Source: an optimization exercise on an open RTL-to-GDS flow (aim: small area and a short achievable clock period). Production flows keep margins and buffers that such runs may drop.
Where RTL was checked, it was by simulation tests only, not by an equivalence proof against the original.
Not every run is shown, and edits may drop behaviour that the tests do not exercise.
For runs 1 to 5, 10 and 11, only the layout was checked, not whether the RTL still works.

**Run 1: metal 3**

Scale: 1.5 px per um.
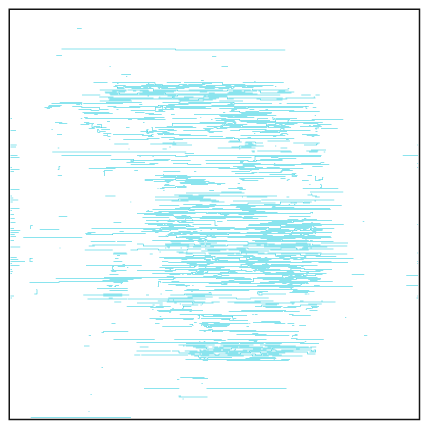
**Run 1: sequential cells grouped by signal name**

Scale: 2 px per um.
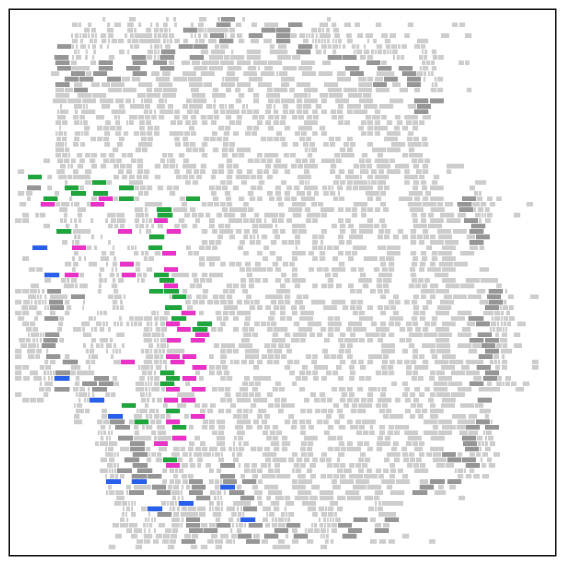
**Run 1: close-up of the layout**

Region (179, 179) to (229, 229) um. Cells in gray, sequential cells in the stronger gray; small squares are vias.
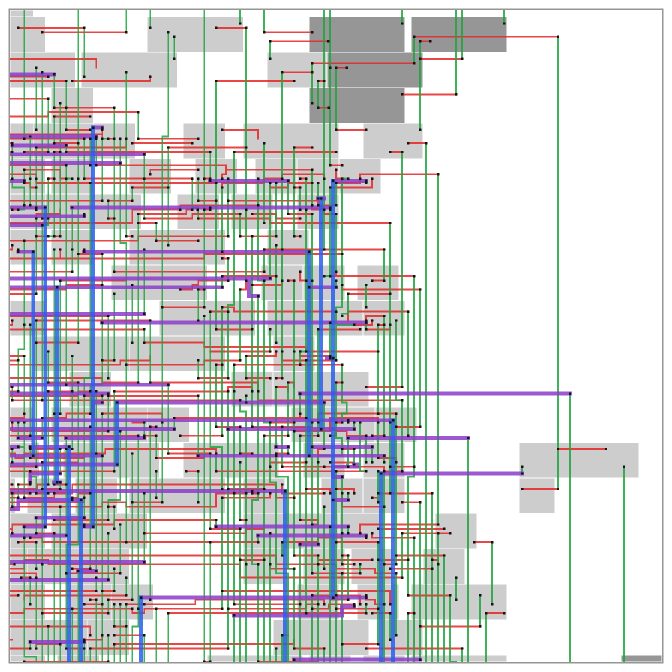
--- flow/design.v: outline only ---
// module fa: 4 lines
// module ha: 4 lines
// module pg00: 4 lines
// module pg01: 4 lines
// module pg10: 4 lines
// module pg11: 4 lines
// module sx0: 3 lines
// module sx1: 3 lines
// module wallace_mult_top: 2713 lines
module wallace_mult_top (
	input  wire        clk,
	input  wire        sext_a,
	input  wire        sext_b,
	input  wire [31:0] a,
	input  wire [31:0] b,
	output wire [63:0] out
);
  // ...
==> flow/run.sh <==
#!/bin/bash
# synth_recipe.tcl (not shown) runs the flow's synth.tcl, then flattens the netlist and writes it again
# the make line also repeats each setting of config.mk as NAME=value (left out here)
make -C /OpenROAD-flow-scripts/flow DESIGN_CONFIG=/design/flow/config.mk WORK_HOME=/design/flow/orfs CLKGATE_MAP_FILE= SYNTH_SCRIPT=/design/flow/synth_recipe.tcl finish
==> flow/config.mk <==
export PLATFORM = sky130hd
export DESIGN_NAME = wallace_mult_top
export DESIGN_NICKNAME = wallace_mult_top
export VERILOG_FILES = /design/flow/design.v
export SDC_FILE = /design/flow/constraint.sdc
export NUM_CORES = 4
export LEC_CHECK = 0
export CAP_MARGIN = 20
export CORE_MARGIN = 2
export CORE_UTILIZATION = 40
export SETUP_SLACK_MARGIN = 4.0
export SLEW_MARGIN = 20
export SYNTH_HIERARCHICAL = 1
export SYNTH_MINIMUM_KEEP_SIZE = 0
==> flow/constraint.sdc <==
create_clock -name core_clock -period 8.5 [get_ports {clk}]
set_input_delay 1.7000 -clock core_clock [delete_from_list [all_inputs] [get_ports {clk}]]
set_output_delay 1.7000 -clock core_clock [all_outputs]
set_load 0.01 [all_outputs]
==> impl_metrics.yaml, run 1 <==
status:
  status: "no timing/DRC/antenna violations"
drt:
  viasPerCell: 6.763
  drt_pass1_iterations: 8
  ant_nets: 0
  remaining_drc_errors: 0
  drtIter0Drc: 3485
  wl_per_cell_um: 28.00
sta:
  worst_slew_pin_slew_ns: 1.165
  setup_ws_ns: 4.058
  fin_crit_ns: 4.442
  setup_tns_ns: 0
  relSlewSlack_pct: 22.25
  maxSlewViolCount: 0
  fin_skew_ns: 0.02997
  rsz0062_at_grt: "yes"
  hold_violations: 0
  hold_ws_ns: 0.9333
  post-route-period-util_pct: 52.26
  fmax_mhz: 225.1
  finalSetupViolations: 0
floorplan:
  core_area_um2: 71490
  initial_core_util_pct: 40.36
  die_width_um: 272.6
  io-pin-count: 131
  die_h_um: 272.6
  num_rows: 98
  dieArea_um2: 74290
worst_setup_path:
  cpLargestDelayFamily: "adder cells"
  cp_num_cells: 9
  crit_path_frequent_cell: "fa_1"
  worst_r2r_path_depth: 9
  crit_arrival_ns: 4.89
  worstPathCellList: "a22o_1 -> a221oi_1 -> xnor2_1 -> fa_1 -> fa_1 -> fa_1 -> fa_1 -> fa_1 -> ha_1"
  path_class: "flip-flop to flip-flop"
  path_max_fanout: 11
  slowest_delay_ns: 1.04
  crit_buf_inv: 0
  cp-end-kind: "flip-flop"
  cp.required_ns: 8.95
  critical_path.slowest_cell: "dfxtp_1"
  r2r_slack_ns: 4.06
  critPathLaunchType: "flip-flop"
cells_and_area:
  nFillCells: 6793
  largest_reg_flops: 34
  multi_input_area_um2: 22140
  drive_gt1_share_pct: 10.06
  area_delta_synth_final_pct: 8.279
  final_nets: 3385
synthesis:
  yosys_warnings: 7
  postSynthAreaPerCell_um2: 9.540
  synth_cells: 3024
  syn-cell-area_um2: 28850
clocking:
  cts.clk_slew.worst_paths_ns: 0.06
  clock_latency_ns: 0.59
  cts_hold_buf: 0
  cts.path.max_buffers: 3
  numCtsBuffers: 26
  cts.sinks: 231
  cts_root_buffer: "clkbuf_16"
  cts_tree: "built"
  htree_levels: 1
place:
  hpwl_um: 69030
  portBuffers: 130
  place_ws_ns: 3.392
  gp_congestion: 0.9337
global_routing:
  first_global_vias: 26150
  grt_max_degree: 37
  gr-total-overflow: 0
  track_usage_pct: 28.12
  grt_pass1_wl_um: 162200
  antenna_found_initial: 2
flow_run:
  maxCapViolations: 0
hold_path:
  min_path_cells: 2
  hold_class: "flip-flop to flip-flop"
-- 'metal 3' (at the start) --
longest straight run: 99.4 um
share of all routed wire: 14%
number of vias in the routed layout: 25800
GRT met3 Usage: 9.507%
drt total wl: 106800 um

-- 'sequential cells grouped by signal name' (at the start) --
[blue] neg_r | flops: 11
[green] a_r | flops: 31 | where: middle left
[magenta] t_r | flops: 34
Final Util: 43.70%
register share of the cell area: 15.02%
sequential cell area: 4691 um^2

-- 'close-up of the layout' (at the start) --
[blue] M4
[green] M2
[red] M1
[purple] M3
most frequent: fa_1 (21), xnor2_1 (19), a221oi_1 (19)
sequential cells in the window: 4
cells with their middle in the window: 85

run 1: placed cells by master, fill, tap and decap left out, drive strengths merged, types with 88 or more instances in the layout:
master and instances:
a221oi 331, clkdlybuf4s50 101, buf 98, nand2 88, o21ai 102, a22o 331
nor2 98, xnor2 386, a21oi 115, inv 90, xor2 101, ha 185
fa 289, dfxtp 231
run 1: timing repair:
| item | CTS | global route |
|---|---|---|
| resized for setup | 45 | 53 |
| pin swaps | 5 | 7 |
| endpoints found under the setup margin | 39 | 29 |
| setup buffers | 7 | 4 |
run 1: per-layer routing:
metal | track usage (%) | part of all wire [%] | vias up
met5 | 0 | 0.015 | -
met4 | 11.48 | 4.6 | 2
met3 | 9.507 | 14 | 441
met2 | 42.99 | 43 | 1939
met1 | 36.33 | 39 | 12740
li1 | - | - | 10680
run 1: tightest hold or removal path, cell delays in order (launching register included):
cell	delay [ns]
dfxtp_2	0.31
buf_4	0.30
xnor2_1	0.25
run 1: through the flow:
| step | cell area, um^2 | instances |
|---|---|---|
| 2_1_floorplan | 28850 | 3024 |
| 5_1_grt | 31240 | 3814 |
| 4_1_cts | 31170 | 3810 |
| 3_5_place_dp | 30150 | 3755 |
| 6_report | 31240 | 3815 |
| 3_3_place_gp | 30150 | 3755 |
run 1: layout make-up:
class                      count  area share, %
sequential                   231          15.02
clock inverter                12         0.6088
clock buffer                  36          2.363
timing repair buffer         222          6.228
tap                          950          3.805
inverter                      89          1.093
multi-input combinational   2274          70.88
antenna                        1       0.008011
--- run 2 (diff from run 1) ---
--- a/flow/config.mk
+++ b/flow/config.mk
@@ -9,5 +9,5 @@
 export CORE_MARGIN = 2
 export CORE_UTILIZATION = 40
-export SETUP_SLACK_MARGIN = 4.0
+export SETUP_SLACK_MARGIN = 4.4
 export SLEW_MARGIN = 20
 export SYNTH_HIERARCHICAL = 1
**Run 2: sequential cells grouped by signal name**

Scale: 2 px per um.
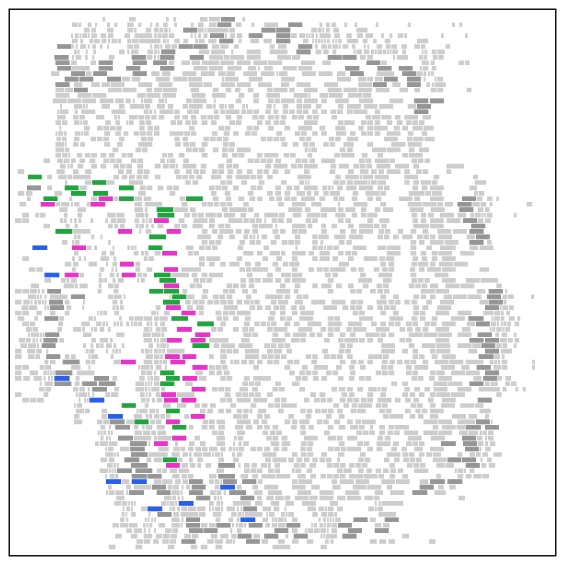
[magenta] t_r | flops: 34
[green] a_r | flops: 31
[blue] neg_r | flops: 11
not colored: 155

==> run 2 against run 1 <==
  * Hold slack improved by 0.0063 ns
  * Sequential cell count is the same
  * Final area grew 2.7%
  * Worst setup slack better by 0.094 ns
  * Fmax increased by 2.2%
  * Highest routed layer unchanged
==> impl_metrics.yaml, run 2 <==
worst_setup_path:
  path_max_fanout: 8
  cp-end-kind: "primary output"
  r2r_slack_ns: 4.41
  worstPathCellList: "a21oi_4 -> o21a_1 -> inv_2 -> a21oi_4 -> o21a_4 -> inv_8 -> a21oi_4 -> buf_6 -> inv_8 -> a21o_1 -> xor2_1 -> buf_2"
  slowest_delay_ns: 0.33
  cp.required_ns: 6.80
  critPathLaunchType: "flip-flop"
  cp_num_cells: 12
place:
  hpwl_um: 69030
  portBuffers: 130
floorplan:
  initial_core_util_pct: 40.36
  core_area_um2: 71490
  dieArea_um2: 74290
  io-pin-count: 131
  die_width_um: 272.6
sta:
  worst_slew_pin_slew_ns: 0.9037
  hold_ws_ns: 0.9396
  rsz0062_at_grt: "yes"
  setup_tns_ns: 0
  hold_violations: 0
  relSlewSlack_pct: 39.67
  fmax_mhz: 230.0
  fin_skew_ns: 0.03010
cells_and_area:
  largest_reg_flops: 34
  area_delta_synth_final_pct: 11.25
  drive_gt1_share_pct: 15.08
  final_cell_mix: "xnor2_1 (385), a22o_1 (331), a221oi_1 (291)"
drt:
  ant_nets: 0
  wl_per_cell_um: 28.31
  wirelength_um: 108700
  drtIter0Drc: 3631
hold_path:
  hold_class: "flip-flop to flip-flop"
  min_path_cells: 2
global_routing:
  antenna_found_initial: 0
  first_global_vias: 26220
status:
  status: "no timing/DRC/antenna violations"
synthesis:
  synth_cells: 3024
  yosys_warnings: 7
clocking:
  cts.clk_slew.worst_paths_ns: 0.06
  cts.path.max_buffers: 3
  cts_root_buffer: "clkbuf_16"
**Run 2: metal 3**

Scale: 1.5 px per um.
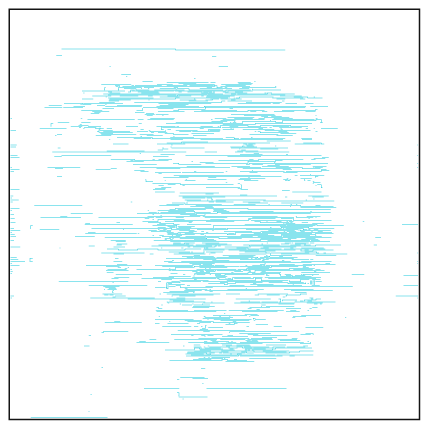
wire length on this layer: 14500 um
nets with wire on the layer: 370
main direction: horizontal
longest straight run: 106 um
share of all routed wire: 13%

==> run 2: cell count changes in the layout (fill, tap and decap cells not counted), moves of 10 or more <==
cell	delta
o21ai_0	-11
o21ai_2	+11
dlygate4sd2_1	-10
a221oi_2	+40
buf_2	+29
dfxtp_4	+21
buf_4	-20
buf_6	+34
clkdlybuf4s50_1	-13
dfxtp_1	-21
a221oi_1	-40
==> run 2: cell type report <==
type,count,share of cell area (%)
clock buffer,36,2.300
clock inverter,12,0.5925
inverter,89,1.099
multi-input combinational,2274,70.26
sequential,231,14.86
tap,950,3.703
timing repair buffer,249,7.184
==> run 2: metal layers <==
layer / vias to the layer above / share of wire [%] / track usage [%]
met2: 1901 / 43 / 42.90
met3: 497 / 13 / 9.683
met1: 12740 / 39 / 36.50
met4: 2 / 5.2 / 11.87
met5: - / 0.043 / 0
li1: 10740 / - / -
==> run 2: worst reg2reg max path, cell delays in order (launching register included) <==
cell      delay [ns]
dfxtp_2         0.32
buf_6           0.18
a22o_1          0.37
a221oi_2        0.22
xnor2_1         0.15
fa_1            0.61
fa_2            0.46
fa_1            0.41
fa_1            0.43
fa_1            0.50
ha_1            0.29
==> run 2: timing repair <==
action	CTS	global route
resized for setup	206	177
buffers inserted	13	25
pin swaps	19	40
setup endpoints to repair	62	78
==> run 2: stage by stage <==
stage | worst slack (ns) | instances | util (%) | area [um^2]
floorplan | 4.549 | 3024 | - | 28850
global placement | 3.497 | 3755 | 42.18 | 30150
detailed placement | 3.392 | 3755 | 42.18 | 30150
CTS | 4.117 | 3816 | 43.72 | 31260
global route | 4.014 | 3841 | 44.90 | 32100
finish | 4.152 | 3841 | 44.90 | 32100
==> run 3: too many edits to list; what changed since run 2 <==
flow/design.v: 2743 -> 2864 lines; modules unchanged: 8
  wallace_mult_top: edited, 2713 -> 2834 lines
--- a/flow/config.mk
+++ b/flow/config.mk
@@ -9,5 +9,5 @@
 export CORE_MARGIN = 2
 export CORE_UTILIZATION = 40
-export SETUP_SLACK_MARGIN = 4.4
+export SETUP_SLACK_MARGIN = 4.0
 export SLEW_MARGIN = 20
 export SYNTH_HIERARCHICAL = 1
**Run 3: close-up of the layout**

Region (179, 179) to (229, 229) um. Cells in gray, sequential cells in the stronger gray; small squares are vias.
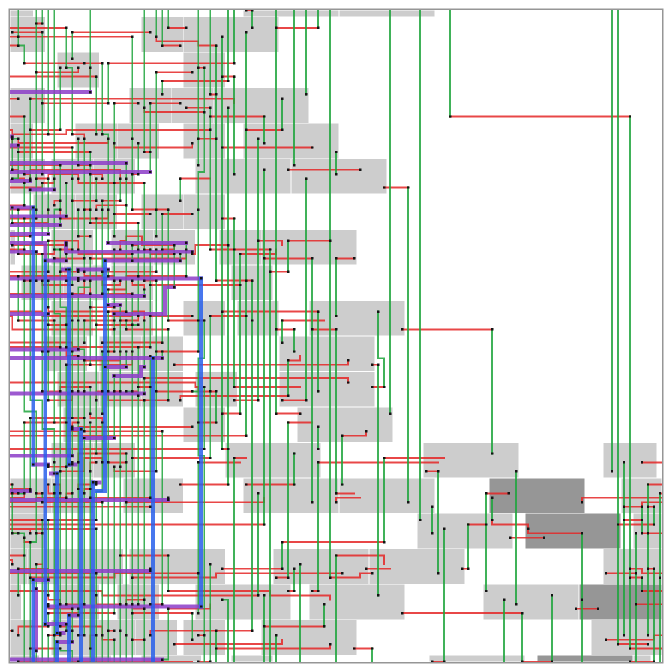
[green] M2
[blue] M4
[purple] M3
[red] M1
cells with their middle in the window: 82
most frequent: fa_1 (23), xnor2_1 (19), a221oi_1 (16)
sequential cells in the window: 3

==> run 3 against run 2 <==
  * Fmax shrank 6.1%
  * Register-to-register slack worse by 0.25 ns
  * Critical path depth up 1
  * Critical path type unchanged
  * Largest cell class unchanged
==> impl_metrics.yaml, run 3 <==
cells_and_area:
  largest_reg_flops: 35
  final_common_cell: "xnor2_1"
  nFillCells: 6789
  n_antenna_cell: 0
  fin_util_pct: 43.98
  final_nets: 3358
  drive_gt1_share_pct: 12.54
  area_delta_synth_final_pct: 9.160
  final_cell_mix: "xnor2_1 (396), a221oi_1 (330), a22o_1 (330)"
  multi_input_area_um2: 22240
  regArea_um2: 4720
clocking:
  cts_tree: "built"
  clock_latency_ns: 0.61
  cts.path.max_buffers: 3
  htree_levels: 1
  cts.clk_slew.worst_paths_ns: 0.06
worst_setup_path:
  critPathLaunchType: "flip-flop"
  crit_arrival_ns: 2.93
  slowest_delay_ns: 0.33
  worstPathCellList: "ha_4 -> a21oi_2 -> o21a_1 -> inv_2 -> a21oi_4 -> o21a_4 -> inv_8 -> a21oi_4 -> buf_6 -> inv_8 -> a21o_1 -> xor2_1 -> buf_2"
  path_class: "flip-flop to primary output"
  cp_num_cells: 13
  path_max_fanout: 8
  cpLargestDelayFamily: "compound AO/OA/AOI/OAI gates"
  worst_r2r_path_depth: 9
  critical_path.slowest_cell: "dfxtp_2"
  r2r_slack_ns: 4.16
  crit_buf_inv: 5
  cp-end-kind: "primary output"
floorplan:
  die_width_um: 272.1
  initial_core_util_pct: 40.29
  num_rows: 98
  io-pin-count: 131
global_routing:
  track_usage_pct: 27.19
  antenna_found_initial: 0
  grt_pass1_wl_um: 156800
  gr-total-overflow: 0
  grt_max_degree: 39
sta:
  post-route-period-util_pct: 54.49
  setup_tns_ns: 0
  fin_crit_ns: 4.632
  finalSetupViolations: 0
  worst_slew_pin_slew_ns: 1.096
  hold_violations: 0
  fmax_mhz: 215.9
  relSlewSlack_pct: 26.93
place:
  portBuffers: 130
  gp_congestion: 0.9241
  hpwl_um: 67270
drt:
  drt_pass1_iterations: 9
  wirelength_um: 103100
  remaining_drc_errors: 0
  viasPerCell: 6.581
  ant_nets: 0
  vias: 24930
  drtIter0Drc: 3029
synthesis:
  yosys_warnings: 7
  syn-cell-area_um2: 28750
  synth_cells: 2986
  postSynthAreaPerCell_um2: 9.630
flow_run:
  maxCapViolations: 0
status:
  status: "no timing/DRC/antenna violations"
hold_path:
  hold_class: "flip-flop to flip-flop"
**Run 3: clock routing**

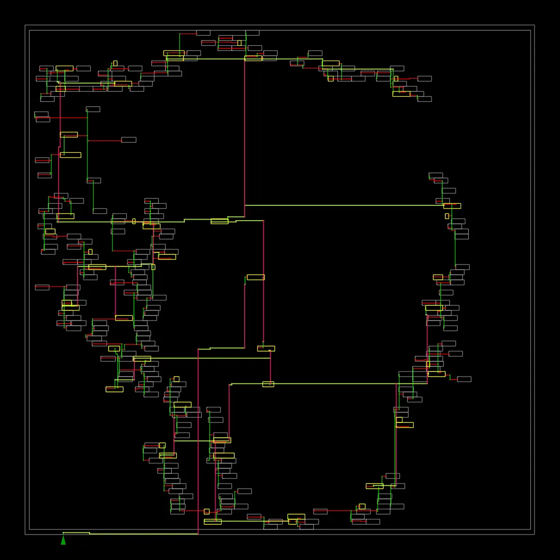
num sequential: 233
Clock Skew: 0.03809 ns
Clock Sinks: 233
Num CTS Buffers: 28

run 3: what timing repair did:
action,4_1_cts,5_1_grt
gates resized for setup,148,56
cloned,0,0
pin swaps,26,26
setup buffers,10,8
endpoints found under the setup margin,39,41
run 3: cell type report:
cell class	count	area share, %
clock inverter	19	0.6936
tap	950	3.787
inverter	91	1.136
clock buffer	33	2.420
multi-input combinational	2241	70.86
sequential	233	15.04
timing repair buffer	222	6.063
run 3: worst min-delay path: stages (launching register included):
cell and delay [ns]:
dfxtp_2 0.31, buf_4 0.31, xnor2_1 0.22
run 3: routing by layer:
layer | up-vias | wire length, um | global-route usage (%)
met5 | - | 104 | 1.155
met4 | 2 | 5176 | 11.83
met3 | 425 | 14160 | 10.61
met2 | 1827 | 43700 | 40.67
met1 | 12140 | 39940 | 34.61
li1 | 10540 | - | -
run 3: through the flow:
step | instance area, um^2 | std cells | setup WS, ns
after floorplan | 28770 | 2989 | 4.412
after global placement | 30020 | 3719 | 3.078
after detailed placement | 30020 | 3719 | 2.944
after CTS | 31100 | 3781 | 3.776
after global routing | 31390 | 3789 | 3.746
final | 31390 | 3789 | 3.868
## Run 4: large edit since run 3, in outline
flow/design.v: 2864 -> 3470 lines; modules unchanged: 8
  ao4: new, 3 lines
  wallace_mult_top: edited, 2834 -> 3437 lines
==> module ao4 as of run 4 <==
module ao4 (input wire s1, input wire x1, input wire s2, input wire x2, input wire s3, input wire x3, input wire s4, input wire x4, output wire y);
assign y = ~(~((s1 & x1) | (s2 & x2)) & ~((s3 & x3) | (s4 & x4)));
endmodule
--- a/flow/config.mk
+++ b/flow/config.mk
@@ -8,6 +8,6 @@
 export CAP_MARGIN = 20
 export CORE_MARGIN = 2
-export CORE_UTILIZATION = 40
-export SETUP_SLACK_MARGIN = 4.0
+export CORE_UTILIZATION = 60
+export SETUP_SLACK_MARGIN = 4.3
 export SLEW_MARGIN = 20
 export SYNTH_HIERARCHICAL = 1
**Run 4: clock routing**

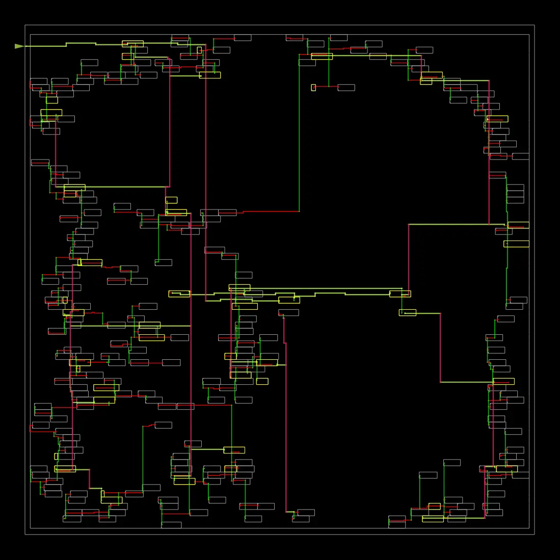
clk_buf instances: 40
num sequential: 231
Num CTS Buffers: 27

==> run 4 against run 3 <==
  * Clock-buffer cell count increased by 7
  * Still clean
  * Critical path type unchanged
  * Largest cell class unchanged
  * Non-clock buffer count increased by 11
  * Critical endpoint is now out[60]
  * Final area up 0.88%
==> impl_metrics.yaml, run 4 <==
worst_setup_path:
  cp.required_ns: 6.80
  critPathLaunchType: "flip-flop"
  worst_r2r_path_depth: 9
  cp-end-kind: "primary output"
  worstPathCellList: "a21oi_2 -> o21a_1 -> inv_2 -> a21oi_4 -> o21a_4 -> inv_6 -> a21oi_4 -> buf_6 -> inv_6 -> a21o_1 -> xor2_1 -> buf_2"
  slowest_delay_ns: 0.32
drt:
  vias: 26910
  viasPerCell: 6.983
  ant_nets: 0
  drt_pass1_iterations: 22
  remaining_drc_errors: 0
floorplan:
  die_width_um: 221.8
  num_rows: 79
  initial_core_util_pct: 60.98
  core_area_um2: 46650
sta:
  finalSetupViolations: 0
  fin_crit_ns: 4.489
  hold_violations: 0
  rsz0062_at_grt: "yes"
  hold_ws_ns: 0.8828
  relSlewSlack_pct: 30.63
  fin_skew_ns: 0.01832
  setup_tns_ns: 0
global_routing:
  grt_pass1_wl_um: 155300
  first_global_vias: 27240
  gr-total-overflow: 0
cells_and_area:
  area_delta_synth_final_pct: 11.29
  final_area_um2: 31660
  drive_gt1_share_pct: 10.41
  fin_util_pct: 67.87
clocking:
  cts.clk_slew.worst_paths_ns: 0.06
  clock_latency_ns: 0.60
  cts.sinks: 231
  cts.path.max_buffers: 3
synthesis:
  synth_cells: 3094
  syn-cell-area_um2: 28450
place:
  dpl_cell_area_um2: 30410
  portBuffers: 130
  hpwl_um: 66450
status:
  status: "no timing/DRC/antenna violations"
**Run 4: sequential cells grouped by signal name**

Scale: 2 px per um.
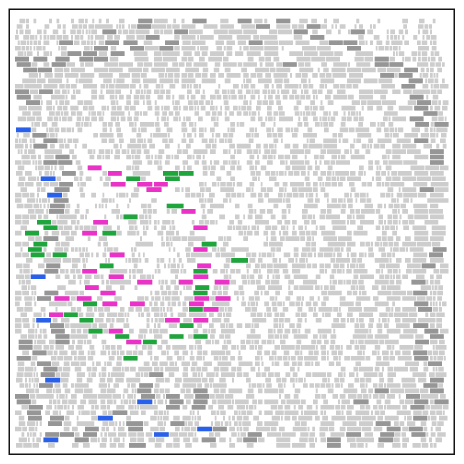
[blue] neg_r | flops: 11
[magenta] t_r | flops: 34
[green] a_r | flops: 31
not colored: 155

## run 4: worst max-delay path, delay by kind of cell (launching register included)
kind                      cells  cell delay [ns]
buffers and inverters         5             0.49
xor gates and xnor gates      1             0.16
DFF                           1             0.32
AOI/OAI and AO/OA             6             1.22
## run 4: repair_timing
item	in CTS	in global routing
cloned	1	0
resized for setup	133	81
setup buffers	13	6
pin swaps	17	11
endpoints found under the setup margin	51	60
## run 4: metal layers
layer | share of wire (%) | global-route usage [%]
met5 | 0 | 0.4888
met4 | 5.9 | 18.74
met3 | 14 | 12.30
met2 | 43 | 60.51
met1 | 37 | 51.61
## run 4: area by class of cell
cell class                      count  area [um^2]
Clock buffer                       40        814.5
Clock inverter                      8        155.1
Fill cell                        3780        14990
Inverter                           89        344.1
Multi-Input combinational cell   2645        22860
Sequential cell                   231         4702
Tap cell                          607        759.5
Timing Repair Buffer              233         2024
Timing Repair inverter              1        3.754
## run 4: per-stage QoR
stage                     cells
after floorplan            3094
after global placement     3786
after detailed placement   3786
after CTS                  3848
after global routing       3854
final                      3854
## Run 5: large edit since run 4, in outline
flow/design.v: 3470 -> 3512 lines; modules unchanged: 9
  wallace_mult_top: edited, 3437 -> 3479 lines
**Run 5: clock routing**

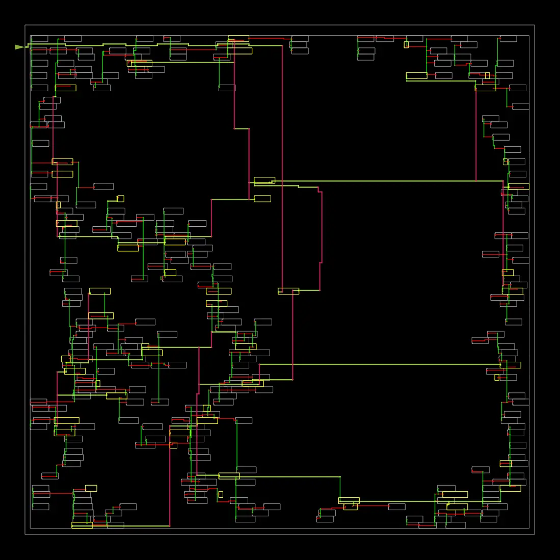
num sequential: 253
Num CTS Buffers: 29
Clock Sinks: 253
Clock Skew: 0.02218 ns

==> run 5 against run 4 <==
  * Core utilization is 5.0 points higher
  * Still clean
  * Critical endpoint is now out[61]
  * Final cell count up 2.2%
  * Sequential share of layout area increased by 0.33 points
  * Sequential cell count is 22 higher
==> impl_metrics.yaml, run 5 <==
status:
  status: "no timing/DRC/antenna violations"
floorplan:
  die_h_um: 225.0
  num_rows: 80
  core_area_um2: 47950
  initial_core_util_pct: 61.11
  dieArea_um2: 50620
worst_setup_path:
  path_max_fanout: 5
  cp-end-kind: "primary output"
  path_class: "flip-flop to primary output"
  worstPathCellList: "a21oi_4 -> o21ai_4 -> a21oi_4 -> o21ai_4 -> buf_12 -> buf_6 -> a21oi_4 -> mux2_4 -> buf_6"
  crit_arrival_ns: 2.63
  critPathLaunchType: "flip-flop"
  critical_path.slowest_cell: "dfxtp_4"
  slowest_delay_ns: 0.36
  cp.required_ns: 6.80
  r2r_slack_ns: 4.23
  crit_path_frequent_cell: "a21oi_4"
sta:
  hold_violations: 0
  fmax_mhz: 231.2
  worst_slew_pin_slew_ns: 0.8085
  rsz0062_at_grt: "yes"
  fin_crit_ns: 4.325
  relSlewSlack_pct: 46.03
  setup_ws_ns: 4.175
  finalSetupViolations: 0
  setup_tns_ns: 0
  post-route-period-util_pct: 50.89
hold_path:
  min_path_cells: 2
  hold_class: "flip-flop to flip-flop"
global_routing:
  antenna_found_initial: 2
  first_global_vias: 27760
  grt_max_degree: 37
  grt_pass1_wl_um: 167600
  track_usage_pct: 43.63
clocking:
  cts.path.max_buffers: 3
  htree_levels: 1
  clock_latency_ns: 0.64
  cts.clk_slew.worst_paths_ns: 0.06
  cts_tree: "built"
cells_and_area:
  final_common_cell: "a22oi_1"
  final_nets: 3882
  final_area_um2: 34930
  area_delta_synth_final_pct: 19.21
  final_cell_mix: "a22oi_1 (694), nand2_1 (404), xor2_1 (373)"
place:
  dpl_cell_area_um2: 31220
  gp_congestion: 0.9846
  hpwl_um: 69250
  place_ws_ns: 3.804
synthesis:
  postSynthAreaPerCell_um2: 9.473
  syn-cell-area_um2: 29300
  synth_cells: 3093
drt:
  drt_pass1_iterations: 14
  ant_nets: 0
  vias: 28510
  wl_per_cell_um: 29.78
  viasPerCell: 7.239
  remaining_drc_errors: 0
  drtIter0Drc: 4621
  wirelength_um: 117300
flow_run:
  maxCapViolations: 0
**Run 5: sequential cells grouped by signal name**

Scale: 2 px per um.
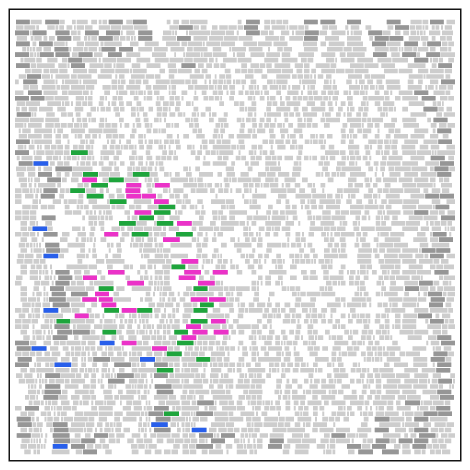
[blue] neg_r | flops: 11
[green] a_r | flops: 31
[magenta] t_r | flops: 34
not colored: 177

run 5: area by class of cell:
class,count,area [um^2],share of cell area [%]
Antenna cell,3,7.507,0.02149
Clock buffer,34,805.8,2.307
Clock inverter,20,271.5,0.7773
Inverter,113,424.2,1.214
Multi-Input combinational cell,2604,23890,68.38
Sequential cell,253,5301,15.18
Tap cell,615,769.5,2.203
Timing Repair Buffer,296,3463,9.915
run 5: critical path: cells and delay by family, from the launching register on:
family / cells / cell delay (ns)
flip-flops: 1 / 0.36
multiplexers: 1 / 0.32
buffers and inverters: 3 / 0.40
AO/OA/AOI/OAI: 5 / 0.89
run 5: metal layers:
metal  share of wire, %  wire [um]  global-route usage [%]
met5               0.19        221                       0
met4                8.1       9512                   24.14
met1                 35      40940                   54.93
met2                 40      47210                   62.87
met3                 17      19380                   18.66
run 5: repair_timing:
item,in CTS,in global routing
resized for setup,247,230
endpoints found under the hold margin,0,0
setup buffers,45,47
cloned,1,6
setup endpoints to repair,90,62
pin swaps,23,64
run 5: per-stage QoR:
| stage | std cells | utilization (%) | hold WS [ns] |
|---|---|---|---|
| 3_5_place_dp | 3782 | 65.11 | 0.8947 |
| 2_1_floorplan | 3093 | - | 0.5478 |
| 5_1_grt | 3937 | 72.84 | 0.8481 |
| 6_report | 3938 | 72.85 | 0.8159 |
| 4_1_cts | 3882 | 69.84 | 0.8077 |
| 3_3_place_gp | 3782 | 65.11 | 0.8882 |
--- run 6: outline of the changes from run 5 ---
flow/design.v: 3512 -> 4131 lines; modules unchanged: 0
  wallace_adder: new, 457 lines
  wallace_mult: new, 3620 lines
  wallace_mult_top: edited, 3479 -> 54 lines
  removed: fa, ha, pg00, pg01, pg10, pg11, ao4, sx0, sx1
==> module wallace_mult_top as of run 6 <==
module wallace_mult_top (
	input  wire        clk,
	input  wire        sext_a,
	input  wire        sext_b,
	input  wire [31:0] a,
	input  wire [31:0] b,
	output wire [63:0] out
);
reg  [31:0] a_r;
reg         ae_r;
reg  [15:0] one_r;
reg  [15:0] two_r;
reg  [15:0] neg_r;
reg         sel16_r;
wire [63:0] x_r;
wire [63:0] y_r;
integer i;
reg [15:0] one_d, two_d, neg_d;
reg        b2, b1, b0;
always @ (*) begin
	for (i = 0; i < 16; i = i + 1) begin
		b2 = b[2 * i + 1];
		b1 = b[2 * i];
		b0 = (i == 0) ? 1'b0 : b[2 * i - 1];
		one_d[i] = b1 ^ b0;
		two_d[i] = (b2 & ~b1 & ~b0) | (~b2 & b1 & b0);
		neg_d[i] = b2;
	end
end
always @ (posedge clk) begin
	a_r     <= a;
	ae_r    <= sext_a & a[31];
	one_r   <= one_d;
	two_r   <= two_d;
	neg_r   <= neg_d;
	sel16_r <= b[31] & ~sext_b;
end
wallace_mult mult (
	.clk     (clk),
	.a_r     (a_r),
	.ae_r    (ae_r),
	.one_r   (one_r),
	.two_r   (two_r),
	.neg_r   (neg_r),
	.sel16_r (sel16_r),
	.x_r     (x_r),
	.y_r     (y_r)
);
wallace_adder add (
	.x   (x_r),
	.y   (y_r),
	.out (out)
);
endmodule
--- a/flow/config.mk
+++ b/flow/config.mk
@@ -8,7 +8,4 @@
 export CAP_MARGIN = 20
 export CORE_MARGIN = 2
-export CORE_UTILIZATION = 60
-export SETUP_SLACK_MARGIN = 4.3
+export CORE_UTILIZATION = 40
 export SLEW_MARGIN = 20
-export SYNTH_HIERARCHICAL = 1
-export SYNTH_MINIMUM_KEEP_SIZE = 0
**Run 6: clock routing**

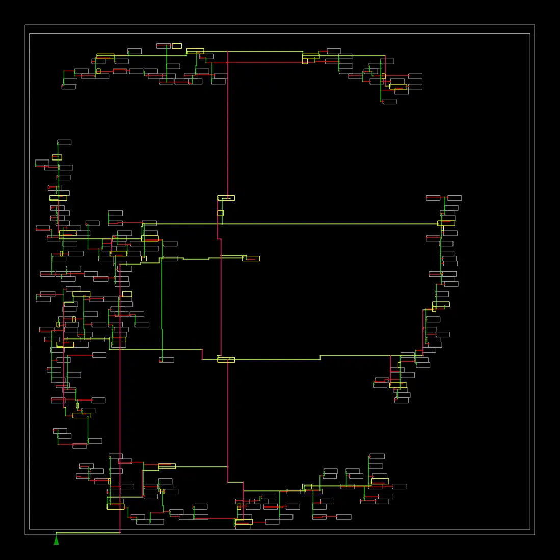
num sequential: 209
worst skew pair latency: 0.58 ns
clk_buf instances: 34
Num CTS Buffers: 23

==> run 6 against run 5 <==
  * Highest routed layer unchanged
  * Global-route usage is 17 points lower
  * Clock-buffer cell count is the same
  * Core utilization down 29 points
  * Still clean
  * Fmax shrank 33%
  * Hold slack got worse by 0.0046 ns
  * Synthesized cell count fell by 1.6%
  * Non-clock buffer count fell by 108
  * Final area down 9.5%
==> impl_metrics.yaml, run 6 <==
status:
  status: "no timing/DRC/antenna violations"
worst_setup_path:
  path_class: "flip-flop to primary output"
  crit_buf_inv: 2
  path_max_fanout: 4
  worst_r2r_path_depth: 12
  crit_arrival_ns: 4.71
  slowest_delay_ns: 0.74
  critPathLaunchType: "flip-flop"
  cpLargestDelayFamily: "compound AO/OA/AOI/OAI gates"
  cp.required_ns: 6.80
sta:
  fmax_mhz: 155.9
  maxSlewViolCount: 0
  relSlewSlack_pct: 23.22
  fin_crit_ns: 6.414
  rsz0062_at_grt: "no"
  setup_tns_ns: 0
  worst_slew_pin_slew_ns: 1.152
  hold_ws_ns: 0.8113
clocking:
  cts_resized: 0
  cts.clk_slew.worst_paths_ns: 0.06
  cts.path.max_buffers: 3
  cts_tree: "built"
  cts_hold_buf: 0
cells_and_area:
  final_nets: 3575
  final_cell_mix: "a22oi_1 (513), fa_1 (484), inv_1 (481)"
  n_antenna_cell: 0
  final_common_cell: "a22oi_1"
  largest_reg_flops: 32
floorplan:
  core_area_um2: 71730
  dieArea_um2: 74970
  die_width_um: 273.8
  die_h_um: 273.8
  num_rows: 98
global_routing:
  antenna_found_initial: 2
  gr-total-overflow: 0
  grt_pass1_wl_um: 150500
drt:
  remaining_drc_errors: 0
  wl_per_cell_um: 25.18
  viasPerCell: 5.913
  ant_nets: 0
  drt_pass1_iterations: 6
place:
  gp_congestion: 0.9020
  portBuffers: 130
flow_run:
  maxCapViolations: 0
synthesis:
  yosys_warnings: 2
  syn-cell-area_um2: 29120
  postSynthAreaPerCell_um2: 9.570
hold_path:
  min_path_cells: 3
  hold_class: "flip-flop to flip-flop"
**Run 6: selected gate families**

Scale: 1.5 px per um.
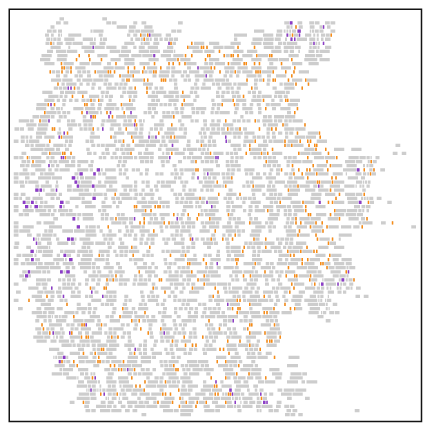
[purple] nand cells | cells: 110 | most used: nand2_1 | where: spread over the die
[orange] inv cells | cells: 484 | most used: inv_1

-- run 6: cell count changes in the layout (fill, tap and decap cells not counted), sizes merged, moves of 56 or more --
| cell | previous run | this run |
|---|---|---|
| a22oi | 732 | 513 |
| fa | 311 | 484 |
| xor2 | 389 | 318 |
| inv | 116 | 483 |
| buf | 168 | 57 |
| nand2 | 425 | 68 |
| xnor2 | 106 | 288 |
| ha | 207 | 93 |
| a21oi | 88 | 32 |
-- run 6: layout make-up --
| cell class | instances | area, um^2 |
|---|---|---|
| clock inverters | 8 | 48.80 |
| fillers | 6815 | 40120 |
| well taps | 950 | 1189 |
| clock buffers | 34 | 656.9 |
| inverters | 484 | 1817 |
| multi-input cells | 2025 | 21900 |
| flip-flops and latches | 209 | 4259 |
| repair buffers | 188 | 1737 |
-- run 6: routing by layer --
| layer | GRT usage, % | wire, um | up-vias |
|---|---|---|---|
| li1 | - | - | 9528 |
| met1 | 34.17 | 37780 | 11600 |
| met2 | 40.56 | 43610 | 1589 |
| met3 | 7.579 | 12240 | 332 |
| met4 | 10.79 | 4498 | 4 |
| met5 | 0 | 26 | - |
-- run 6: cell families after synthesis --
group	after synthesis	synth area share, %
compound gates	664	16.61
xor+xnor	606	18.23
fa+ha+maj	577	37.27
buf+inv	809	10.43
flops	209	14.37
mux	2	0.07304
simple gates	176	3.029
-- run 6: per-stage QoR --
step	util, %	cell area [um^2]
CTS	44.05	31600
global placement	43.07	30890
global route	44.06	31610
floorplan	-	29120
finish	44.06	31610
detailed placement	43.07	30890
-- run 6: tightest hold or removal path, cell delays in order (launching register included) --
cell and delay [ns]:
dfxtp_1 0.30, buf_4 0.26, nand2_1 0.13, xnor2_1 0.07
==> run 7: too many edits to list; what changed since run 6 <==
flow/design.v: 4131 -> 3599 lines; modules unchanged: 0
  fa: new, 4 lines
  ha: new, 4 lines
  bcel: new, 3 lines
  bceln: new, 3 lines
  wallace_mult_top: edited, 54 -> 3585 lines
  removed: wallace_adder, wallace_mult
==> module bcel as of run 7 <==
module bcel (input wire one, input wire two, input wire neg, input wire x1, input wire x0, output wire p);
assign p = ((one & x1) | (two & x0)) ^ neg;
endmodule
==> module bceln as of run 7 <==
module bceln (input wire one, input wire two, input wire neg, input wire x1, input wire x0, output wire p);
assign p = ~((one & x1) | (two & x0)) ^ neg;
endmodule
==> module fa as of run 7 <==
module fa (input wire a, input wire b, input wire c, output wire s, output wire co);
assign s = a ^ b ^ c;
assign co = (a & b) | (b & c) | (a & c);
endmodule
==> module ha as of run 7 <==
module ha (input wire a, input wire b, output wire s, output wire c);
assign s = a ^ b;
assign c = a & b;
endmodule
--- a/flow/config.mk
+++ b/flow/config.mk
@@ -9,3 +9,6 @@
 export CORE_MARGIN = 2
 export CORE_UTILIZATION = 40
+export SETUP_SLACK_MARGIN = 4.5
 export SLEW_MARGIN = 20
+export SYNTH_HIERARCHICAL = 1
+export SYNTH_MINIMUM_KEEP_SIZE = 0
**Run 7: metal 3**

Scale: 2 px per um.
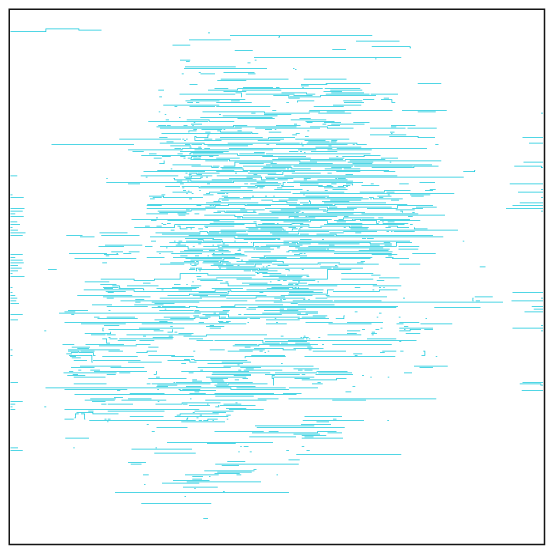
main direction: horizontal
nets with wire on the layer: 491
longest straight run: 114 um
share of all routed wire: 14%
number of vias in the routed layout: 23730
drt total wl: 112100 um
GRT met3 Usage: 9.779%

==> run 7 against run 6 <==
  * Still clean
  * Wire length rose by 14%
  * Via count grew 2.9%
  * Core utilization increased by 8.6 points
  * Sequential share of layout area down 1.3 points
  * Worst setup slack better by 1.3 ns
  * Critical path depth decreased by 2
  * Non-clock buffer count rose by 247
  * Die area down 5.0%
==> impl_metrics.yaml, run 7 <==
synthesis:
  synth_cells: 2611
  postSynthAreaPerCell_um2: 10.58
global_routing:
  first_global_vias: 25110
  grt_max_degree: 36
  grt_pass1_wl_um: 160200
  track_usage_pct: 30.27
  antenna_found_initial: 1
floorplan:
  die_h_um: 266.8
  die_width_um: 266.8
  core_area_um2: 68470
  initial_core_util_pct: 40.35
  io-pin-count: 131
clocking:
  clock_latency_ns: 0.59
  numCtsBuffers: 26
  cts_root_buffer: "clkbuf_16"
  cts_hold_buf: 0
  cts_tree: "built"
  cts.clk_slew.worst_paths_ns: 0.06
place:
  dpl_cell_area_um2: 29600
  hpwl_um: 63200
status:
  status: "no timing/DRC/antenna violations"
cells_and_area:
  final_area_um2: 36070
  drive_gt1_share_pct: 32.02
  final_cell_mix: "xnor2_1 (520), a22oi_1 (449), fa_1 (361)"
  final_common_cell: "xnor2_1"
  final_nets: 3392
drt:
  remaining_drc_errors: 0
  drt_pass1_iterations: 10
  viasPerCell: 6.500
  drtIter0Drc: 3735
worst_setup_path:
  cp_num_cells: 11
  critical_path.slowest_cell: "a221o_1"
  cp-end-kind: "primary output"
  critPathLaunchType: "flip-flop"
  crit_arrival_ns: 3.37
  path_max_fanout: 4
  slowest_delay_ns: 0.41
  path_class: "flip-flop to primary output"
sta:
  hold_violations: 0
  fin_skew_ns: 0.02101
  rsz0062_at_grt: "yes"
  post-route-period-util_pct: 59.70
  finalSetupViolations: 0
  hold_ws_ns: 0.6176
  worst_slew_pin_slew_ns: 0.5307
hold_path:
  hold_class: "flip-flop to flip-flop"
**Run 7: close-up of the layout**

Region (175, 175) to (225, 225) um. Cells in gray, sequential cells in the stronger gray; small squares are vias.
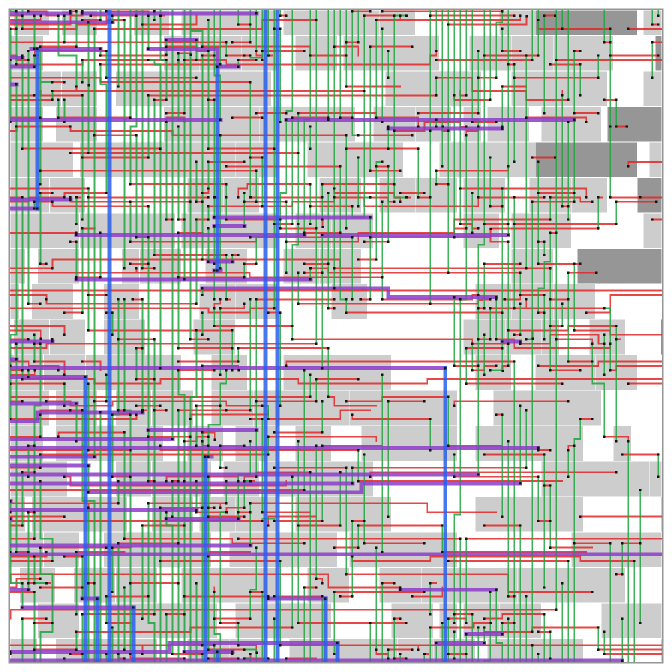
[blue] M4
[green] M2
[red] M1
[purple] M3
most frequent: xnor2_1 (44), a22oi_1 (36), fa_1 (20)
cells with their middle in the window: 141
sequential cells in the window: 4

==> run 7: kinds of logic after synthesis <==
logic type | Yosys count | synth area share [%]
AO/OA/AOI/OAI | 666 | 17.72
XOR/XNOR | 605 | 19.18
adder cells (fa/ha/maj) | 578 | 39.35
buffers and inverters | 373 | 5.072
flip-flops | 209 | 15.14
multiplexers | 2 | 0.07246
AND/OR/NAND/NOR | 178 | 3.464
==> run 7: repair_timing <==
item                                    4_1_cts  5_1_grt
endpoints found under the setup margin      125       98
buffers inserted                            129       71
cloned                                       20        8
pin swaps                                   132      179
gates resized for setup                     708      286
==> run 7: final cells by class <==
cell class | instances | area (um^2)
Sequential cell | 209 | 4405
Clock inverter | 18 | 269.0
Clock buffer | 30 | 695.7
Timing Repair Buffer | 435 | 5228
Multi-Input combinational cell | 2029 | 24200
Inverter | 46 | 172.7
Antenna cell | 1 | 2.502
Tap cell | 882 | 1104
Fill cell | 5730 | 32390
==> run 7: metrics by stage <==
| step | setup WS [ns] | std cells |
|---|---|---|
| final | 3.425 | 3650 |
| after global routing | 3.339 | 3649 |
| after CTS | 3.354 | 3570 |
| after detailed placement | 2.783 | 3373 |
| after global placement | 2.822 | 3373 |
| after floorplan | 4.367 | 2611 |
==> run 7: per-layer routing <==
layer / up-vias / track usage (%) / routed length [um]
met5: - / 0 / 13
met4: 2 / 18.33 / 8296
met3: 567 / 9.779 / 15300
met2: 2027 / 46.43 / 49100
met1: 11920 / 37.08 / 39390
li1: 9208 / - / -
--- run 8 (diff from run 7) ---
--- a/flow/config.mk
+++ b/flow/config.mk
@@ -9,5 +9,5 @@
 export CORE_MARGIN = 2
 export CORE_UTILIZATION = 40
-export SETUP_SLACK_MARGIN = 4.5
+export SETUP_SLACK_MARGIN = 3.5
 export SLEW_MARGIN = 20
 export SYNTH_HIERARCHICAL = 1
**Run 8: close-up of the layout**

Region (175, 175) to (225, 225) um. Cells in gray, sequential cells in the stronger gray; small squares are vias.
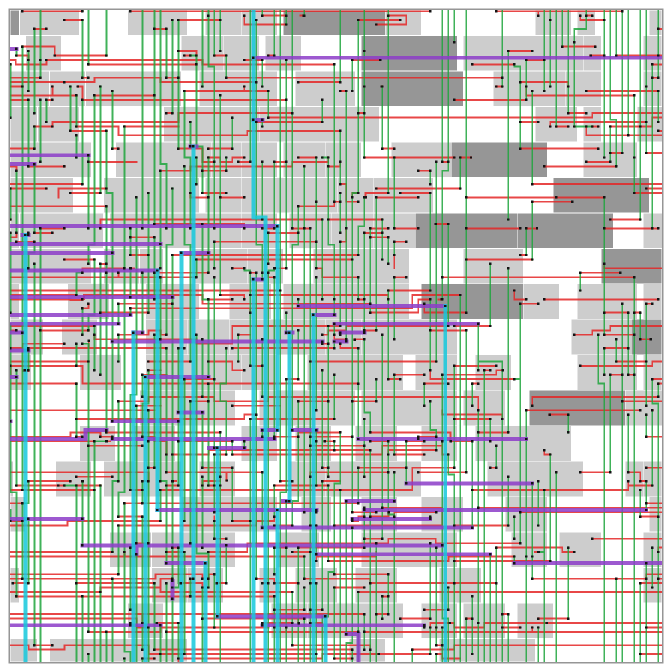
[green] M2
[cyan] M4
[red] M1
[purple] M3
most frequent: a22oi_1 (26), xnor2_1 (26), fa_1 (23)
cells with their middle in the window: 134
sequential cells in the window: 10

==> run 8 against run 7 <==
  * Synthesized cell count is the same
  * Via count shrank 6.3%
  * Largest cell class unchanged
==> impl_metrics.yaml, run 8 <==
sta:
  maxSlewViolCount: 0
  fin_crit_ns: 5.207
  hold_violations: 0
  post-route-period-util_pct: 61.25
  setup_tns_ns: 0
  fmax_mhz: 192.1
  fin_skew_ns: 0.02340
  worst_slew_pin_slew_ns: 1.072
status:
  status: "no timing/DRC/antenna violations"
worst_setup_path:
  r2r_slack_ns: 3.57
  cp.required_ns: 6.80
  crit_arrival_ns: 3.51
  cp-end-kind: "primary output"
  worst_r2r_path_depth: 9
floorplan:
  die_h_um: 266.8
  core_area_um2: 68470
  dieArea_um2: 71190
  initial_core_util_pct: 40.35
  io-pin-count: 131
  num_rows: 96
drt:
  drt_pass1_iterations: 7
  ant_nets: 0
  wirelength_um: 99490
  remaining_drc_errors: 0
cells_and_area:
  drive_gt1_share_pct: 15.63
  regArea_um2: 4284
  final_cell_mix: "xnor2_1 (556), a22oi_1 (512), fa_1 (484)"
  final_common_cell: "xnor2_1"
  final_nets: 3224
  n_antenna_cell: 0
  largest_reg_flops: 32
place:
  hpwl_um: 61380
clocking:
  cts.clk_slew.worst_paths_ns: 0.06
  cts_root_buffer: "clkbuf_16"
  htree_levels: 1
global_routing:
  grt_max_degree: 36
synthesis:
  yosys_warnings: 7
hold_path:
  hold_class: "flip-flop to flip-flop"
  min_path_cells: 1
flow_run:
  maxCapViolations: 0
**Run 8: clock routing**

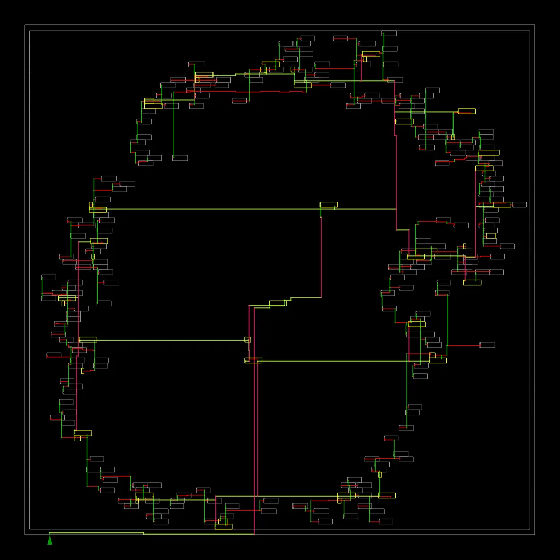
Num CTS Buffers: 25
Clock Sinks: 209

-- run 8: cell counts after synthesis --
No cell type changed its count.
-- run 8: layout make-up --
| cell class | instances | area share [%] |
|---|---|---|
| clock buffer | 34 | 2.180 |
| clock inverter | 12 | 0.3917 |
| inverter | 46 | 0.5461 |
| multi-input combinational | 2029 | 72.81 |
| sequential | 209 | 13.55 |
| tap | 882 | 3.490 |
| timing repair buffer | 268 | 7.035 |
-- run 8: cells by family (layout without fill, tap and decap cells) --
kind of cell / count (synthesis) / after routing / synth area share [%]
compound gates: 666 / 666 / 17.72
xor+xnor: 605 / 605 / 19.18
fa+ha+maj: 578 / 578 / 39.35
buf+inv: 373 / 360 / 5.072
flops: 209 / 209 / 15.14
simple gates: 178 / 178 / 3.464
mux: 2 / 2 / 0.07246
-- run 8: routing by layer --
metal | up-vias | track usage (%) | wire, um | share of wire, %
met5 | - | 0.2772 | 0 | 0
met4 | 0 | 13.41 | 5536 | 5.6
met3 | 391 | 8.202 | 12140 | 12
met2 | 1698 | 43.36 | 44870 | 45
met1 | 11310 | 35.25 | 36950 | 37
li1 | 8840 | - | - | -
-- run 8: critical path, stage by stage, from the launching register on --
cell	delay (ns)
dfxtp_2	0.33
ha_4	0.26
a21o_1	0.20
a21o_1	0.18
a41o_1	0.25
a221o_2	0.50
buf_6	0.16
o31ai_4	0.30
nand2_2	0.15
a2111oi_4	0.31
xnor2_1	0.15
buf_2	0.15
-- run 8: repair_timing --
item | CTS | global route
hold buffers | 0 | 0
gates cloned | 0 | 0
endpoints found under the setup margin | 55 | 47
resized for setup | 245 | 90
pin swaps | 65 | 43
setup buffers | 47 | 16
-- run 8: per-stage QoR --
stage          utilization [%]  setup WS (ns)  hold slack, ns  std cells  instance area [um^2]
3_5_place_dp             43.00          2.772          0.7765       3371                 29440
2_1_floorplan                -          4.074          0.3290       2611                 27630
4_1_cts                  45.79          3.347          0.7775       3464                 31350
3_3_place_gp             42.98          2.563          0.7714       3371                 29430
6_report                 46.18          3.293          0.7658       3480                 31620
5_1_grt                  46.18          3.197          0.7852       3480                 31620
--- run 9 (diff from run 8) ---
--- a/flow/config.mk
+++ b/flow/config.mk
@@ -9,5 +9,4 @@
 export CORE_MARGIN = 2
 export CORE_UTILIZATION = 40
-export SETUP_SLACK_MARGIN = 3.5
 export SLEW_MARGIN = 20
 export SYNTH_HIERARCHICAL = 1
**Run 9: close-up of the layout**

Region (175, 175) to (225, 225) um. Cells in gray, sequential cells in the stronger gray; small squares are vias.
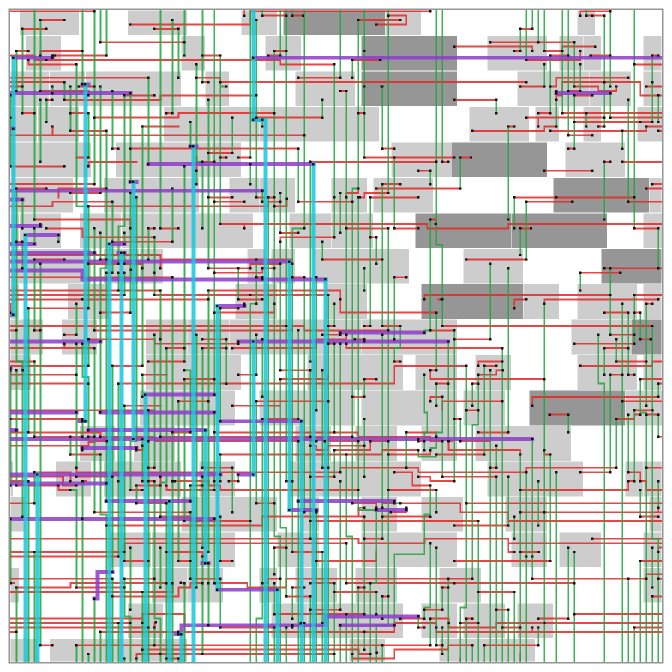
[red] M1
[purple] M3
[cyan] M4
[green] M2
sequential cells in the window: 10
cells with their middle in the window: 126
most frequent: a22oi_1 (26), xnor2_1 (26), fa_1 (23)

==> run 9 against run 8 <==
  * Non-clock buffer count shrank 63
  * Final area shrank 4.3%
  * Clock skew shrank 0.011 ns
  * Hold slack gained 0.012 ns
  * Critical endpoint is now out[57]
==> impl_metrics.yaml, run 9 <==
hold_path:
  hold_class: "flip-flop to flip-flop"
  min_path_cells: 1
sta:
  finalSetupViolations: 0
  fin_skew_ns: 0.01269
  maxSlewViolCount: 0
  setup_tns_ns: 0
  worst_slew_pin_slew_ns: 1.110
  fmax_mhz: 153.8
  fin_crit_ns: 6.504
  relSlewSlack_pct: 25.98
  hold_ws_ns: 0.7776
  hold_violations: 0
worst_setup_path:
  cp-end-kind: "primary output"
  r2r_slack_ns: 3.36
  cp.required_ns: 6.80
  path_class: "flip-flop to primary output"
  critPathLaunchType: "flip-flop"
  crit_arrival_ns: 4.80
  path_max_fanout: 7
clocking:
  cts.path.max_buffers: 3
  cts.sinks: 209
  htree_levels: 1
  cts.clk_slew.worst_paths_ns: 0.06
  clock_latency_ns: 0.58
  cts_resized: 0
  cts_root_buffer: "clkbuf_16"
  cts_hold_buf: 0
  cts_tree: "built"
drt:
  ant_nets: 0
  drt_pass1_iterations: 7
  vias: 21860
  remaining_drc_errors: 0
  drtIter0Drc: 2925
  viasPerCell: 6.397
  wirelength_um: 97180
place:
  hpwl_um: 61380
  portBuffers: 130
  gp_congestion: 0.9599
  placedCellCount: 3371
cells_and_area:
  nFillCells: 6311
  area_delta_synth_final_pct: 9.497
  drive_gt1_share_pct: 7.022
  final_cell_mix: "xnor2_1 (560), a22oi_1 (512), fa_1 (485)"
  final_nets: 3161
global_routing:
  antenna_found_initial: 0
  first_global_vias: 23690
  track_usage_pct: 27.19
  grt_pass1_wl_um: 146600
  gr-total-overflow: 0
flow_run:
  maxCapViolations: 0
synthesis:
  postSynthAreaPerCell_um2: 10.58
  yosys_warnings: 7
status:
  status: "no timing/DRC/antenna violations"
floorplan:
  io-pin-count: 131
  num_rows: 96
  die_width_um: 266.8
  die_h_um: 266.8
  core_area_um2: 68470
  dieArea_um2: 71190
**Run 9: selected gate families**

Scale: 1.5 px per um.
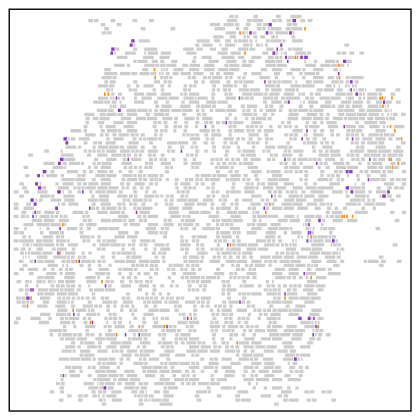
[orange] inv cells | cells: 46 | most used: inv_1 | where: spread over the die
[purple] nand cells | cells: 96 | most used: nand2_1 | where: spread over the die
Final Non-Filler Cells: 3417
fraction of area in multi-input gates: 72.91%
most common cell after layout, fill and taps aside: xnor2_1

run 9: layout make-up:
type                    instances  area (um^2)  area share [%]
well taps                     882         1104           3.648
clock inverters                12        123.9          0.4094
multi-input cells            2029        22060           72.91
clock buffers                  34        689.4           2.279
flip-flops and latches        209         4243           14.02
repair buffers                205         1864           6.162
inverters                      46        172.7          0.5707
run 9: metal layers:
layer	GRT usage [%]	share of wire [%]	up-vias	wire length [um]
li1	-	-	8725	-
met1	34.91	37	11130	36320
met2	41.88	45	1641	43420
met3	8.054	13	362	12200
met4	13.10	5.4	0	5230
met5	0.2772	0	-	0
run 9: metrics by stage:
step           instance area, um^2  setup WS (ns)
6_report                     30250          1.996
5_1_grt                      30250          1.881
4_1_cts                      30250          2.123
3_5_place_dp                 29440          2.772
3_3_place_gp                 29430          2.563
2_1_floorplan                27630          4.074
run 9: critical path: stages (launching register included):
cell and delay (ns):
dfxtp_1 0.30, ha_1 0.40, nand4_1 0.43, nor3_1 0.68, a22o_1 0.36, o21a_1 0.39, o31a_1 0.55, a21o_2 0.28
a21oi_2 0.07, xnor2_1 0.18, clkdlybuf4s50_1 0.57
run 9: cell families after synthesis:
logic type | count (synthesis) | share of synthesized area, %
adders and majority gates | 578 | 39.35
xor gates and xnor gates | 605 | 19.18
DFF | 209 | 15.14
AOI/OAI and AO/OA | 666 | 17.72
and+or+nand+nor | 178 | 3.464
muxes | 2 | 0.07246
buffers and inverters | 373 | 5.072
--- run 10: outline of the changes from run 9 ---
flow/design.v: 3599 -> 3615 lines; modules unchanged: 4
  pg00: new, 4 lines
  pg01: new, 4 lines
  pg10: new, 4 lines
  pg11: new, 4 lines
  wallace_mult_top: edited, 3585 -> 3585 lines
==> module pg01 as of run 10 <==
module pg01 (input wire gi, input wire pi, input wire gj, input wire pj, output wire go, output wire po);
assign go = ~(gi | (pi & ~gj));
assign po = ~(pi & ~pj);
endmodule
==> module pg00 as of run 10 <==
module pg00 (input wire gi, input wire pi, input wire gj, input wire pj, output wire go, output wire po);
assign go = ~(gi | (pi & gj));
assign po = ~(pi & pj);
endmodule
==> module pg11 as of run 10 <==
module pg11 (input wire gi, input wire pi, input wire gj, input wire pj, output wire go, output wire po);
assign go = (~gi | (~pi & ~gj));
assign po = (~pi & ~pj);
endmodule
==> module pg10 as of run 10 <==
module pg10 (input wire gi, input wire pi, input wire gj, input wire pj, output wire go, output wire po);
assign go = (~gi | (~pi & gj));
assign po = (~pi & pj);
endmodule
--- a/flow/config.mk
+++ b/flow/config.mk
@@ -9,4 +9,5 @@
 export CORE_MARGIN = 2
 export CORE_UTILIZATION = 40
+export SETUP_SLACK_MARGIN = 4.5
 export SLEW_MARGIN = 20
 export SYNTH_HIERARCHICAL = 1
**Run 10: clock routing**

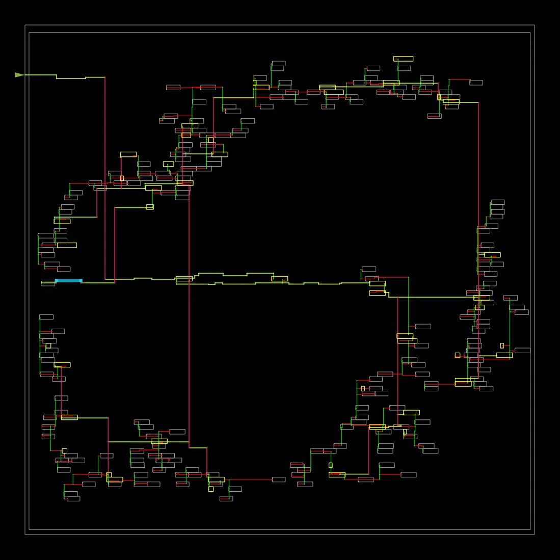
Num CTS Buffers: 26
clk_buf instances: 29
Clock Skew: 0.02299 ns

==> run 10 against run 9 <==
  * Final cell count increased by 18%
  * Sequential share of layout area decreased by 2.9 points
  * Via count increased by 9.0%
  * Die area increased by 18%
  * Core utilization increased by 5.2 points
  * Register-to-register slack improved by 1.0 ns
  * Final area increased by 32%
  * Hold slack got worse by 0.17 ns
==> impl_metrics.yaml, run 10 <==
synthesis:
  synth_cells: 2762
  yosys_warnings: 7
  syn-cell-area_um2: 32690
  postSynthAreaPerCell_um2: 11.84
sta:
  setup_tns_ns: 0
  rsz0062_at_grt: "yes"
  relSlewSlack_pct: 50.50
  worst_slew_pin_slew_ns: 0.7425
  hold_violations: 0
  maxSlewViolCount: 0
  fin_crit_ns: 4.649
  finalSetupViolations: 0
  fmax_mhz: 215.1
  post-route-period-util_pct: 54.69
drt:
  ant_nets: 0
  wl_per_cell_um: 28.61
  drtIter0Drc: 1953
  remaining_drc_errors: 0
  drt_pass1_iterations: 5
  viasPerCell: 5.920
status:
  status: "no timing/DRC/antenna violations"
floorplan:
  num_rows: 104
  die_width_um: 289.9
  io-pin-count: 131
  die_h_um: 289.9
  dieArea_um2: 84030
  initial_core_util_pct: 40.52
  core_area_um2: 80680
cells_and_area:
  largest_reg_flops: 32
  final_cell_mix: "a22oi_2 (512), xnor2_1 (511), fa_1 (387)"
  drive_gt1_share_pct: 47.99
  area_delta_synth_final_pct: 21.80
  final_nets: 3580
  final_common_cell: "a22oi_2"
  fin_util_pct: 49.35
worst_setup_path:
  path_max_fanout: 8
  cp-end-kind: "primary output"
  critPathLaunchType: "flip-flop"
  r2r_slack_ns: 4.37
  crit_arrival_ns: 2.95
  worst_r2r_path_depth: 10
  path_class: "flip-flop to primary output"
  cp.required_ns: 6.80
clocking:
  cts.sinks: 209
  cts_hold_buf: 0
  cts.path.max_buffers: 3
  clock_latency_ns: 0.58
  cts.clk_slew.worst_paths_ns: 0.06
  htree_levels: 1
  cts_tree: "built"
  cts_root_buffer: "clkbuf_16"
global_routing:
  first_global_vias: 25930
  grt_pass1_wl_um: 170100
  grt_max_degree: 36
  track_usage_pct: 26.89
  antenna_found_initial: 1
  gr-total-overflow: 0
place:
  hpwl_um: 67100
  gp_congestion: 0.8958
  portBuffers: 130
flow_run:
  maxCapViolations: 0
hold_path:
  hold_class: "flip-flop to flip-flop"
  min_path_cells: 1
**Run 10: metal 3**

Scale: 1.5 px per um.
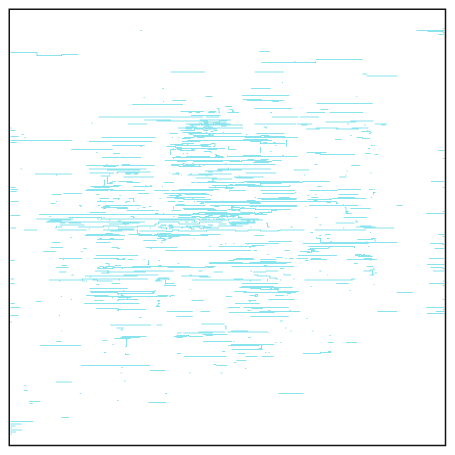
wire length on this layer: 8330 um
main direction: horizontal
number of vias in the routed layout: 23820
drt total wl: 115100 um

run 10: through the flow:
step	std cells	hold WS (ns)	worst slack (ns)	area [um^2]
floorplan	2762	0.3319	4.307	32750
global placement	3709	0.7836	3.121	33110
detailed placement	3709	0.7808	3.055	33110
CTS	3962	0.6244	3.814	38480
global route	4021	0.6284	3.712	39810
finish	4023	0.6041	3.851	39820
run 10: worst max-delay path, cell delays in order, from the launching register on:
cell	delay [ns]
dfxtp_1	0.31
ha_1	0.38
nand2_2	0.13
nor2_4	0.15
nand2_2	0.10
o21ai_2	0.21
a21oi_4	0.05
buf_12	0.15
buf_4	0.14
buf_12	0.13
buf_4	0.13
o21ai_2	0.11
xor2_1	0.19
buf_2	0.17
run 10: layout make-up:
cell class / instances / area [um^2]
Sequential cell: 209 / 4410
Timing Repair Buffer: 477 / 5989
Multi-Input combinational cell: 2131 / 26760
Fill cell: 6998 / 40860
Clock buffer: 29 / 703.2
Antenna cell: 2 / 5.005
Inverter: 96 / 392.9
Clock inverter: 19 / 227.7
Tap cell: 1060 / 1326
run 10: what timing repair did:
action | in CTS | in global routing
pin swaps | 72 | 114
hold endpoints to repair | 0 | 0
setup endpoints to repair | 129 | 89
buffers inserted | 168 | 57
gates cloned | 37 | 2
resized for setup | 623 | 234
run 10: routing by layer:
layer / track usage, % / share of wire, % / vias up
li1: - / - / 9651
met1: 31.98 / 37 / 12400
met2: 45.59 / 49 / 1295
met3: 4.665 / 7.2 / 467
met4: 16.04 / 7.1 / 2
met5: 0 / 0.011 / -
--- run 11: outline of the changes from run 10 ---
flow/design.v: 3615 -> 3873 lines; modules unchanged: 8
  wallace_mult_top: edited, 3585 -> 3843 lines
**Run 11: close-up of the layout**

Region (196, 196) to (246, 246) um. Cells in gray, sequential cells in the stronger gray; small squares are vias.
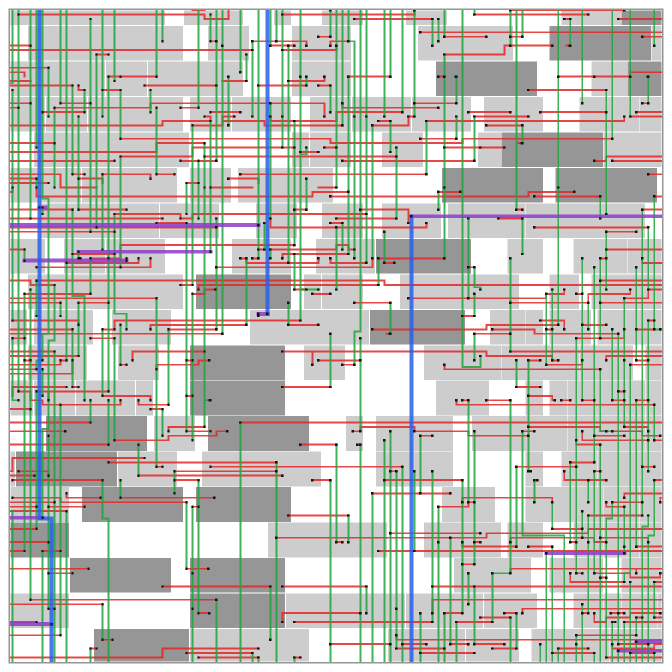
[green] M2
[blue] M4
[red] M1
[purple] M3
most frequent: xnor2_1 (15)
cells with their middle in the window: 121
sequential cells in the window: 20

==> run 11 against run 10 <==
  * Still clean on timing, DRC and antenna
  * Global-route usage up 4.4 points
  * Clock-buffer cell count grew 4
  * Sequential cell count unchanged
  * Register-to-register slack worse by 0.06 ns
  * Fmax grew 2.3%
  * Die area grew 3.0%
  * Non-clock buffer count is 181 higher
  * Area after synthesis up 3.1%
  * Worst setup slack better by 0.11 ns
  * Critical path type unchanged
  * Largest cell class unchanged
==> impl_metrics.yaml, run 11 <==
sta:
  hold_violations: 0
  relSlewSlack_pct: 59.32
  setup_ws_ns: 3.957
  maxSlewViolCount: 0
  rsz0062_at_grt: "yes"
  setup_tns_ns: 0
worst_setup_path:
  path_class: "flip-flop to primary output"
  critical_path.slowest_cell: "dfxtp_1"
  crit_buf_inv: 2
  slowest_delay_ns: 0.33
  r2r_slack_ns: 4.31
  crit_arrival_ns: 2.84
  cpLargestDelayFamily: "compound AO/OA/AOI/OAI gates"
  cp-end-kind: "primary output"
synthesis:
  yosys_warnings: 7
  synth_cells: 2961
  syn-cell-area_um2: 33700
floorplan:
  initial_core_util_pct: 40.33
  io-pin-count: 131
  die_h_um: 294.2
  dieArea_um2: 86580
  core_area_um2: 83560
clocking:
  cts.clk_slew.worst_paths_ns: 0.06
  cts.sinks: 209
  clock_latency_ns: 0.61
status:
  status: "no timing/DRC/antenna violations"
flow_run:
  maxCapViolations: 0
cells_and_area:
  drive_gt1_share_pct: 59.93
  area_delta_synth_final_pct: 34.52
  final_nets: 3963
  final_common_cell: "a22oi_2"
  final_cell_mix: "a22oi_2 (512), xnor2_1 (482), fa_1 (361)"
global_routing:
  grt_pass1_wl_um: 197900
  first_global_vias: 28230
  antenna_found_initial: 3
  grt_max_degree: 36
place:
  place_ws_ns: 3.573
  gp_congestion: 0.9389
  portBuffers: 130
drt:
  remaining_drc_errors: 0
  wl_per_cell_um: 31.83
  wirelength_um: 141000
  vias: 27230
hold_path:
  hold_class: "flip-flop to flip-flop"
**Run 11: metal 3**

Scale: 1.5 px per um.
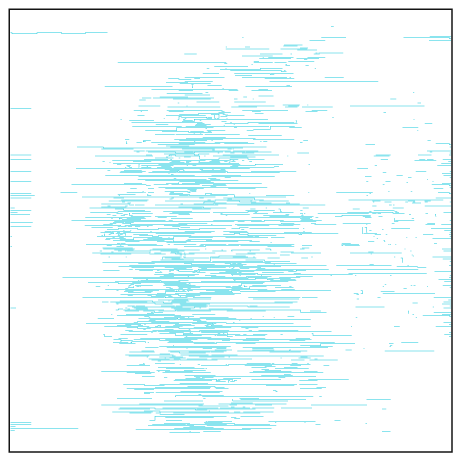
share of all routed wire: 13%
nets with wire on the layer: 625

run 11: timing repair:
action                     in CTS  in global routing
pin swaps                     183                199
gates cloned                   38                  7
setup endpoints to repair     127                101
gates resized for setup      1215                302
buffers inserted              287                114
hold buffers                    0                  0
run 11: metal layers:
layer | routed length, um | vias up | global-route usage (%)
met1 | 52330 | 13820 | 39.87
met3 | 18070 | 565 | 9.841
met2 | 61120 | 2018 | 47.41
li1 | - | 10830 | -
met5 | 27 | - | 0
met4 | 9411 | 4 | 16.76
run 11: metrics by stage:
step	cell area, um^2	std cells	util [%]	hold WS [ns]
after global placement	34080	3927	40.78	0.7895
final	45330	4428	54.25	0.6164
after detailed placement	34080	3927	40.78	0.7879
after global routing	45330	4427	54.25	0.6300
after CTS	43060	4306	51.54	0.6514
after floorplan	33710	2962	-	0.3319
run 11: layout make-up:
class	instances	area (um^2)	share of cell area, %
clock inverters	21	215.2	0.4748
well taps	1080	1351	2.981
diodes	1	2.502	0.005521
clock buffers	33	770.7	1.700
repair buffers	658	7814	17.24
inverters	37	138.9	0.3064
flip-flops and latches	209	4462	9.843
multi-input cells	2389	30570	67.45
--- run 12: outline of the changes from run 11 ---
flow/design.v: 3873 -> 3401 lines; modules unchanged: 6
  wallace_mult_top: edited, 3843 -> 3377 lines
  removed: bcel, bceln
--- a/flow/config.mk
+++ b/flow/config.mk
@@ -9,5 +9,5 @@
 export CORE_MARGIN = 2
 export CORE_UTILIZATION = 40
-export SETUP_SLACK_MARGIN = 4.5
+export SETUP_SLACK_MARGIN = 4.3
 export SLEW_MARGIN = 20
 export SYNTH_HIERARCHICAL = 1
**Run 12: I/O nets highlighted**

Scale: 2 px per um.
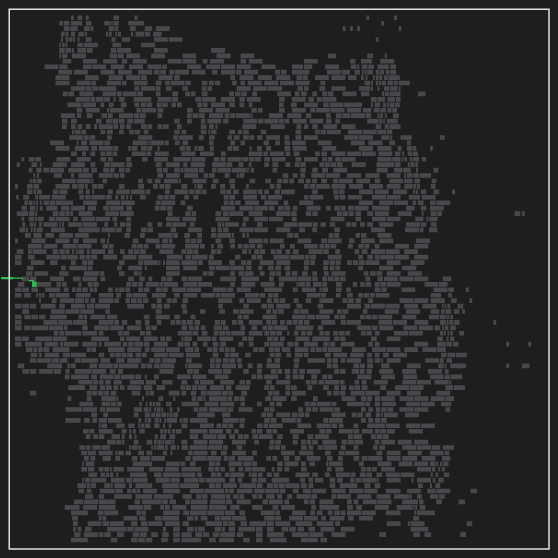
[green] sext_b | bits: 1 | direction: input | end cells: 1 | buffers: 1 | wire: 10.7 um
io pins: 131
number of port buffers: 130

==> run 12 against run 11 <==
  * Still clean
  * First-iteration DRC count down 2.1%
  * Area after synthesis shrank 17%
  * Synthesized cell count fell by 7.9%
  * Register-to-register slack improved by 0.05 ns
  * Critical path type unchanged
  * Critical endpoint is now out[49]
  * Highest routed layer is now met4
==> impl_metrics.yaml, run 12 <==
sta:
  relSlewSlack_pct: 32.46
  post-route-period-util_pct: 54.22
  fmax_mhz: 217.0
  hold_ws_ns: 0.7336
  fin_crit_ns: 4.608
  worst_slew_pin_slew_ns: 1.013
  fin_skew_ns: 0.02372
  hold_violations: 0
  finalSetupViolations: 0
  rsz0062_at_grt: "yes"
  setup_tns_ns: 0
clocking:
  numCtsBuffers: 17
  cts.clk_slew.worst_paths_ns: 0.08
  cts.sinks: 193
  clock_latency_ns: 0.52
  cts_hold_buf: 0
  cts.path.max_buffers: 2
worst_setup_path:
  slowest_delay_ns: 0.53
  cp.required_ns: 6.80
  critPathLaunchType: "flip-flop"
  worstPathCellList: "ha_1 -> a21oi_2 -> o21ai_4 -> a21oi_2 -> o21a_4 -> inv_8 -> a21oi_4 -> buf_12 -> inv_12 -> fa_2 -> buf_6"
  r2r_slack_ns: 4.36
  path_class: "flip-flop to primary output"
  cp-end-kind: "primary output"
  path_max_fanout: 6
  worst_r2r_path_depth: 8
hold_path:
  hold_class: "flip-flop to flip-flop"
  min_path_cells: 2
floorplan:
  num_rows: 97
  die_width_um: 269.1
  initial_core_util_pct: 40.28
global_routing:
  grt_max_degree: 38
  grt_pass1_wl_um: 147300
  antenna_found_initial: 1
  first_global_vias: 23710
drt:
  drt_pass1_iterations: 8
  ant_nets: 0
  wl_per_cell_um: 28.67
  wl_met2_um: 44950
  remaining_drc_errors: 0
  m1WireLength_um: 38500
  drtIter0Drc: 2799
  vias: 22410
cells_and_area:
  n_antenna_cell: 0
  largest_reg_flops: 32
  final_area_um2: 32020
  final_common_cell: "xnor2_1"
place:
  dpl_cell_area_um2: 29340
synthesis:
  synth_cells: 2728
  yosys_warnings: 7
  postSynthAreaPerCell_um2: 10.30
status:
  status: "no timing/DRC/antenna violations"
**Run 12: metal 3**

Scale: 2 px per um.
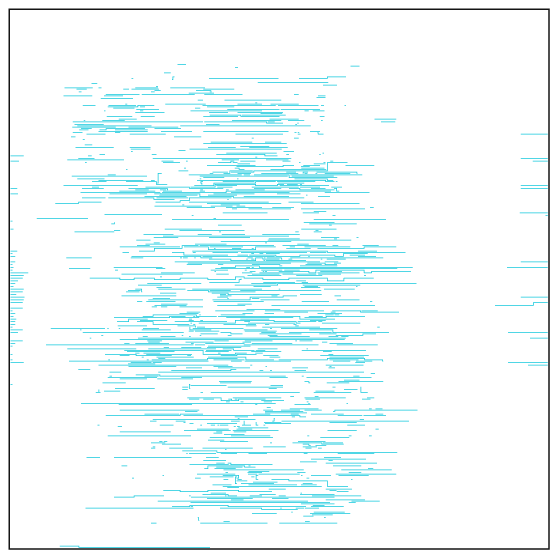
main direction: horizontal
share of all routed wire: 13%
longest straight run: 112 um

[run 12: worst max-delay path, delay by kind of cell (launching register included)]
kind / cells / cell delay (ns)
buffers and inverters: 4 / 0.36
AO/OA/AOI/OAI: 5 / 0.80
adder cells (fa/ha/maj): 2 / 0.89
flip-flops: 1 / 0.32
[run 12: area by class of cell]
cell class	count	area, um^2
clock buffers	18	439.2
clock inverters	13	167.7
fillers	6333	37770
inverters	53	219.0
multi-input cells	2090	22760
flip-flops and latches	193	4053
well taps	940	1176
repair buffers	277	3204
[run 12: through the flow]
step,setup WS (ns),instances
6_report,3.892,3584
4_1_cts,3.844,3524
3_3_place_gp,3.179,3459
3_5_place_dp,3.180,3459
2_1_floorplan,4.312,2728
5_1_grt,3.752,3584
[run 12: what timing repair did]
action                                  CTS  global route
buffers inserted                         34            50
gates cloned                              0            10
resized for setup                       300           143
endpoints found under the setup margin   89            64
pin swaps                                26            31
[run 12: cell families after synthesis]
logic type / count (synthesis) / share of synthesized area, %
buffers and inverters: 445 / 6.819
multiplexers: 2 / 0.07122
flip-flops: 193 / 13.75
XOR/XNOR: 614 / 19.13
AO/OA/AOI/OAI: 702 / 18.12
adder cells (fa/ha/maj): 578 / 38.71
AND/OR/NAND/NOR: 194 / 3.401
[run 12: routing by layer]
metal  up-vias  track usage (%)
met3       400            7.772
met4         0            14.59
met1     11420            34.62
met5         -                0
li1       8951                -
met2      1646            42.32
--- run 13 (diff from run 12) ---
--- a/flow/config.mk
+++ b/flow/config.mk
@@ -9,5 +9,5 @@
 export CORE_MARGIN = 2
 export CORE_UTILIZATION = 40
-export SETUP_SLACK_MARGIN = 4.3
+export SETUP_SLACK_MARGIN = 4.0
 export SLEW_MARGIN = 20
 export SYNTH_HIERARCHICAL = 1
**Run 13: I/O nets highlighted**

Scale: 2 px per um.
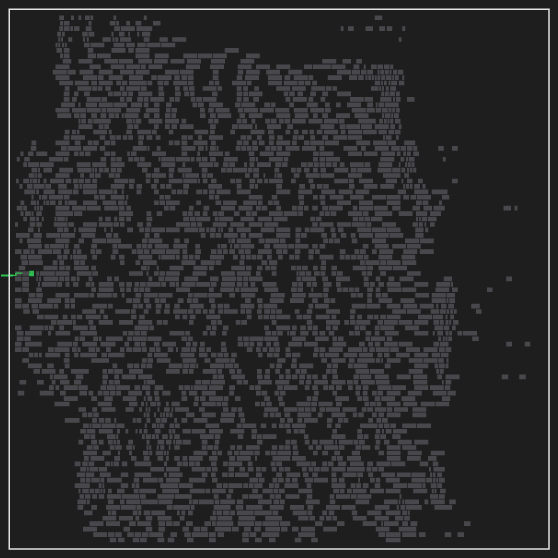
[green] sext_b | bits: 1 | direction: input | end cells: 1 | buffers: 1 | wire: 9.00 um

==> run 13 against run 12 <==
  * Synthesized cell count stayed put
  * Register-to-register slack worse by 0.27 ns
  * Critical path depth is 1 higher
  * Area after synthesis stayed put
  * Clock skew hardly changed
  * Critical endpoint unchanged
  * Via count is 3.8% lower
  * Global-route usage is 1.3 points lower
  * Sequential cell count stayed put
==> impl_metrics.yaml, run 13 <==
status:
  status: "no timing/DRC/antenna violations"
clocking:
  cts.path.max_buffers: 2
  htree_levels: 4
  cts.sinks: 193
  cts_root_buffer: "clkbuf_16"
  cts_hold_buf: 0
  cts.clk_slew.worst_paths_ns: 0.08
  cts_tree: "built"
  clock_latency_ns: 0.52
worst_setup_path:
  critPathLaunchType: "flip-flop"
  cp_num_cells: 12
  critical_path.slowest_cell: "fa_2"
  path_max_fanout: 6
  crit_path_frequent_cell: "a21oi_4"
  crit_arrival_ns: 2.90
  path_class: "flip-flop to primary output"
  cp.required_ns: 6.80
  worstPathCellList: "ha_4 -> a21oi_2 -> o21a_1 -> inv_2 -> a21oi_4 -> o21a_4 -> inv_8 -> a21oi_4 -> buf_12 -> inv_12 -> fa_2 -> buf_6"
  worst_r2r_path_depth: 9
  cp-end-kind: "primary output"
  cpLargestDelayFamily: "compound AO/OA/AOI/OAI gates"
  r2r_slack_ns: 4.09
  slowest_delay_ns: 0.52
  crit_buf_inv: 5
cells_and_area:
  final_common_cell: "xnor2_1"
  final_nets: 3204
  nFillCells: 6449
  area_delta_synth_final_pct: 8.449
  fin_util_pct: 43.68
  instances_no_fill: 3512
  drive_gt1_share_pct: 11.04
  largest_reg_flops: 32
  final_cell_mix: "xnor2_1 (553), a22oi_1 (511), fa_1 (483)"
floorplan:
  io-pin-count: 131
  initial_core_util_pct: 40.28
  dieArea_um2: 72410
  core_area_um2: 69790
  die_h_um: 269.1
  die_width_um: 269.1
sta:
  finalSetupViolations: 0
  fin_crit_ns: 4.599
  setup_tns_ns: 0
  maxSlewViolCount: 0
  rsz0062_at_grt: "yes"
  hold_violations: 0
  fmax_mhz: 217.4
  worst_slew_pin_slew_ns: 1.131
  relSlewSlack_pct: 24.63
  fin_skew_ns: 0.02323
  post-route-period-util_pct: 54.11
global_routing:
  track_usage_pct: 25.99
  grt_max_degree: 38
  grt_pass1_wl_um: 141300
  gr-total-overflow: 0
  first_global_vias: 23070
  antenna_found_initial: 3
flow_run:
  maxCapViolations: 0
hold_path:
  hold_class: "flip-flop to flip-flop"
  min_path_cells: 2
synthesis:
  async_flop_share_pct: 0
  syn-cell-area_um2: 28110
  synth_cells: 2728
  yosys_register_bits: 193
  ys_dominant_reg_cell: "dfxtp_1"
  yosys_warnings: 7
  postSynthAreaPerCell_um2: 10.30
drt:
  vias: 21560
  wl_per_cell_um: 26.49
  drtIter0Drc: 2517
  drt_pass1_iterations: 9
  remaining_drc_errors: 0
  wirelength_um: 93020
  ant_nets: 0
  viasPerCell: 6.139
place:
  placedCellCount: 3460
  gp_congestion: 0.8989
  portBuffers: 130
  hpwl_um: 57600
**Run 13: clock routing**

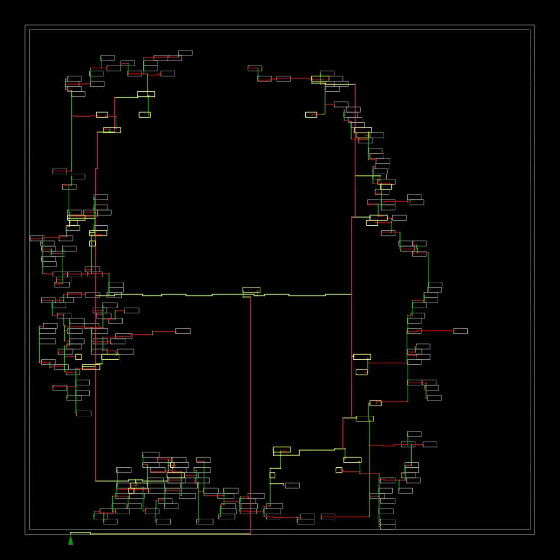
Num CTS Buffers: 17
num sequential: 193

run 13: per-layer routing:
layer | global-route usage (%) | vias to the layer above | part of all wire (%) | wire length [um]
met2 | 40.60 | 1437 | 45 | 42220
li1 | - | 8796 | - | -
met1 | 33.40 | 11040 | 39 | 36660
met5 | 0 | - | 0.025 | 23
met4 | 12.15 | 4 | 3.9 | 3595
met3 | 7.196 | 281 | 11 | 10520
run 13: worst reg2reg max path, delay by kind of cell (launching register included):
kind                     cells  cell delay (ns)
adder cells (fa/ha/maj)      6             3.10
AO/OA/AOI/OAI                1             0.22
buffers and inverters        1             0.45
XOR/XNOR                     1             0.19
flip-flops                   1             0.32
run 13: layout make-up:
class | instances | area [um^2] | area share (%)
Sequential cell | 193 | 4008 | 13.15
Inverter | 53 | 219.0 | 0.7183
Timing Repair Buffer | 204 | 1904 | 6.247
Tap cell | 940 | 1176 | 3.858
Clock inverter | 15 | 187.7 | 0.6157
Clock buffer | 17 | 425.4 | 1.396
Multi-Input combinational cell | 2090 | 22560 | 74.02
run 13: through the flow:
step / setup WS (ns) / hold slack, ns / area (um^2)
6_report: 3.901 / 0.8070 / 30480
5_1_grt: 3.783 / 0.8218 / 30480
4_1_cts: 3.801 / 0.9334 / 30140
3_5_place_dp: 3.192 / 0.9171 / 29340
3_3_place_gp: 3.186 / 0.8998 / 29340
2_1_floorplan: 4.210 / 0.5443 / 28110
run 13: cells by family (layout without fill, tap and decap cells):
logic type / after synthesis / count (layout) / share of synthesized area [%]
simple gates: 194 / 194 / 3.401
xor+xnor: 614 / 614 / 19.13
mux: 2 / 2 / 0.07122
fa+ha+maj: 578 / 578 / 38.71
buf+inv: 445 / 289 / 6.819
flops: 193 / 193 / 13.75
compound gates: 702 / 702 / 18.12
run 13: what timing repair did:
action / 4_1_cts / 5_1_grt
endpoints found under the setup margin: 49 / 50
resized for setup: 180 / 69
pin swaps: 14 / 20
setup buffers: 8 / 12
--- run 14 (diff from run 13) ---
--- a/flow/design.v
+++ b/flow/design.v
@@ -23,4 +23,7 @@
 assign po = (~pi & ~pj);
 endmodule
+module sx0 (input wire p, input wire g, output wire s);
+assign s = p ^ g;
+endmodule
 module wallace_mult_top (
 	input  wire        clk,
@@ -3289,50 +3292,96 @@
 wire hi_G6_45 = ~hi_G4_45 | (~hi_P4_45 & hi_G5_31);
 wire hi_G6_46 = ~hi_G4_46 | (~hi_P4_46 & hi_G5_31);
-wire hi_s0 = hi_p0 ^ cK_q;
-wire hi_s1 = hi_p1 ^ hi_G1_1;
-wire hi_s2 = hi_p2 ^ hi_G2_2;
-wire hi_s3 = hi_p3 ^ hi_G2_3;
-wire hi_s4 = hi_p4 ^ hi_G3_4;
-wire hi_s5 = hi_p5 ^ hi_G3_5;
-wire hi_s6 = hi_p6 ^ hi_G3_6;
-wire hi_s7 = hi_p7 ^ hi_G3_7;
-wire hi_s8 = hi_p8 ^ hi_G4_8;
-wire hi_s9 = hi_p9 ^ hi_G4_9;
-wire hi_s10 = hi_p10 ^ hi_G4_10;
-wire hi_s11 = hi_p11 ^ hi_G4_11;
-wire hi_s12 = hi_p12 ^ hi_G4_12;
-wire hi_s13 = hi_p13 ^ hi_G4_13;
-wire hi_s14 = hi_p14 ^ hi_G4_14;
-wire hi_s15 = hi_p15 ^ hi_G4_15;
-wire hi_s16 = hi_p16 ^ hi_G5_16;
-wire hi_s17 = hi_p17 ^ hi_G5_17;
-wire hi_s18 = hi_p18 ^ hi_G5_18;
-wire hi_s19 = hi_p19 ^ hi_G5_19;
-wire hi_s20 = hi_p20 ^ hi_G5_20;
-wire hi_s21 = hi_p21 ^ hi_G5_21;
-wire hi_s22 = hi_p22 ^ hi_G5_22;
-wire hi_s23 = hi_p23 ^ hi_G5_23;
-wire hi_s24 = hi_p24 ^ hi_G5_24;
-wire hi_s25 = hi_p25 ^ hi_G5_25;
-wire hi_s26 = hi_p26 ^ hi_G5_26;
-wire hi_s27 = hi_p27 ^ hi_G5_27;
-wire hi_s28 = hi_p28 ^ hi_G5_28;
-wire hi_s29 = hi_p29 ^ hi_G5_29;
-wire hi_s30 = hi_p30 ^ hi_G5_30;
-wire hi_s31 = hi_p31 ^ hi_G5_31;
-wire hi_s32 = hi_p32 ^ hi_G6_32;
-wire hi_s33 = hi_p33 ^ hi_G6_33;
-wire hi_s34 = hi_p34 ^ hi_G6_34;
-wire hi_s35 = hi_p35 ^ hi_G6_35;
-wire hi_s36 = hi_p36 ^ hi_G6_36;
-wire hi_s37 = hi_p37 ^ hi_G6_37;
-wire hi_s38 = hi_p38 ^ hi_G6_38;
-wire hi_s39 = hi_p39 ^ hi_G6_39;
-wire hi_s40 = hi_p40 ^ hi_G6_40;
-wire hi_s41 = hi_p41 ^ hi_G6_41;
-wire hi_s42 = hi_p42 ^ hi_G6_42;
-wire hi_s43 = hi_p43 ^ hi_G6_43;
-wire hi_s44 = hi_p44 ^ hi_G6_44;
-wire hi_s45 = hi_p45 ^ hi_G6_45;
+wire hi_s0;
+sx0 u_hi_s0 (.p(hi_p0), .g(cK_q), .s(hi_s0));
+wire hi_s1;
+sx0 u_hi_s1 (.p(hi_p1), .g(hi_G1_1), .s(hi_s1));
+wire hi_s2;
+sx0 u_hi_s2 (.p(hi_p2), .g(hi_G2_2), .s(hi_s2));
+wire hi_s3;
+sx0 u_hi_s3 (.p(hi_p3), .g(hi_G2_3), .s(hi_s3));
+wire hi_s4;
+sx0 u_hi_s4 (.p(hi_p4), .g(hi_G3_4), .s(hi_s4));
+wire hi_s5;
+sx0 u_hi_s5 (.p(hi_p5), .g(hi_G3_5), .s(hi_s5));
+wire hi_s6;
+sx0 u_hi_s6 (.p(hi_p6), .g(hi_G3_6), .s(hi_s6));
+wire hi_s7;
+sx0 u_hi_s7 (.p(hi_p7), .g(hi_G3_7), .s(hi_s7));
+wire hi_s8;
+sx0 u_hi_s8 (.p(hi_p8), .g(hi_G4_8), .s(hi_s8));
+wire hi_s9;
+sx0 u_hi_s9 (.p(hi_p9), .g(hi_G4_9), .s(hi_s9));
+wire hi_s10;
+sx0 u_hi_s10 (.p(hi_p10), .g(hi_G4_10), .s(hi_s10));
+wire hi_s11;
+sx0 u_hi_s11 (.p(hi_p11), .g(hi_G4_11), .s(hi_s11));
+wire hi_s12;
+sx0 u_hi_s12 (.p(hi_p12), .g(hi_G4_12), .s(hi_s12));
+wire hi_s13;
+sx0 u_hi_s13 (.p(hi_p13), .g(hi_G4_13), .s(hi_s13));
+wire hi_s14;
+sx0 u_hi_s14 (.p(hi_p14), .g(hi_G4_14), .s(hi_s14));
+wire hi_s15;
+sx0 u_hi_s15 (.p(hi_p15), .g(hi_G4_15), .s(hi_s15));
+wire hi_s16;
+sx0 u_hi_s16 (.p(hi_p16), .g(hi_G5_16), .s(hi_s16));
+wire hi_s17;
+sx0 u_hi_s17 (.p(hi_p17), .g(hi_G5_17), .s(hi_s17));
+wire hi_s18;
+sx0 u_hi_s18 (.p(hi_p18), .g(hi_G5_18), .s(hi_s18));
+wire hi_s19;
+sx0 u_hi_s19 (.p(hi_p19), .g(hi_G5_19), .s(hi_s19));
+wire hi_s20;
+sx0 u_hi_s20 (.p(hi_p20), .g(hi_G5_20), .s(hi_s20));
+wire hi_s21;
+sx0 u_hi_s21 (.p(hi_p21), .g(hi_G5_21), .s(hi_s21));
+wire hi_s22;
+sx0 u_hi_s22 (.p(hi_p22), .g(hi_G5_22), .s(hi_s22));
+wire hi_s23;
+sx0 u_hi_s23 (.p(hi_p23), .g(hi_G5_23), .s(hi_s23));
+wire hi_s24;
+sx0 u_hi_s24 (.p(hi_p24), .g(hi_G5_24), .s(hi_s24));
+wire hi_s25;
+sx0 u_hi_s25 (.p(hi_p25), .g(hi_G5_25), .s(hi_s25));
+wire hi_s26;
+sx0 u_hi_s26 (.p(hi_p26), .g(hi_G5_26), .s(hi_s26));
+wire hi_s27;
+sx0 u_hi_s27 (.p(hi_p27), .g(hi_G5_27), .s(hi_s27));
+wire hi_s28;
+sx0 u_hi_s28 (.p(hi_p28), .g(hi_G5_28), .s(hi_s28));
+wire hi_s29;
+sx0 u_hi_s29 (.p(hi_p29), .g(hi_G5_29), .s(hi_s29));
+wire hi_s30;
+sx0 u_hi_s30 (.p(hi_p30), .g(hi_G5_30), .s(hi_s30));
+wire hi_s31;
+sx0 u_hi_s31 (.p(hi_p31), .g(hi_G5_31), .s(hi_s31));
+wire hi_s32;
+sx0 u_hi_s32 (.p(hi_p32), .g(hi_G6_32), .s(hi_s32));
+wire hi_s33;
+sx0 u_hi_s33 (.p(hi_p33), .g(hi_G6_33), .s(hi_s33));
+wire hi_s34;
+sx0 u_hi_s34 (.p(hi_p34), .g(hi_G6_34), .s(hi_s34));
+wire hi_s35;
+sx0 u_hi_s35 (.p(hi_p35), .g(hi_G6_35), .s(hi_s35));
+wire hi_s36;
+sx0 u_hi_s36 (.p(hi_p36), .g(hi_G6_36), .s(hi_s36));
+wire hi_s37;
+sx0 u_hi_s37 (.p(hi_p37), .g(hi_G6_37), .s(hi_s37));
+wire hi_s38;
+sx0 u_hi_s38 (.p(hi_p38), .g(hi_G6_38), .s(hi_s38));
+wire hi_s39;
+sx0 u_hi_s39 (.p(hi_p39), .g(hi_G6_39), .s(hi_s39));
+wire hi_s40;
+sx0 u_hi_s40 (.p(hi_p40), .g(hi_G6_40), .s(hi_s40));
+wire hi_s41;
+sx0 u_hi_s41 (.p(hi_p41), .g(hi_G6_41), .s(hi_s41));
+wire hi_s42;
+sx0 u_hi_s42 (.p(hi_p42), .g(hi_G6_42), .s(hi_s42));
+wire hi_s43;
+sx0 u_hi_s43 (.p(hi_p43), .g(hi_G6_43), .s(hi_s43));
+wire hi_s44;
+sx0 u_hi_s44 (.p(hi_p44), .g(hi_G6_44), .s(hi_s44));
+wire hi_s45;
+sx0 u_hi_s45 (.p(hi_p45), .g(hi_G6_45), .s(hi_s45));
 assign out[0] = s0_q;
 assign out[1] = s1_q;
**Run 14: clock routing**

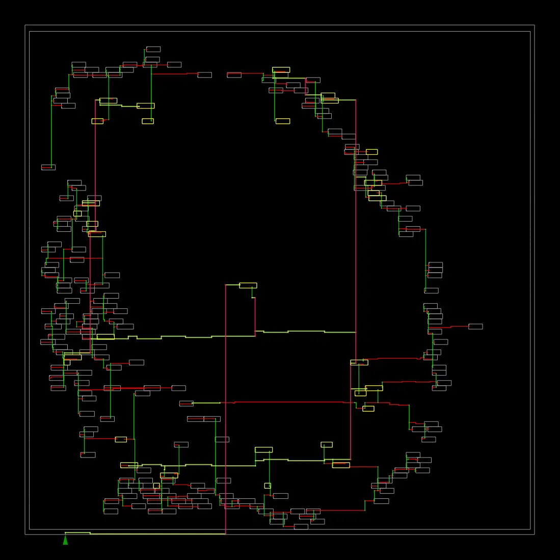
Clock Sinks: 193
Clock Skew: 0.02529 ns

==> run 14 against run 13 <==
  * Still clean
  * Fmax increased by 1.7%
  * First-iteration DRC count shrank 4.7%
  * Final area increased by 1.1%
  * Via count up 0.72%
  * Register-to-register slack barely moved
  * Clock skew grew 0.0021 ns
  * Global-route usage fell by 0.52 points
  * Critical endpoint is now out[59]
  * Largest cell class unchanged
==> impl_metrics.yaml, run 14 <==
status:
  status: "no timing/DRC/antenna violations"
drt:
  wirelength_um: 93660
  vias: 21720
  remaining_drc_errors: 0
  drtIter0Drc: 2398
  ant_nets: 0
  viasPerCell: 6.136
  drt_pass1_iterations: 7
  wl_per_cell_um: 26.46
global_routing:
  gr-total-overflow: 0
  track_usage_pct: 25.47
  first_global_vias: 23200
  grt_pass1_wl_um: 142500
  grt_max_degree: 38
  antenna_found_initial: 1
hold_path:
  min_path_cells: 2
  hold_class: "flip-flop to flip-flop"
sta:
  setup_tns_ns: 0
  maxSlewViolCount: 0
  setup_ws_ns: 3.979
  finalSetupViolations: 0
  fin_crit_ns: 4.521
  hold_violations: 0
  relSlewSlack_pct: 28.81
  rsz0062_at_grt: "yes"
  hold_ws_ns: 0.8071
  post-route-period-util_pct: 53.19
  fmax_mhz: 221.2
  worst_slew_pin_slew_ns: 1.068
synthesis:
  yosys.area_share.xor_xnor_pct: 19.16
  synth_top_family_by_area: "adder cells"
  async_flop_share_pct: 0
  synth_cells: 2743
  synth_adder_area_share_pct: 38.08
  yosys_warnings: 7
  yosys_register_bits: 193
  synthMuxAreaShare_pct: 0.1238
  ys_dominant_reg_cell: "dfxtp_1"
  syn-cell-area_um2: 28290
  postSynthAreaPerCell_um2: 10.31
  synth_compound_area_share_pct: 18.47
  yosys.area_share.simple_pct: 3.521
clocking:
  cts.clk_slew.worst_paths_ns: 0.09
  htree_levels: 4
  numCtsBuffers: 17
  clock_latency_ns: 0.53
  cts_root_buffer: "clkbuf_16"
  cts_tree: "built"
  cts.path.max_buffers: 2
worst_setup_path:
  crit_arrival_ns: 2.82
  critPathLaunchType: "flip-flop"
  path_class: "flip-flop to primary output"
  cpLargestDelayFamily: "compound AO/OA/AOI/OAI gates"
  cp.required_ns: 6.80
  crit_buf_inv: 5
  r2r_slack_ns: 4.08
  critical_path.slowest_cell: "dfxtp_2"
  slowest_delay_ns: 0.34
  worst_r2r_path_depth: 11
  path_max_fanout: 8
  cp-end-kind: "primary output"
  cp_num_cells: 13
  worstPathCellList: "ha_4 -> a21oi_2 -> o21a_2 -> inv_2 -> a21oi_4 -> o21a_4 -> inv_8 -> a21oi_4 -> buf_12 -> inv_8 -> a21o_1 -> xor2_1 -> buf_2"
cells_and_area:
  final_area_um2: 30820
  final_common_cell: "xnor2_1"
  final_cell_mix: "xnor2_1 (536), a22oi_1 (511), fa_1 (480)"
  drive_gt1_share_pct: 11.04
  area_delta_synth_final_pct: 8.957
  instances_no_fill: 3539
  final_nets: 3226
  nFillCells: 6528
  largest_reg_flops: 32
floorplan:
  die_h_um: 269.9
  io-pin-count: 131
  initial_core_util_pct: 40.40
  dieArea_um2: 72860
  die_width_um: 269.9
  num_rows: 97
place:
  portBuffers: 130
  gp_congestion: 0.8831
  hpwl_um: 59550
  place_ws_ns: 3.624
  placedCellCount: 3488
  dpl_cell_area_um2: 29570
flow_run:
  maxCapViolations: 0
**Run 14: close-up of the layout**

Region (177, 177) to (227, 227) um. Cells in gray, sequential cells in the stronger gray; small squares are vias.
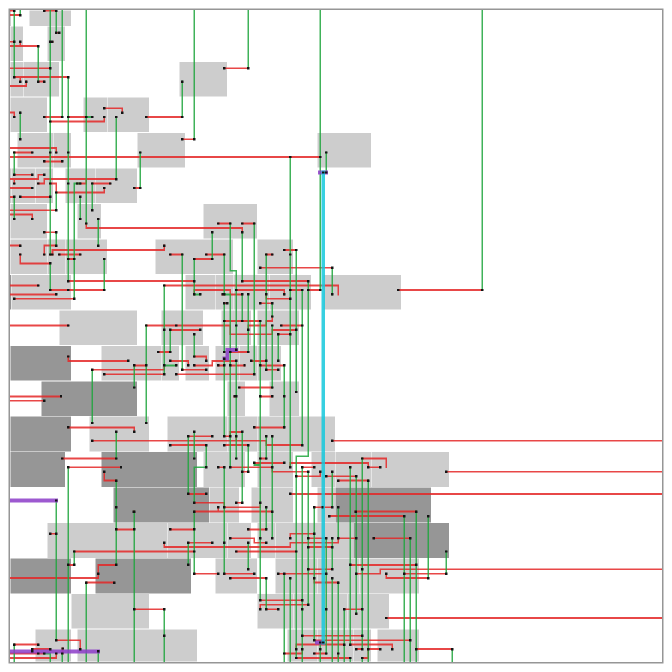
[cyan] M4
[purple] M3
[green] M2
[red] M1
cells with their middle in the window: 82
sequential cells in the window: 10
most frequent: dfxtp_1 (10), a21oi_2 (8)

run 14: cell count changes after synthesis, sizes merged, moves of 5 or more:
cell / before / now
a21o: 5 / 30
fa: 486 / 480
xnor2: 553 / 536
buf: 104 / 114
o21ai: 87 / 82
a21oi: 76 / 68
clkbuf: 288 / 280
xor2: 61 / 83
run 14: per-stage QoR:
stage	utilization [%]
after floorplan	-
after global placement	42.22
after detailed placement	42.22
after CTS	43.51
after global routing	44.01
final	44.01
run 14: logic make-up (layout without fill, tap and decap cells):
| group | count (synthesis) | in the layout |
|---|---|---|
| AO/OA/AOI/OAI | 712 | 712 |
| XOR/XNOR | 619 | 619 |
| adder cells (fa/ha/maj) | 573 | 573 |
| buffers and inverters | 445 | 301 |
| flip-flops | 193 | 193 |
| multiplexers | 3 | 3 |
| AND/OR/NAND/NOR | 198 | 198 |
run 14: cell type report:
type	instances	area (um^2)	share of cell area (%)
timing repair buffer	218	2128	6.905
tap	940	1176	3.816
clock buffer	17	425.4	1.380
inverter	51	206.4	0.6698
multi-input combinational	2105	22700	73.63
sequential	193	3966	12.87
clock inverter	15	224.0	0.7266
run 14: what timing repair did:
action                                  CTS  global route
gates resized for setup                 141            82
endpoints found under the setup margin   52            46
gates cloned                              0             0
setup buffers                             9            10
hold buffers                              0             0
pin swaps                                11            13
run 14: per-layer routing:
metal | vias to the layer above | global-route usage (%) | share of wire, %
met5 | - | 0 | 0
met4 | 0 | 10.41 | 3.6
met3 | 246 | 6.908 | 11
met2 | 1458 | 40.29 | 46
met1 | 11120 | 32.95 | 39
li1 | 8892 | - | -
run 14: worst reg2reg max path, delay by kind of cell (launching register included):
| family | cells | cell delay [ns] |
|---|---|---|
| buf+inv | 2 | 0.72 |
| fa+ha+maj | 5 | 2.45 |
| compound gates | 2 | 0.58 |
| mux | 1 | 0.07 |
| flops | 1 | 0.33 |
| simple gates | 1 | 0.14 |
--- run 15 (diff from run 14) ---
--- a/flow/config.mk
+++ b/flow/config.mk
@@ -9,4 +9,6 @@
 export CORE_MARGIN = 2
 export CORE_UTILIZATION = 40
+export CTS_CLUSTER_DIAMETER = 200
+export CTS_CLUSTER_SIZE = 30
 export SETUP_SLACK_MARGIN = 4.0
 export SLEW_MARGIN = 20
**Run 15: metal 3**

Scale: 2 px per um.
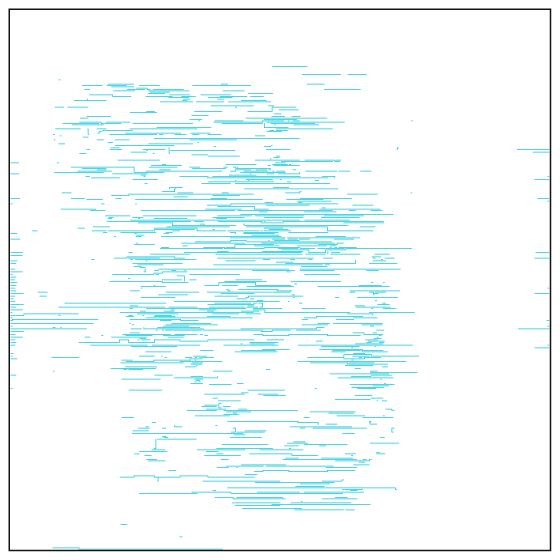
longest straight run: 84.4 um
wire length on this layer: 10500 um
share of all routed wire: 11%
main direction: horizontal
nets with wire on the layer: 326

==> run 15 against run 14 <==
  * Global-route usage did not move
  * Sequential cell count did not move
  * Still clean
  * Fmax stayed put
==> impl_metrics.yaml, run 15 <==
status:
  status: "no timing/DRC/antenna violations"
synthesis:
  yosys_warnings: 7
  yosys_register_bits: 193
  syn-cell-area_um2: 28290
  ys_dominant_reg_cell: "dfxtp_1"
drt:
  wl_per_cell_um: 26.46
  wirelength_um: 93660
  vias: 21720
  drtIter0Drc: 2398
  viasPerCell: 6.136
clocking:
  numCtsBuffers: 17
  cts.clk_slew.worst_paths_ns: 0.09
  cts.path.max_buffers: 2
  cts_tree: "built"
  clock_latency_ns: 0.53
  cts.sinks: 193
floorplan:
  dieArea_um2: 72860
  num_rows: 97
  core_area_um2: 70030
  die_h_um: 269.9
  initial_core_util_pct: 40.40
  io-pin-count: 131
  die_width_um: 269.9
hold_path:
  hold_class: "flip-flop to flip-flop"
  min_path_cells: 2
worst_setup_path:
  critPathLaunchType: "flip-flop"
  critical_path.slowest_cell: "dfxtp_2"
  cp_num_cells: 13
  cp-end-kind: "primary output"
  worstPathCellList: "ha_4 -> a21oi_2 -> o21a_2 -> inv_2 -> a21oi_4 -> o21a_4 -> inv_8 -> a21oi_4 -> buf_12 -> inv_8 -> a21o_1 -> xor2_1 -> buf_2"
  cpLargestDelayFamily: "compound AO/OA/AOI/OAI gates"
  crit_arrival_ns: 2.82
cells_and_area:
  final_area_um2: 30820
  largest_reg_flops: 32
  instances_no_fill: 3539
  drive_gt1_share_pct: 11.04
  final_cell_mix: "xnor2_1 (536), a22oi_1 (511), fa_1 (480)"
  final_nets: 3226
  area_delta_synth_final_pct: 8.957
sta:
  fin_skew_ns: 0.02529
  hold_violations: 0
  setup_ws_ns: 3.979
  setup_tns_ns: 0
  fmax_mhz: 221.2
  finalSetupViolations: 0
  post-route-period-util_pct: 53.19
place:
  hpwl_um: 59550
  place_ws_ns: 3.624
  placedCellCount: 3488
  dpl_cell_area_um2: 29570
flow_run:
  maxCapViolations: 0
global_routing:
  grt_max_degree: 38
  antenna_found_initial: 1
  grt_pass1_wl_um: 142500
  first_global_vias: 23200
**Run 15: selected gate families**

Scale: 1.5 px per um.
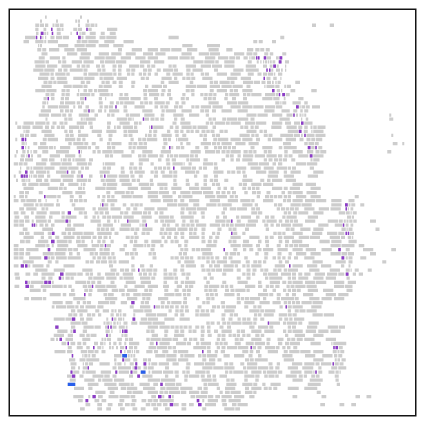
[blue] mux cells | cells: 3 | most used: mux2i_1
[purple] nand cells | cells: 129 | most used: nand2_1 | where: spread over the die

==> run 15: timing repair <==
item	4_1_cts	5_1_grt
endpoints found under the setup margin	52	46
pin swaps	11	13
endpoints found under the hold margin	0	0
buffers inserted	9	10
resized for setup	141	82
==> run 15: cell families after synthesis <==
kind of cell    synth area share (%)
mux                           0.1238
simple gates                   3.521
flops                          13.66
buf+inv                        6.980
xor+xnor                       19.16
fa+ha+maj                      38.08
compound gates                 18.47
==> run 15: layout make-up <==
class                           count  area, um^2
Inverter                           51       206.4
Clock inverter                     15       224.0
Clock buffer                       17       425.4
Fill cell                        6528       39210
Tap cell                          940        1176
Sequential cell                   193        3966
Multi-Input combinational cell   2105       22700
Timing Repair Buffer              218        2128
==> run 15: layer usage <==
metal | vias up | share of wire (%) | routed length, um | GRT usage [%]
met5 | - | 0 | 0 | 0
met4 | 0 | 3.6 | 3391 | 10.41
met3 | 246 | 11 | 10460 | 6.908
met2 | 1458 | 46 | 43230 | 40.29
met1 | 11120 | 39 | 36580 | 32.95
li1 | 8892 | - | - | -
==> run 15: through the flow <==
| stage | hold slack, ns |
|---|---|
| finish | 0.8071 |
| global route | 0.8281 |
| floorplan | 0.5725 |
| detailed placement | 0.9021 |
| CTS | 0.8085 |
| global placement | 0.8861 |
==> run 15: tightest hold or removal path: cells and delay by family (launching register included) <==
| family | cells | cell delay [ns] |
|---|---|---|
| flops | 1 | 0.32 |
| xor+xnor | 1 | 0.19 |
| buf+inv | 1 | 0.23 |
--- run 16 (diff from run 15) ---
--- a/flow/config.mk
+++ b/flow/config.mk
@@ -9,7 +9,5 @@
 export CORE_MARGIN = 2
 export CORE_UTILIZATION = 40
-export CTS_CLUSTER_DIAMETER = 200
-export CTS_CLUSTER_SIZE = 30
-export SETUP_SLACK_MARGIN = 4.0
+export SETUP_SLACK_MARGIN = 4.3
 export SLEW_MARGIN = 20
 export SYNTH_HIERARCHICAL = 1
**Run 16: selected gate families**

Scale: 1.5 px per um.
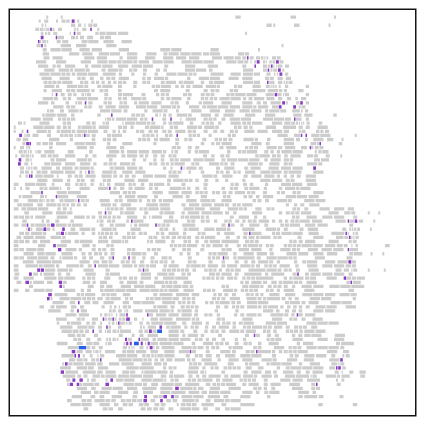
[purple] nand cells | cells: 129 | most used: nand2_1 | where: spread over the die
[blue] mux cells | cells: 3 | most used: mux2i_1

==> run 16 against run 15 <==
  * Critical path depth did not move
  * Register-to-register slack improved by 0.23 ns
  * Clock skew fell by 0.0041 ns
  * Synthesized cell count did not move
  * Sequential cell count did not move
  * Largest cell class unchanged
  * Hold slack got worse by 0.038 ns
==> impl_metrics.yaml, run 16 <==
place:
  portBuffers: 130
  gp_congestion: 0.8856
  hpwl_um: 59350
  placedCellCount: 3488
global_routing:
  gr-total-overflow: 0
  grt_pass1_wl_um: 146500
  first_global_vias: 23470
  track_usage_pct: 26.36
  grt.busiest_layer: "met2"
  grt_use_met3_pct: 7.708
  use_met2_pct: 41.61
  grt_util_met1_pct: 33.33
  grt_max_degree: 38
clocking:
  numCtsBuffers: 17
  htree_levels: 4
  clock_latency_ns: 0.51
  cts_hold_buf: 0
  cts.clk_slew.worst_paths_ns: 0.09
  cts_root_buffer: "clkbuf_16"
  cts_tree: "built"
synthesis:
  async_flop_share_pct: 0
  yosys_warnings: 7
  ys_dominant_reg_cell: "dfxtp_1"
  yosys_register_bits: 193
  synth_cells: 2743
  syn-cell-area_um2: 28290
worst_setup_path:
  worstPathCellList: "ha_4 -> a21oi_2 -> o21a_2 -> inv_2 -> a21oi_4 -> o21a_4 -> inv_8 -> buf_4 -> buf_6 -> buf_6 -> a21o_1 -> xor2_1 -> buf_2"
  cp-end-kind: "primary output"
  critical_path.slowest_cell: "dfxtp_2"
  crit_buf_inv: 6
  slowest_delay_ns: 0.34
  crit_arrival_ns: 2.79
  critPathLaunchType: "flip-flop"
  cp_num_cells: 13
  path_class: "flip-flop to primary output"
  crit_path_frequent_cell: "buf_6"
  worst_r2r_path_depth: 14
  cp.required_ns: 6.80
status:
  status: "no timing/DRC/antenna violations"
drt:
  wl_met3_um: 11770
  drt_pass1_iterations: 7
  drtIter0Drc: 2698
  ant_nets: 0
  wl_per_cell_um: 27.61
  viasPerCell: 6.183
  vias: 22140
  wirelength_um: 98840
  top_layer: "met5"
  remaining_drc_errors: 0
sta:
  fin_skew_ns: 0.02115
  setup_tns_ns: 0
  rsz0062_at_grt: "yes"
  finalSetupViolations: 0
  worst_slew_pin_slew_ns: 0.9920
  post-route-period-util_pct: 52.80
  relSlewSlack_pct: 33.87
  fmax_mhz: 222.8
floorplan:
  initial_core_util_pct: 40.40
  num_rows: 97
  core_area_um2: 70030
  die_width_um: 269.9
  io-pin-count: 131
hold_path:
  min_path_cells: 2
  hold_class: "flip-flop to flip-flop"
cells_and_area:
  final_cell_mix: "xnor2_1 (532), a22oi_1 (507), fa_1 (475)"
  final_common_cell: "xnor2_1"
  area_delta_synth_final_pct: 12.61
  largest_reg_flops: 32
  instances_no_fill: 3580
**Run 16: I/O nets highlighted**

Scale: 2 px per um.
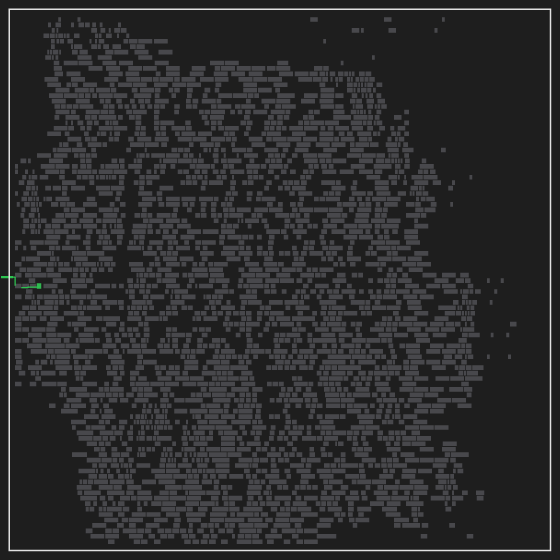
[green] sext_b | bits: 1 | direction: input | end cells: 1 | buffers: 1 | wire: 16.1 um

==> run 16: timing repair <==
| item | 4_1_cts | 5_1_grt |
|---|---|---|
| gates resized for setup | 280 | 148 |
| setup buffers | 20 | 28 |
| endpoints found under the setup margin | 78 | 67 |
| pin swaps | 25 | 35 |
| gates cloned | 5 | 6 |
==> run 16: worst reg2reg max path: cells and delay by family, from the launching register on <==
family | cells | cell delay [ns]
flip-flops | 1 | 0.38
AND/OR/NAND/NOR | 1 | 0.32
AO/OA/AOI/OAI | 5 | 0.72
multiplexers | 1 | 0.18
XOR/XNOR | 1 | 0.15
buffers and inverters | 1 | 0.16
adder cells (fa/ha/maj) | 5 | 2.14
==> run 16: area by class of cell <==
cell class                      count  area [um^2]
Fill cell                        6420        38170
Tap cell                          940         1176
Clock inverter                     14        158.9
Clock buffer                       18        439.2
Antenna cell                        1        2.502
Multi-Input combinational cell   2105        22870
Sequential cell                   193         3999
Timing Repair Buffer              258         3008
Inverter                           51        206.4
==> run 16: per-stage QoR <==
| stage | hold WS (ns) | util (%) | instance area [um^2] | setup WS (ns) |
|---|---|---|---|---|
| after global routing | 0.8159 | 45.49 | 31850 | 3.850 |
| after floorplan | 0.5725 | - | 28300 | 4.304 |
| final | 0.7691 | 45.49 | 31860 | 4.012 |
| after global placement | 0.8943 | 42.22 | 29570 | 3.639 |
| after detailed placement | 0.9015 | 42.23 | 29570 | 3.602 |
| after CTS | 0.7872 | 44.21 | 30960 | 3.896 |
==> run 16: kinds of logic (layout without fill, tap and decap cells) <==
group | Yosys count | after routing | share of synthesized area, %
AOI/OAI and AO/OA | 712 | 712 | 18.47
muxes | 3 | 3 | 0.1238
xor gates and xnor gates | 619 | 619 | 19.16
and+or+nand+nor | 198 | 198 | 3.521
adders and majority gates | 573 | 573 | 38.08
buffers and inverters | 445 | 341 | 6.980
DFF | 193 | 193 | 13.66
other | 0 | 1 | 0

## static timing again, ports no longer ideal
How much do the figures lean on ideal ports? The routed layouts below were timed once more, with nothing changed but the port constraints. Step 1 assumes that a clkbuf_16 drives the clock port and a buf_2 every other input. Step 2, shift: input delay + t, output delay - t, t = (earliest + latest rising clock arrival at the registers) / 2. This alone moves slack from input paths to output paths. Three values: ideal, step 1, step 2; two values: the first two.
run | t, ns | setup slack, ns | worst hold slack (ns) | worst setup path at the end | worst data-port slew with drivers (ns)
run 1 | 0.638 | 4.058 / 4.058 / 3.751 | 0.933 / 0.933 / 0.933 | input to register | 0.08
run 2 | 0.643 | 4.152 / 4.088 / 3.854 | 0.940 / 0.940 / 0.940 | input to register | 0.08
run 3 | 0.650 | 3.868 / 3.808 / 3.589 | 0.899 / 0.899 / 0.899 | input to register | 0.07
run 4 | 0.655 | 4.011 / 3.946 / 4.025 | 0.883 / 0.883 / 0.883 | input to register | 0.07
run 5 | 0.691 | 4.175 / 4.111 / 3.929 | 0.816 / 0.816 / 0.816 | input to register | 0.04
run 6 | 0.633 | 2.086 / 2.018 / 2.651 | 0.811 / 0.811 / 0.811 | register to output | 0.08
run 7 | 0.647 | 3.425 / 3.361 / 4.009 | 0.618 / 0.618 / 0.618 | register to output | 0.06
run 8 | 0.636 | 3.293 / 3.236 / 3.566 | 0.766 / 0.766 / 0.766 | register to register | 0.05
run 9 | 0.643 | 1.996 / 1.932 / 2.574 | 0.778 / 0.778 / 0.778 | register to output | 0.04
run 10 | 0.641 | 3.851 / 3.779 / 4.373 | 0.604 / 0.604 / 0.604 | register to register | 0.10
run 11 | 0.669 | 3.957 / 3.886 / 4.306 | 0.616 / 0.616 / 0.616 | register to register | 0.05
run 12 | 0.570 | 3.892 / 3.830 / 4.357 | 0.734 / 0.734 / 0.734 | register to register | 0.05
run 13 | 0.566 | 3.901 / 3.842 / 4.091 | 0.807 / 0.807 / 0.807 | register to register | 0.05
run 14 | 0.577 | 3.979 / 3.922 / 4.080 | 0.807 / 0.807 / 0.807 | register to register | 0.07
run 15 | 0.577 | 3.979 / 3.922 / 4.080 | 0.807 / 0.807 / 0.807 | register to register | 0.07
run 16 | 0.559 | 4.012 / 3.954 / 4.310 | 0.769 / 0.769 / 0.769 | register to register | 0.06
After both steps every run listed still meets setup and hold. For run 1, which loses most, drivers alone change the setup slack by 0.000 ns; drivers and shift together by -0.307 ns.
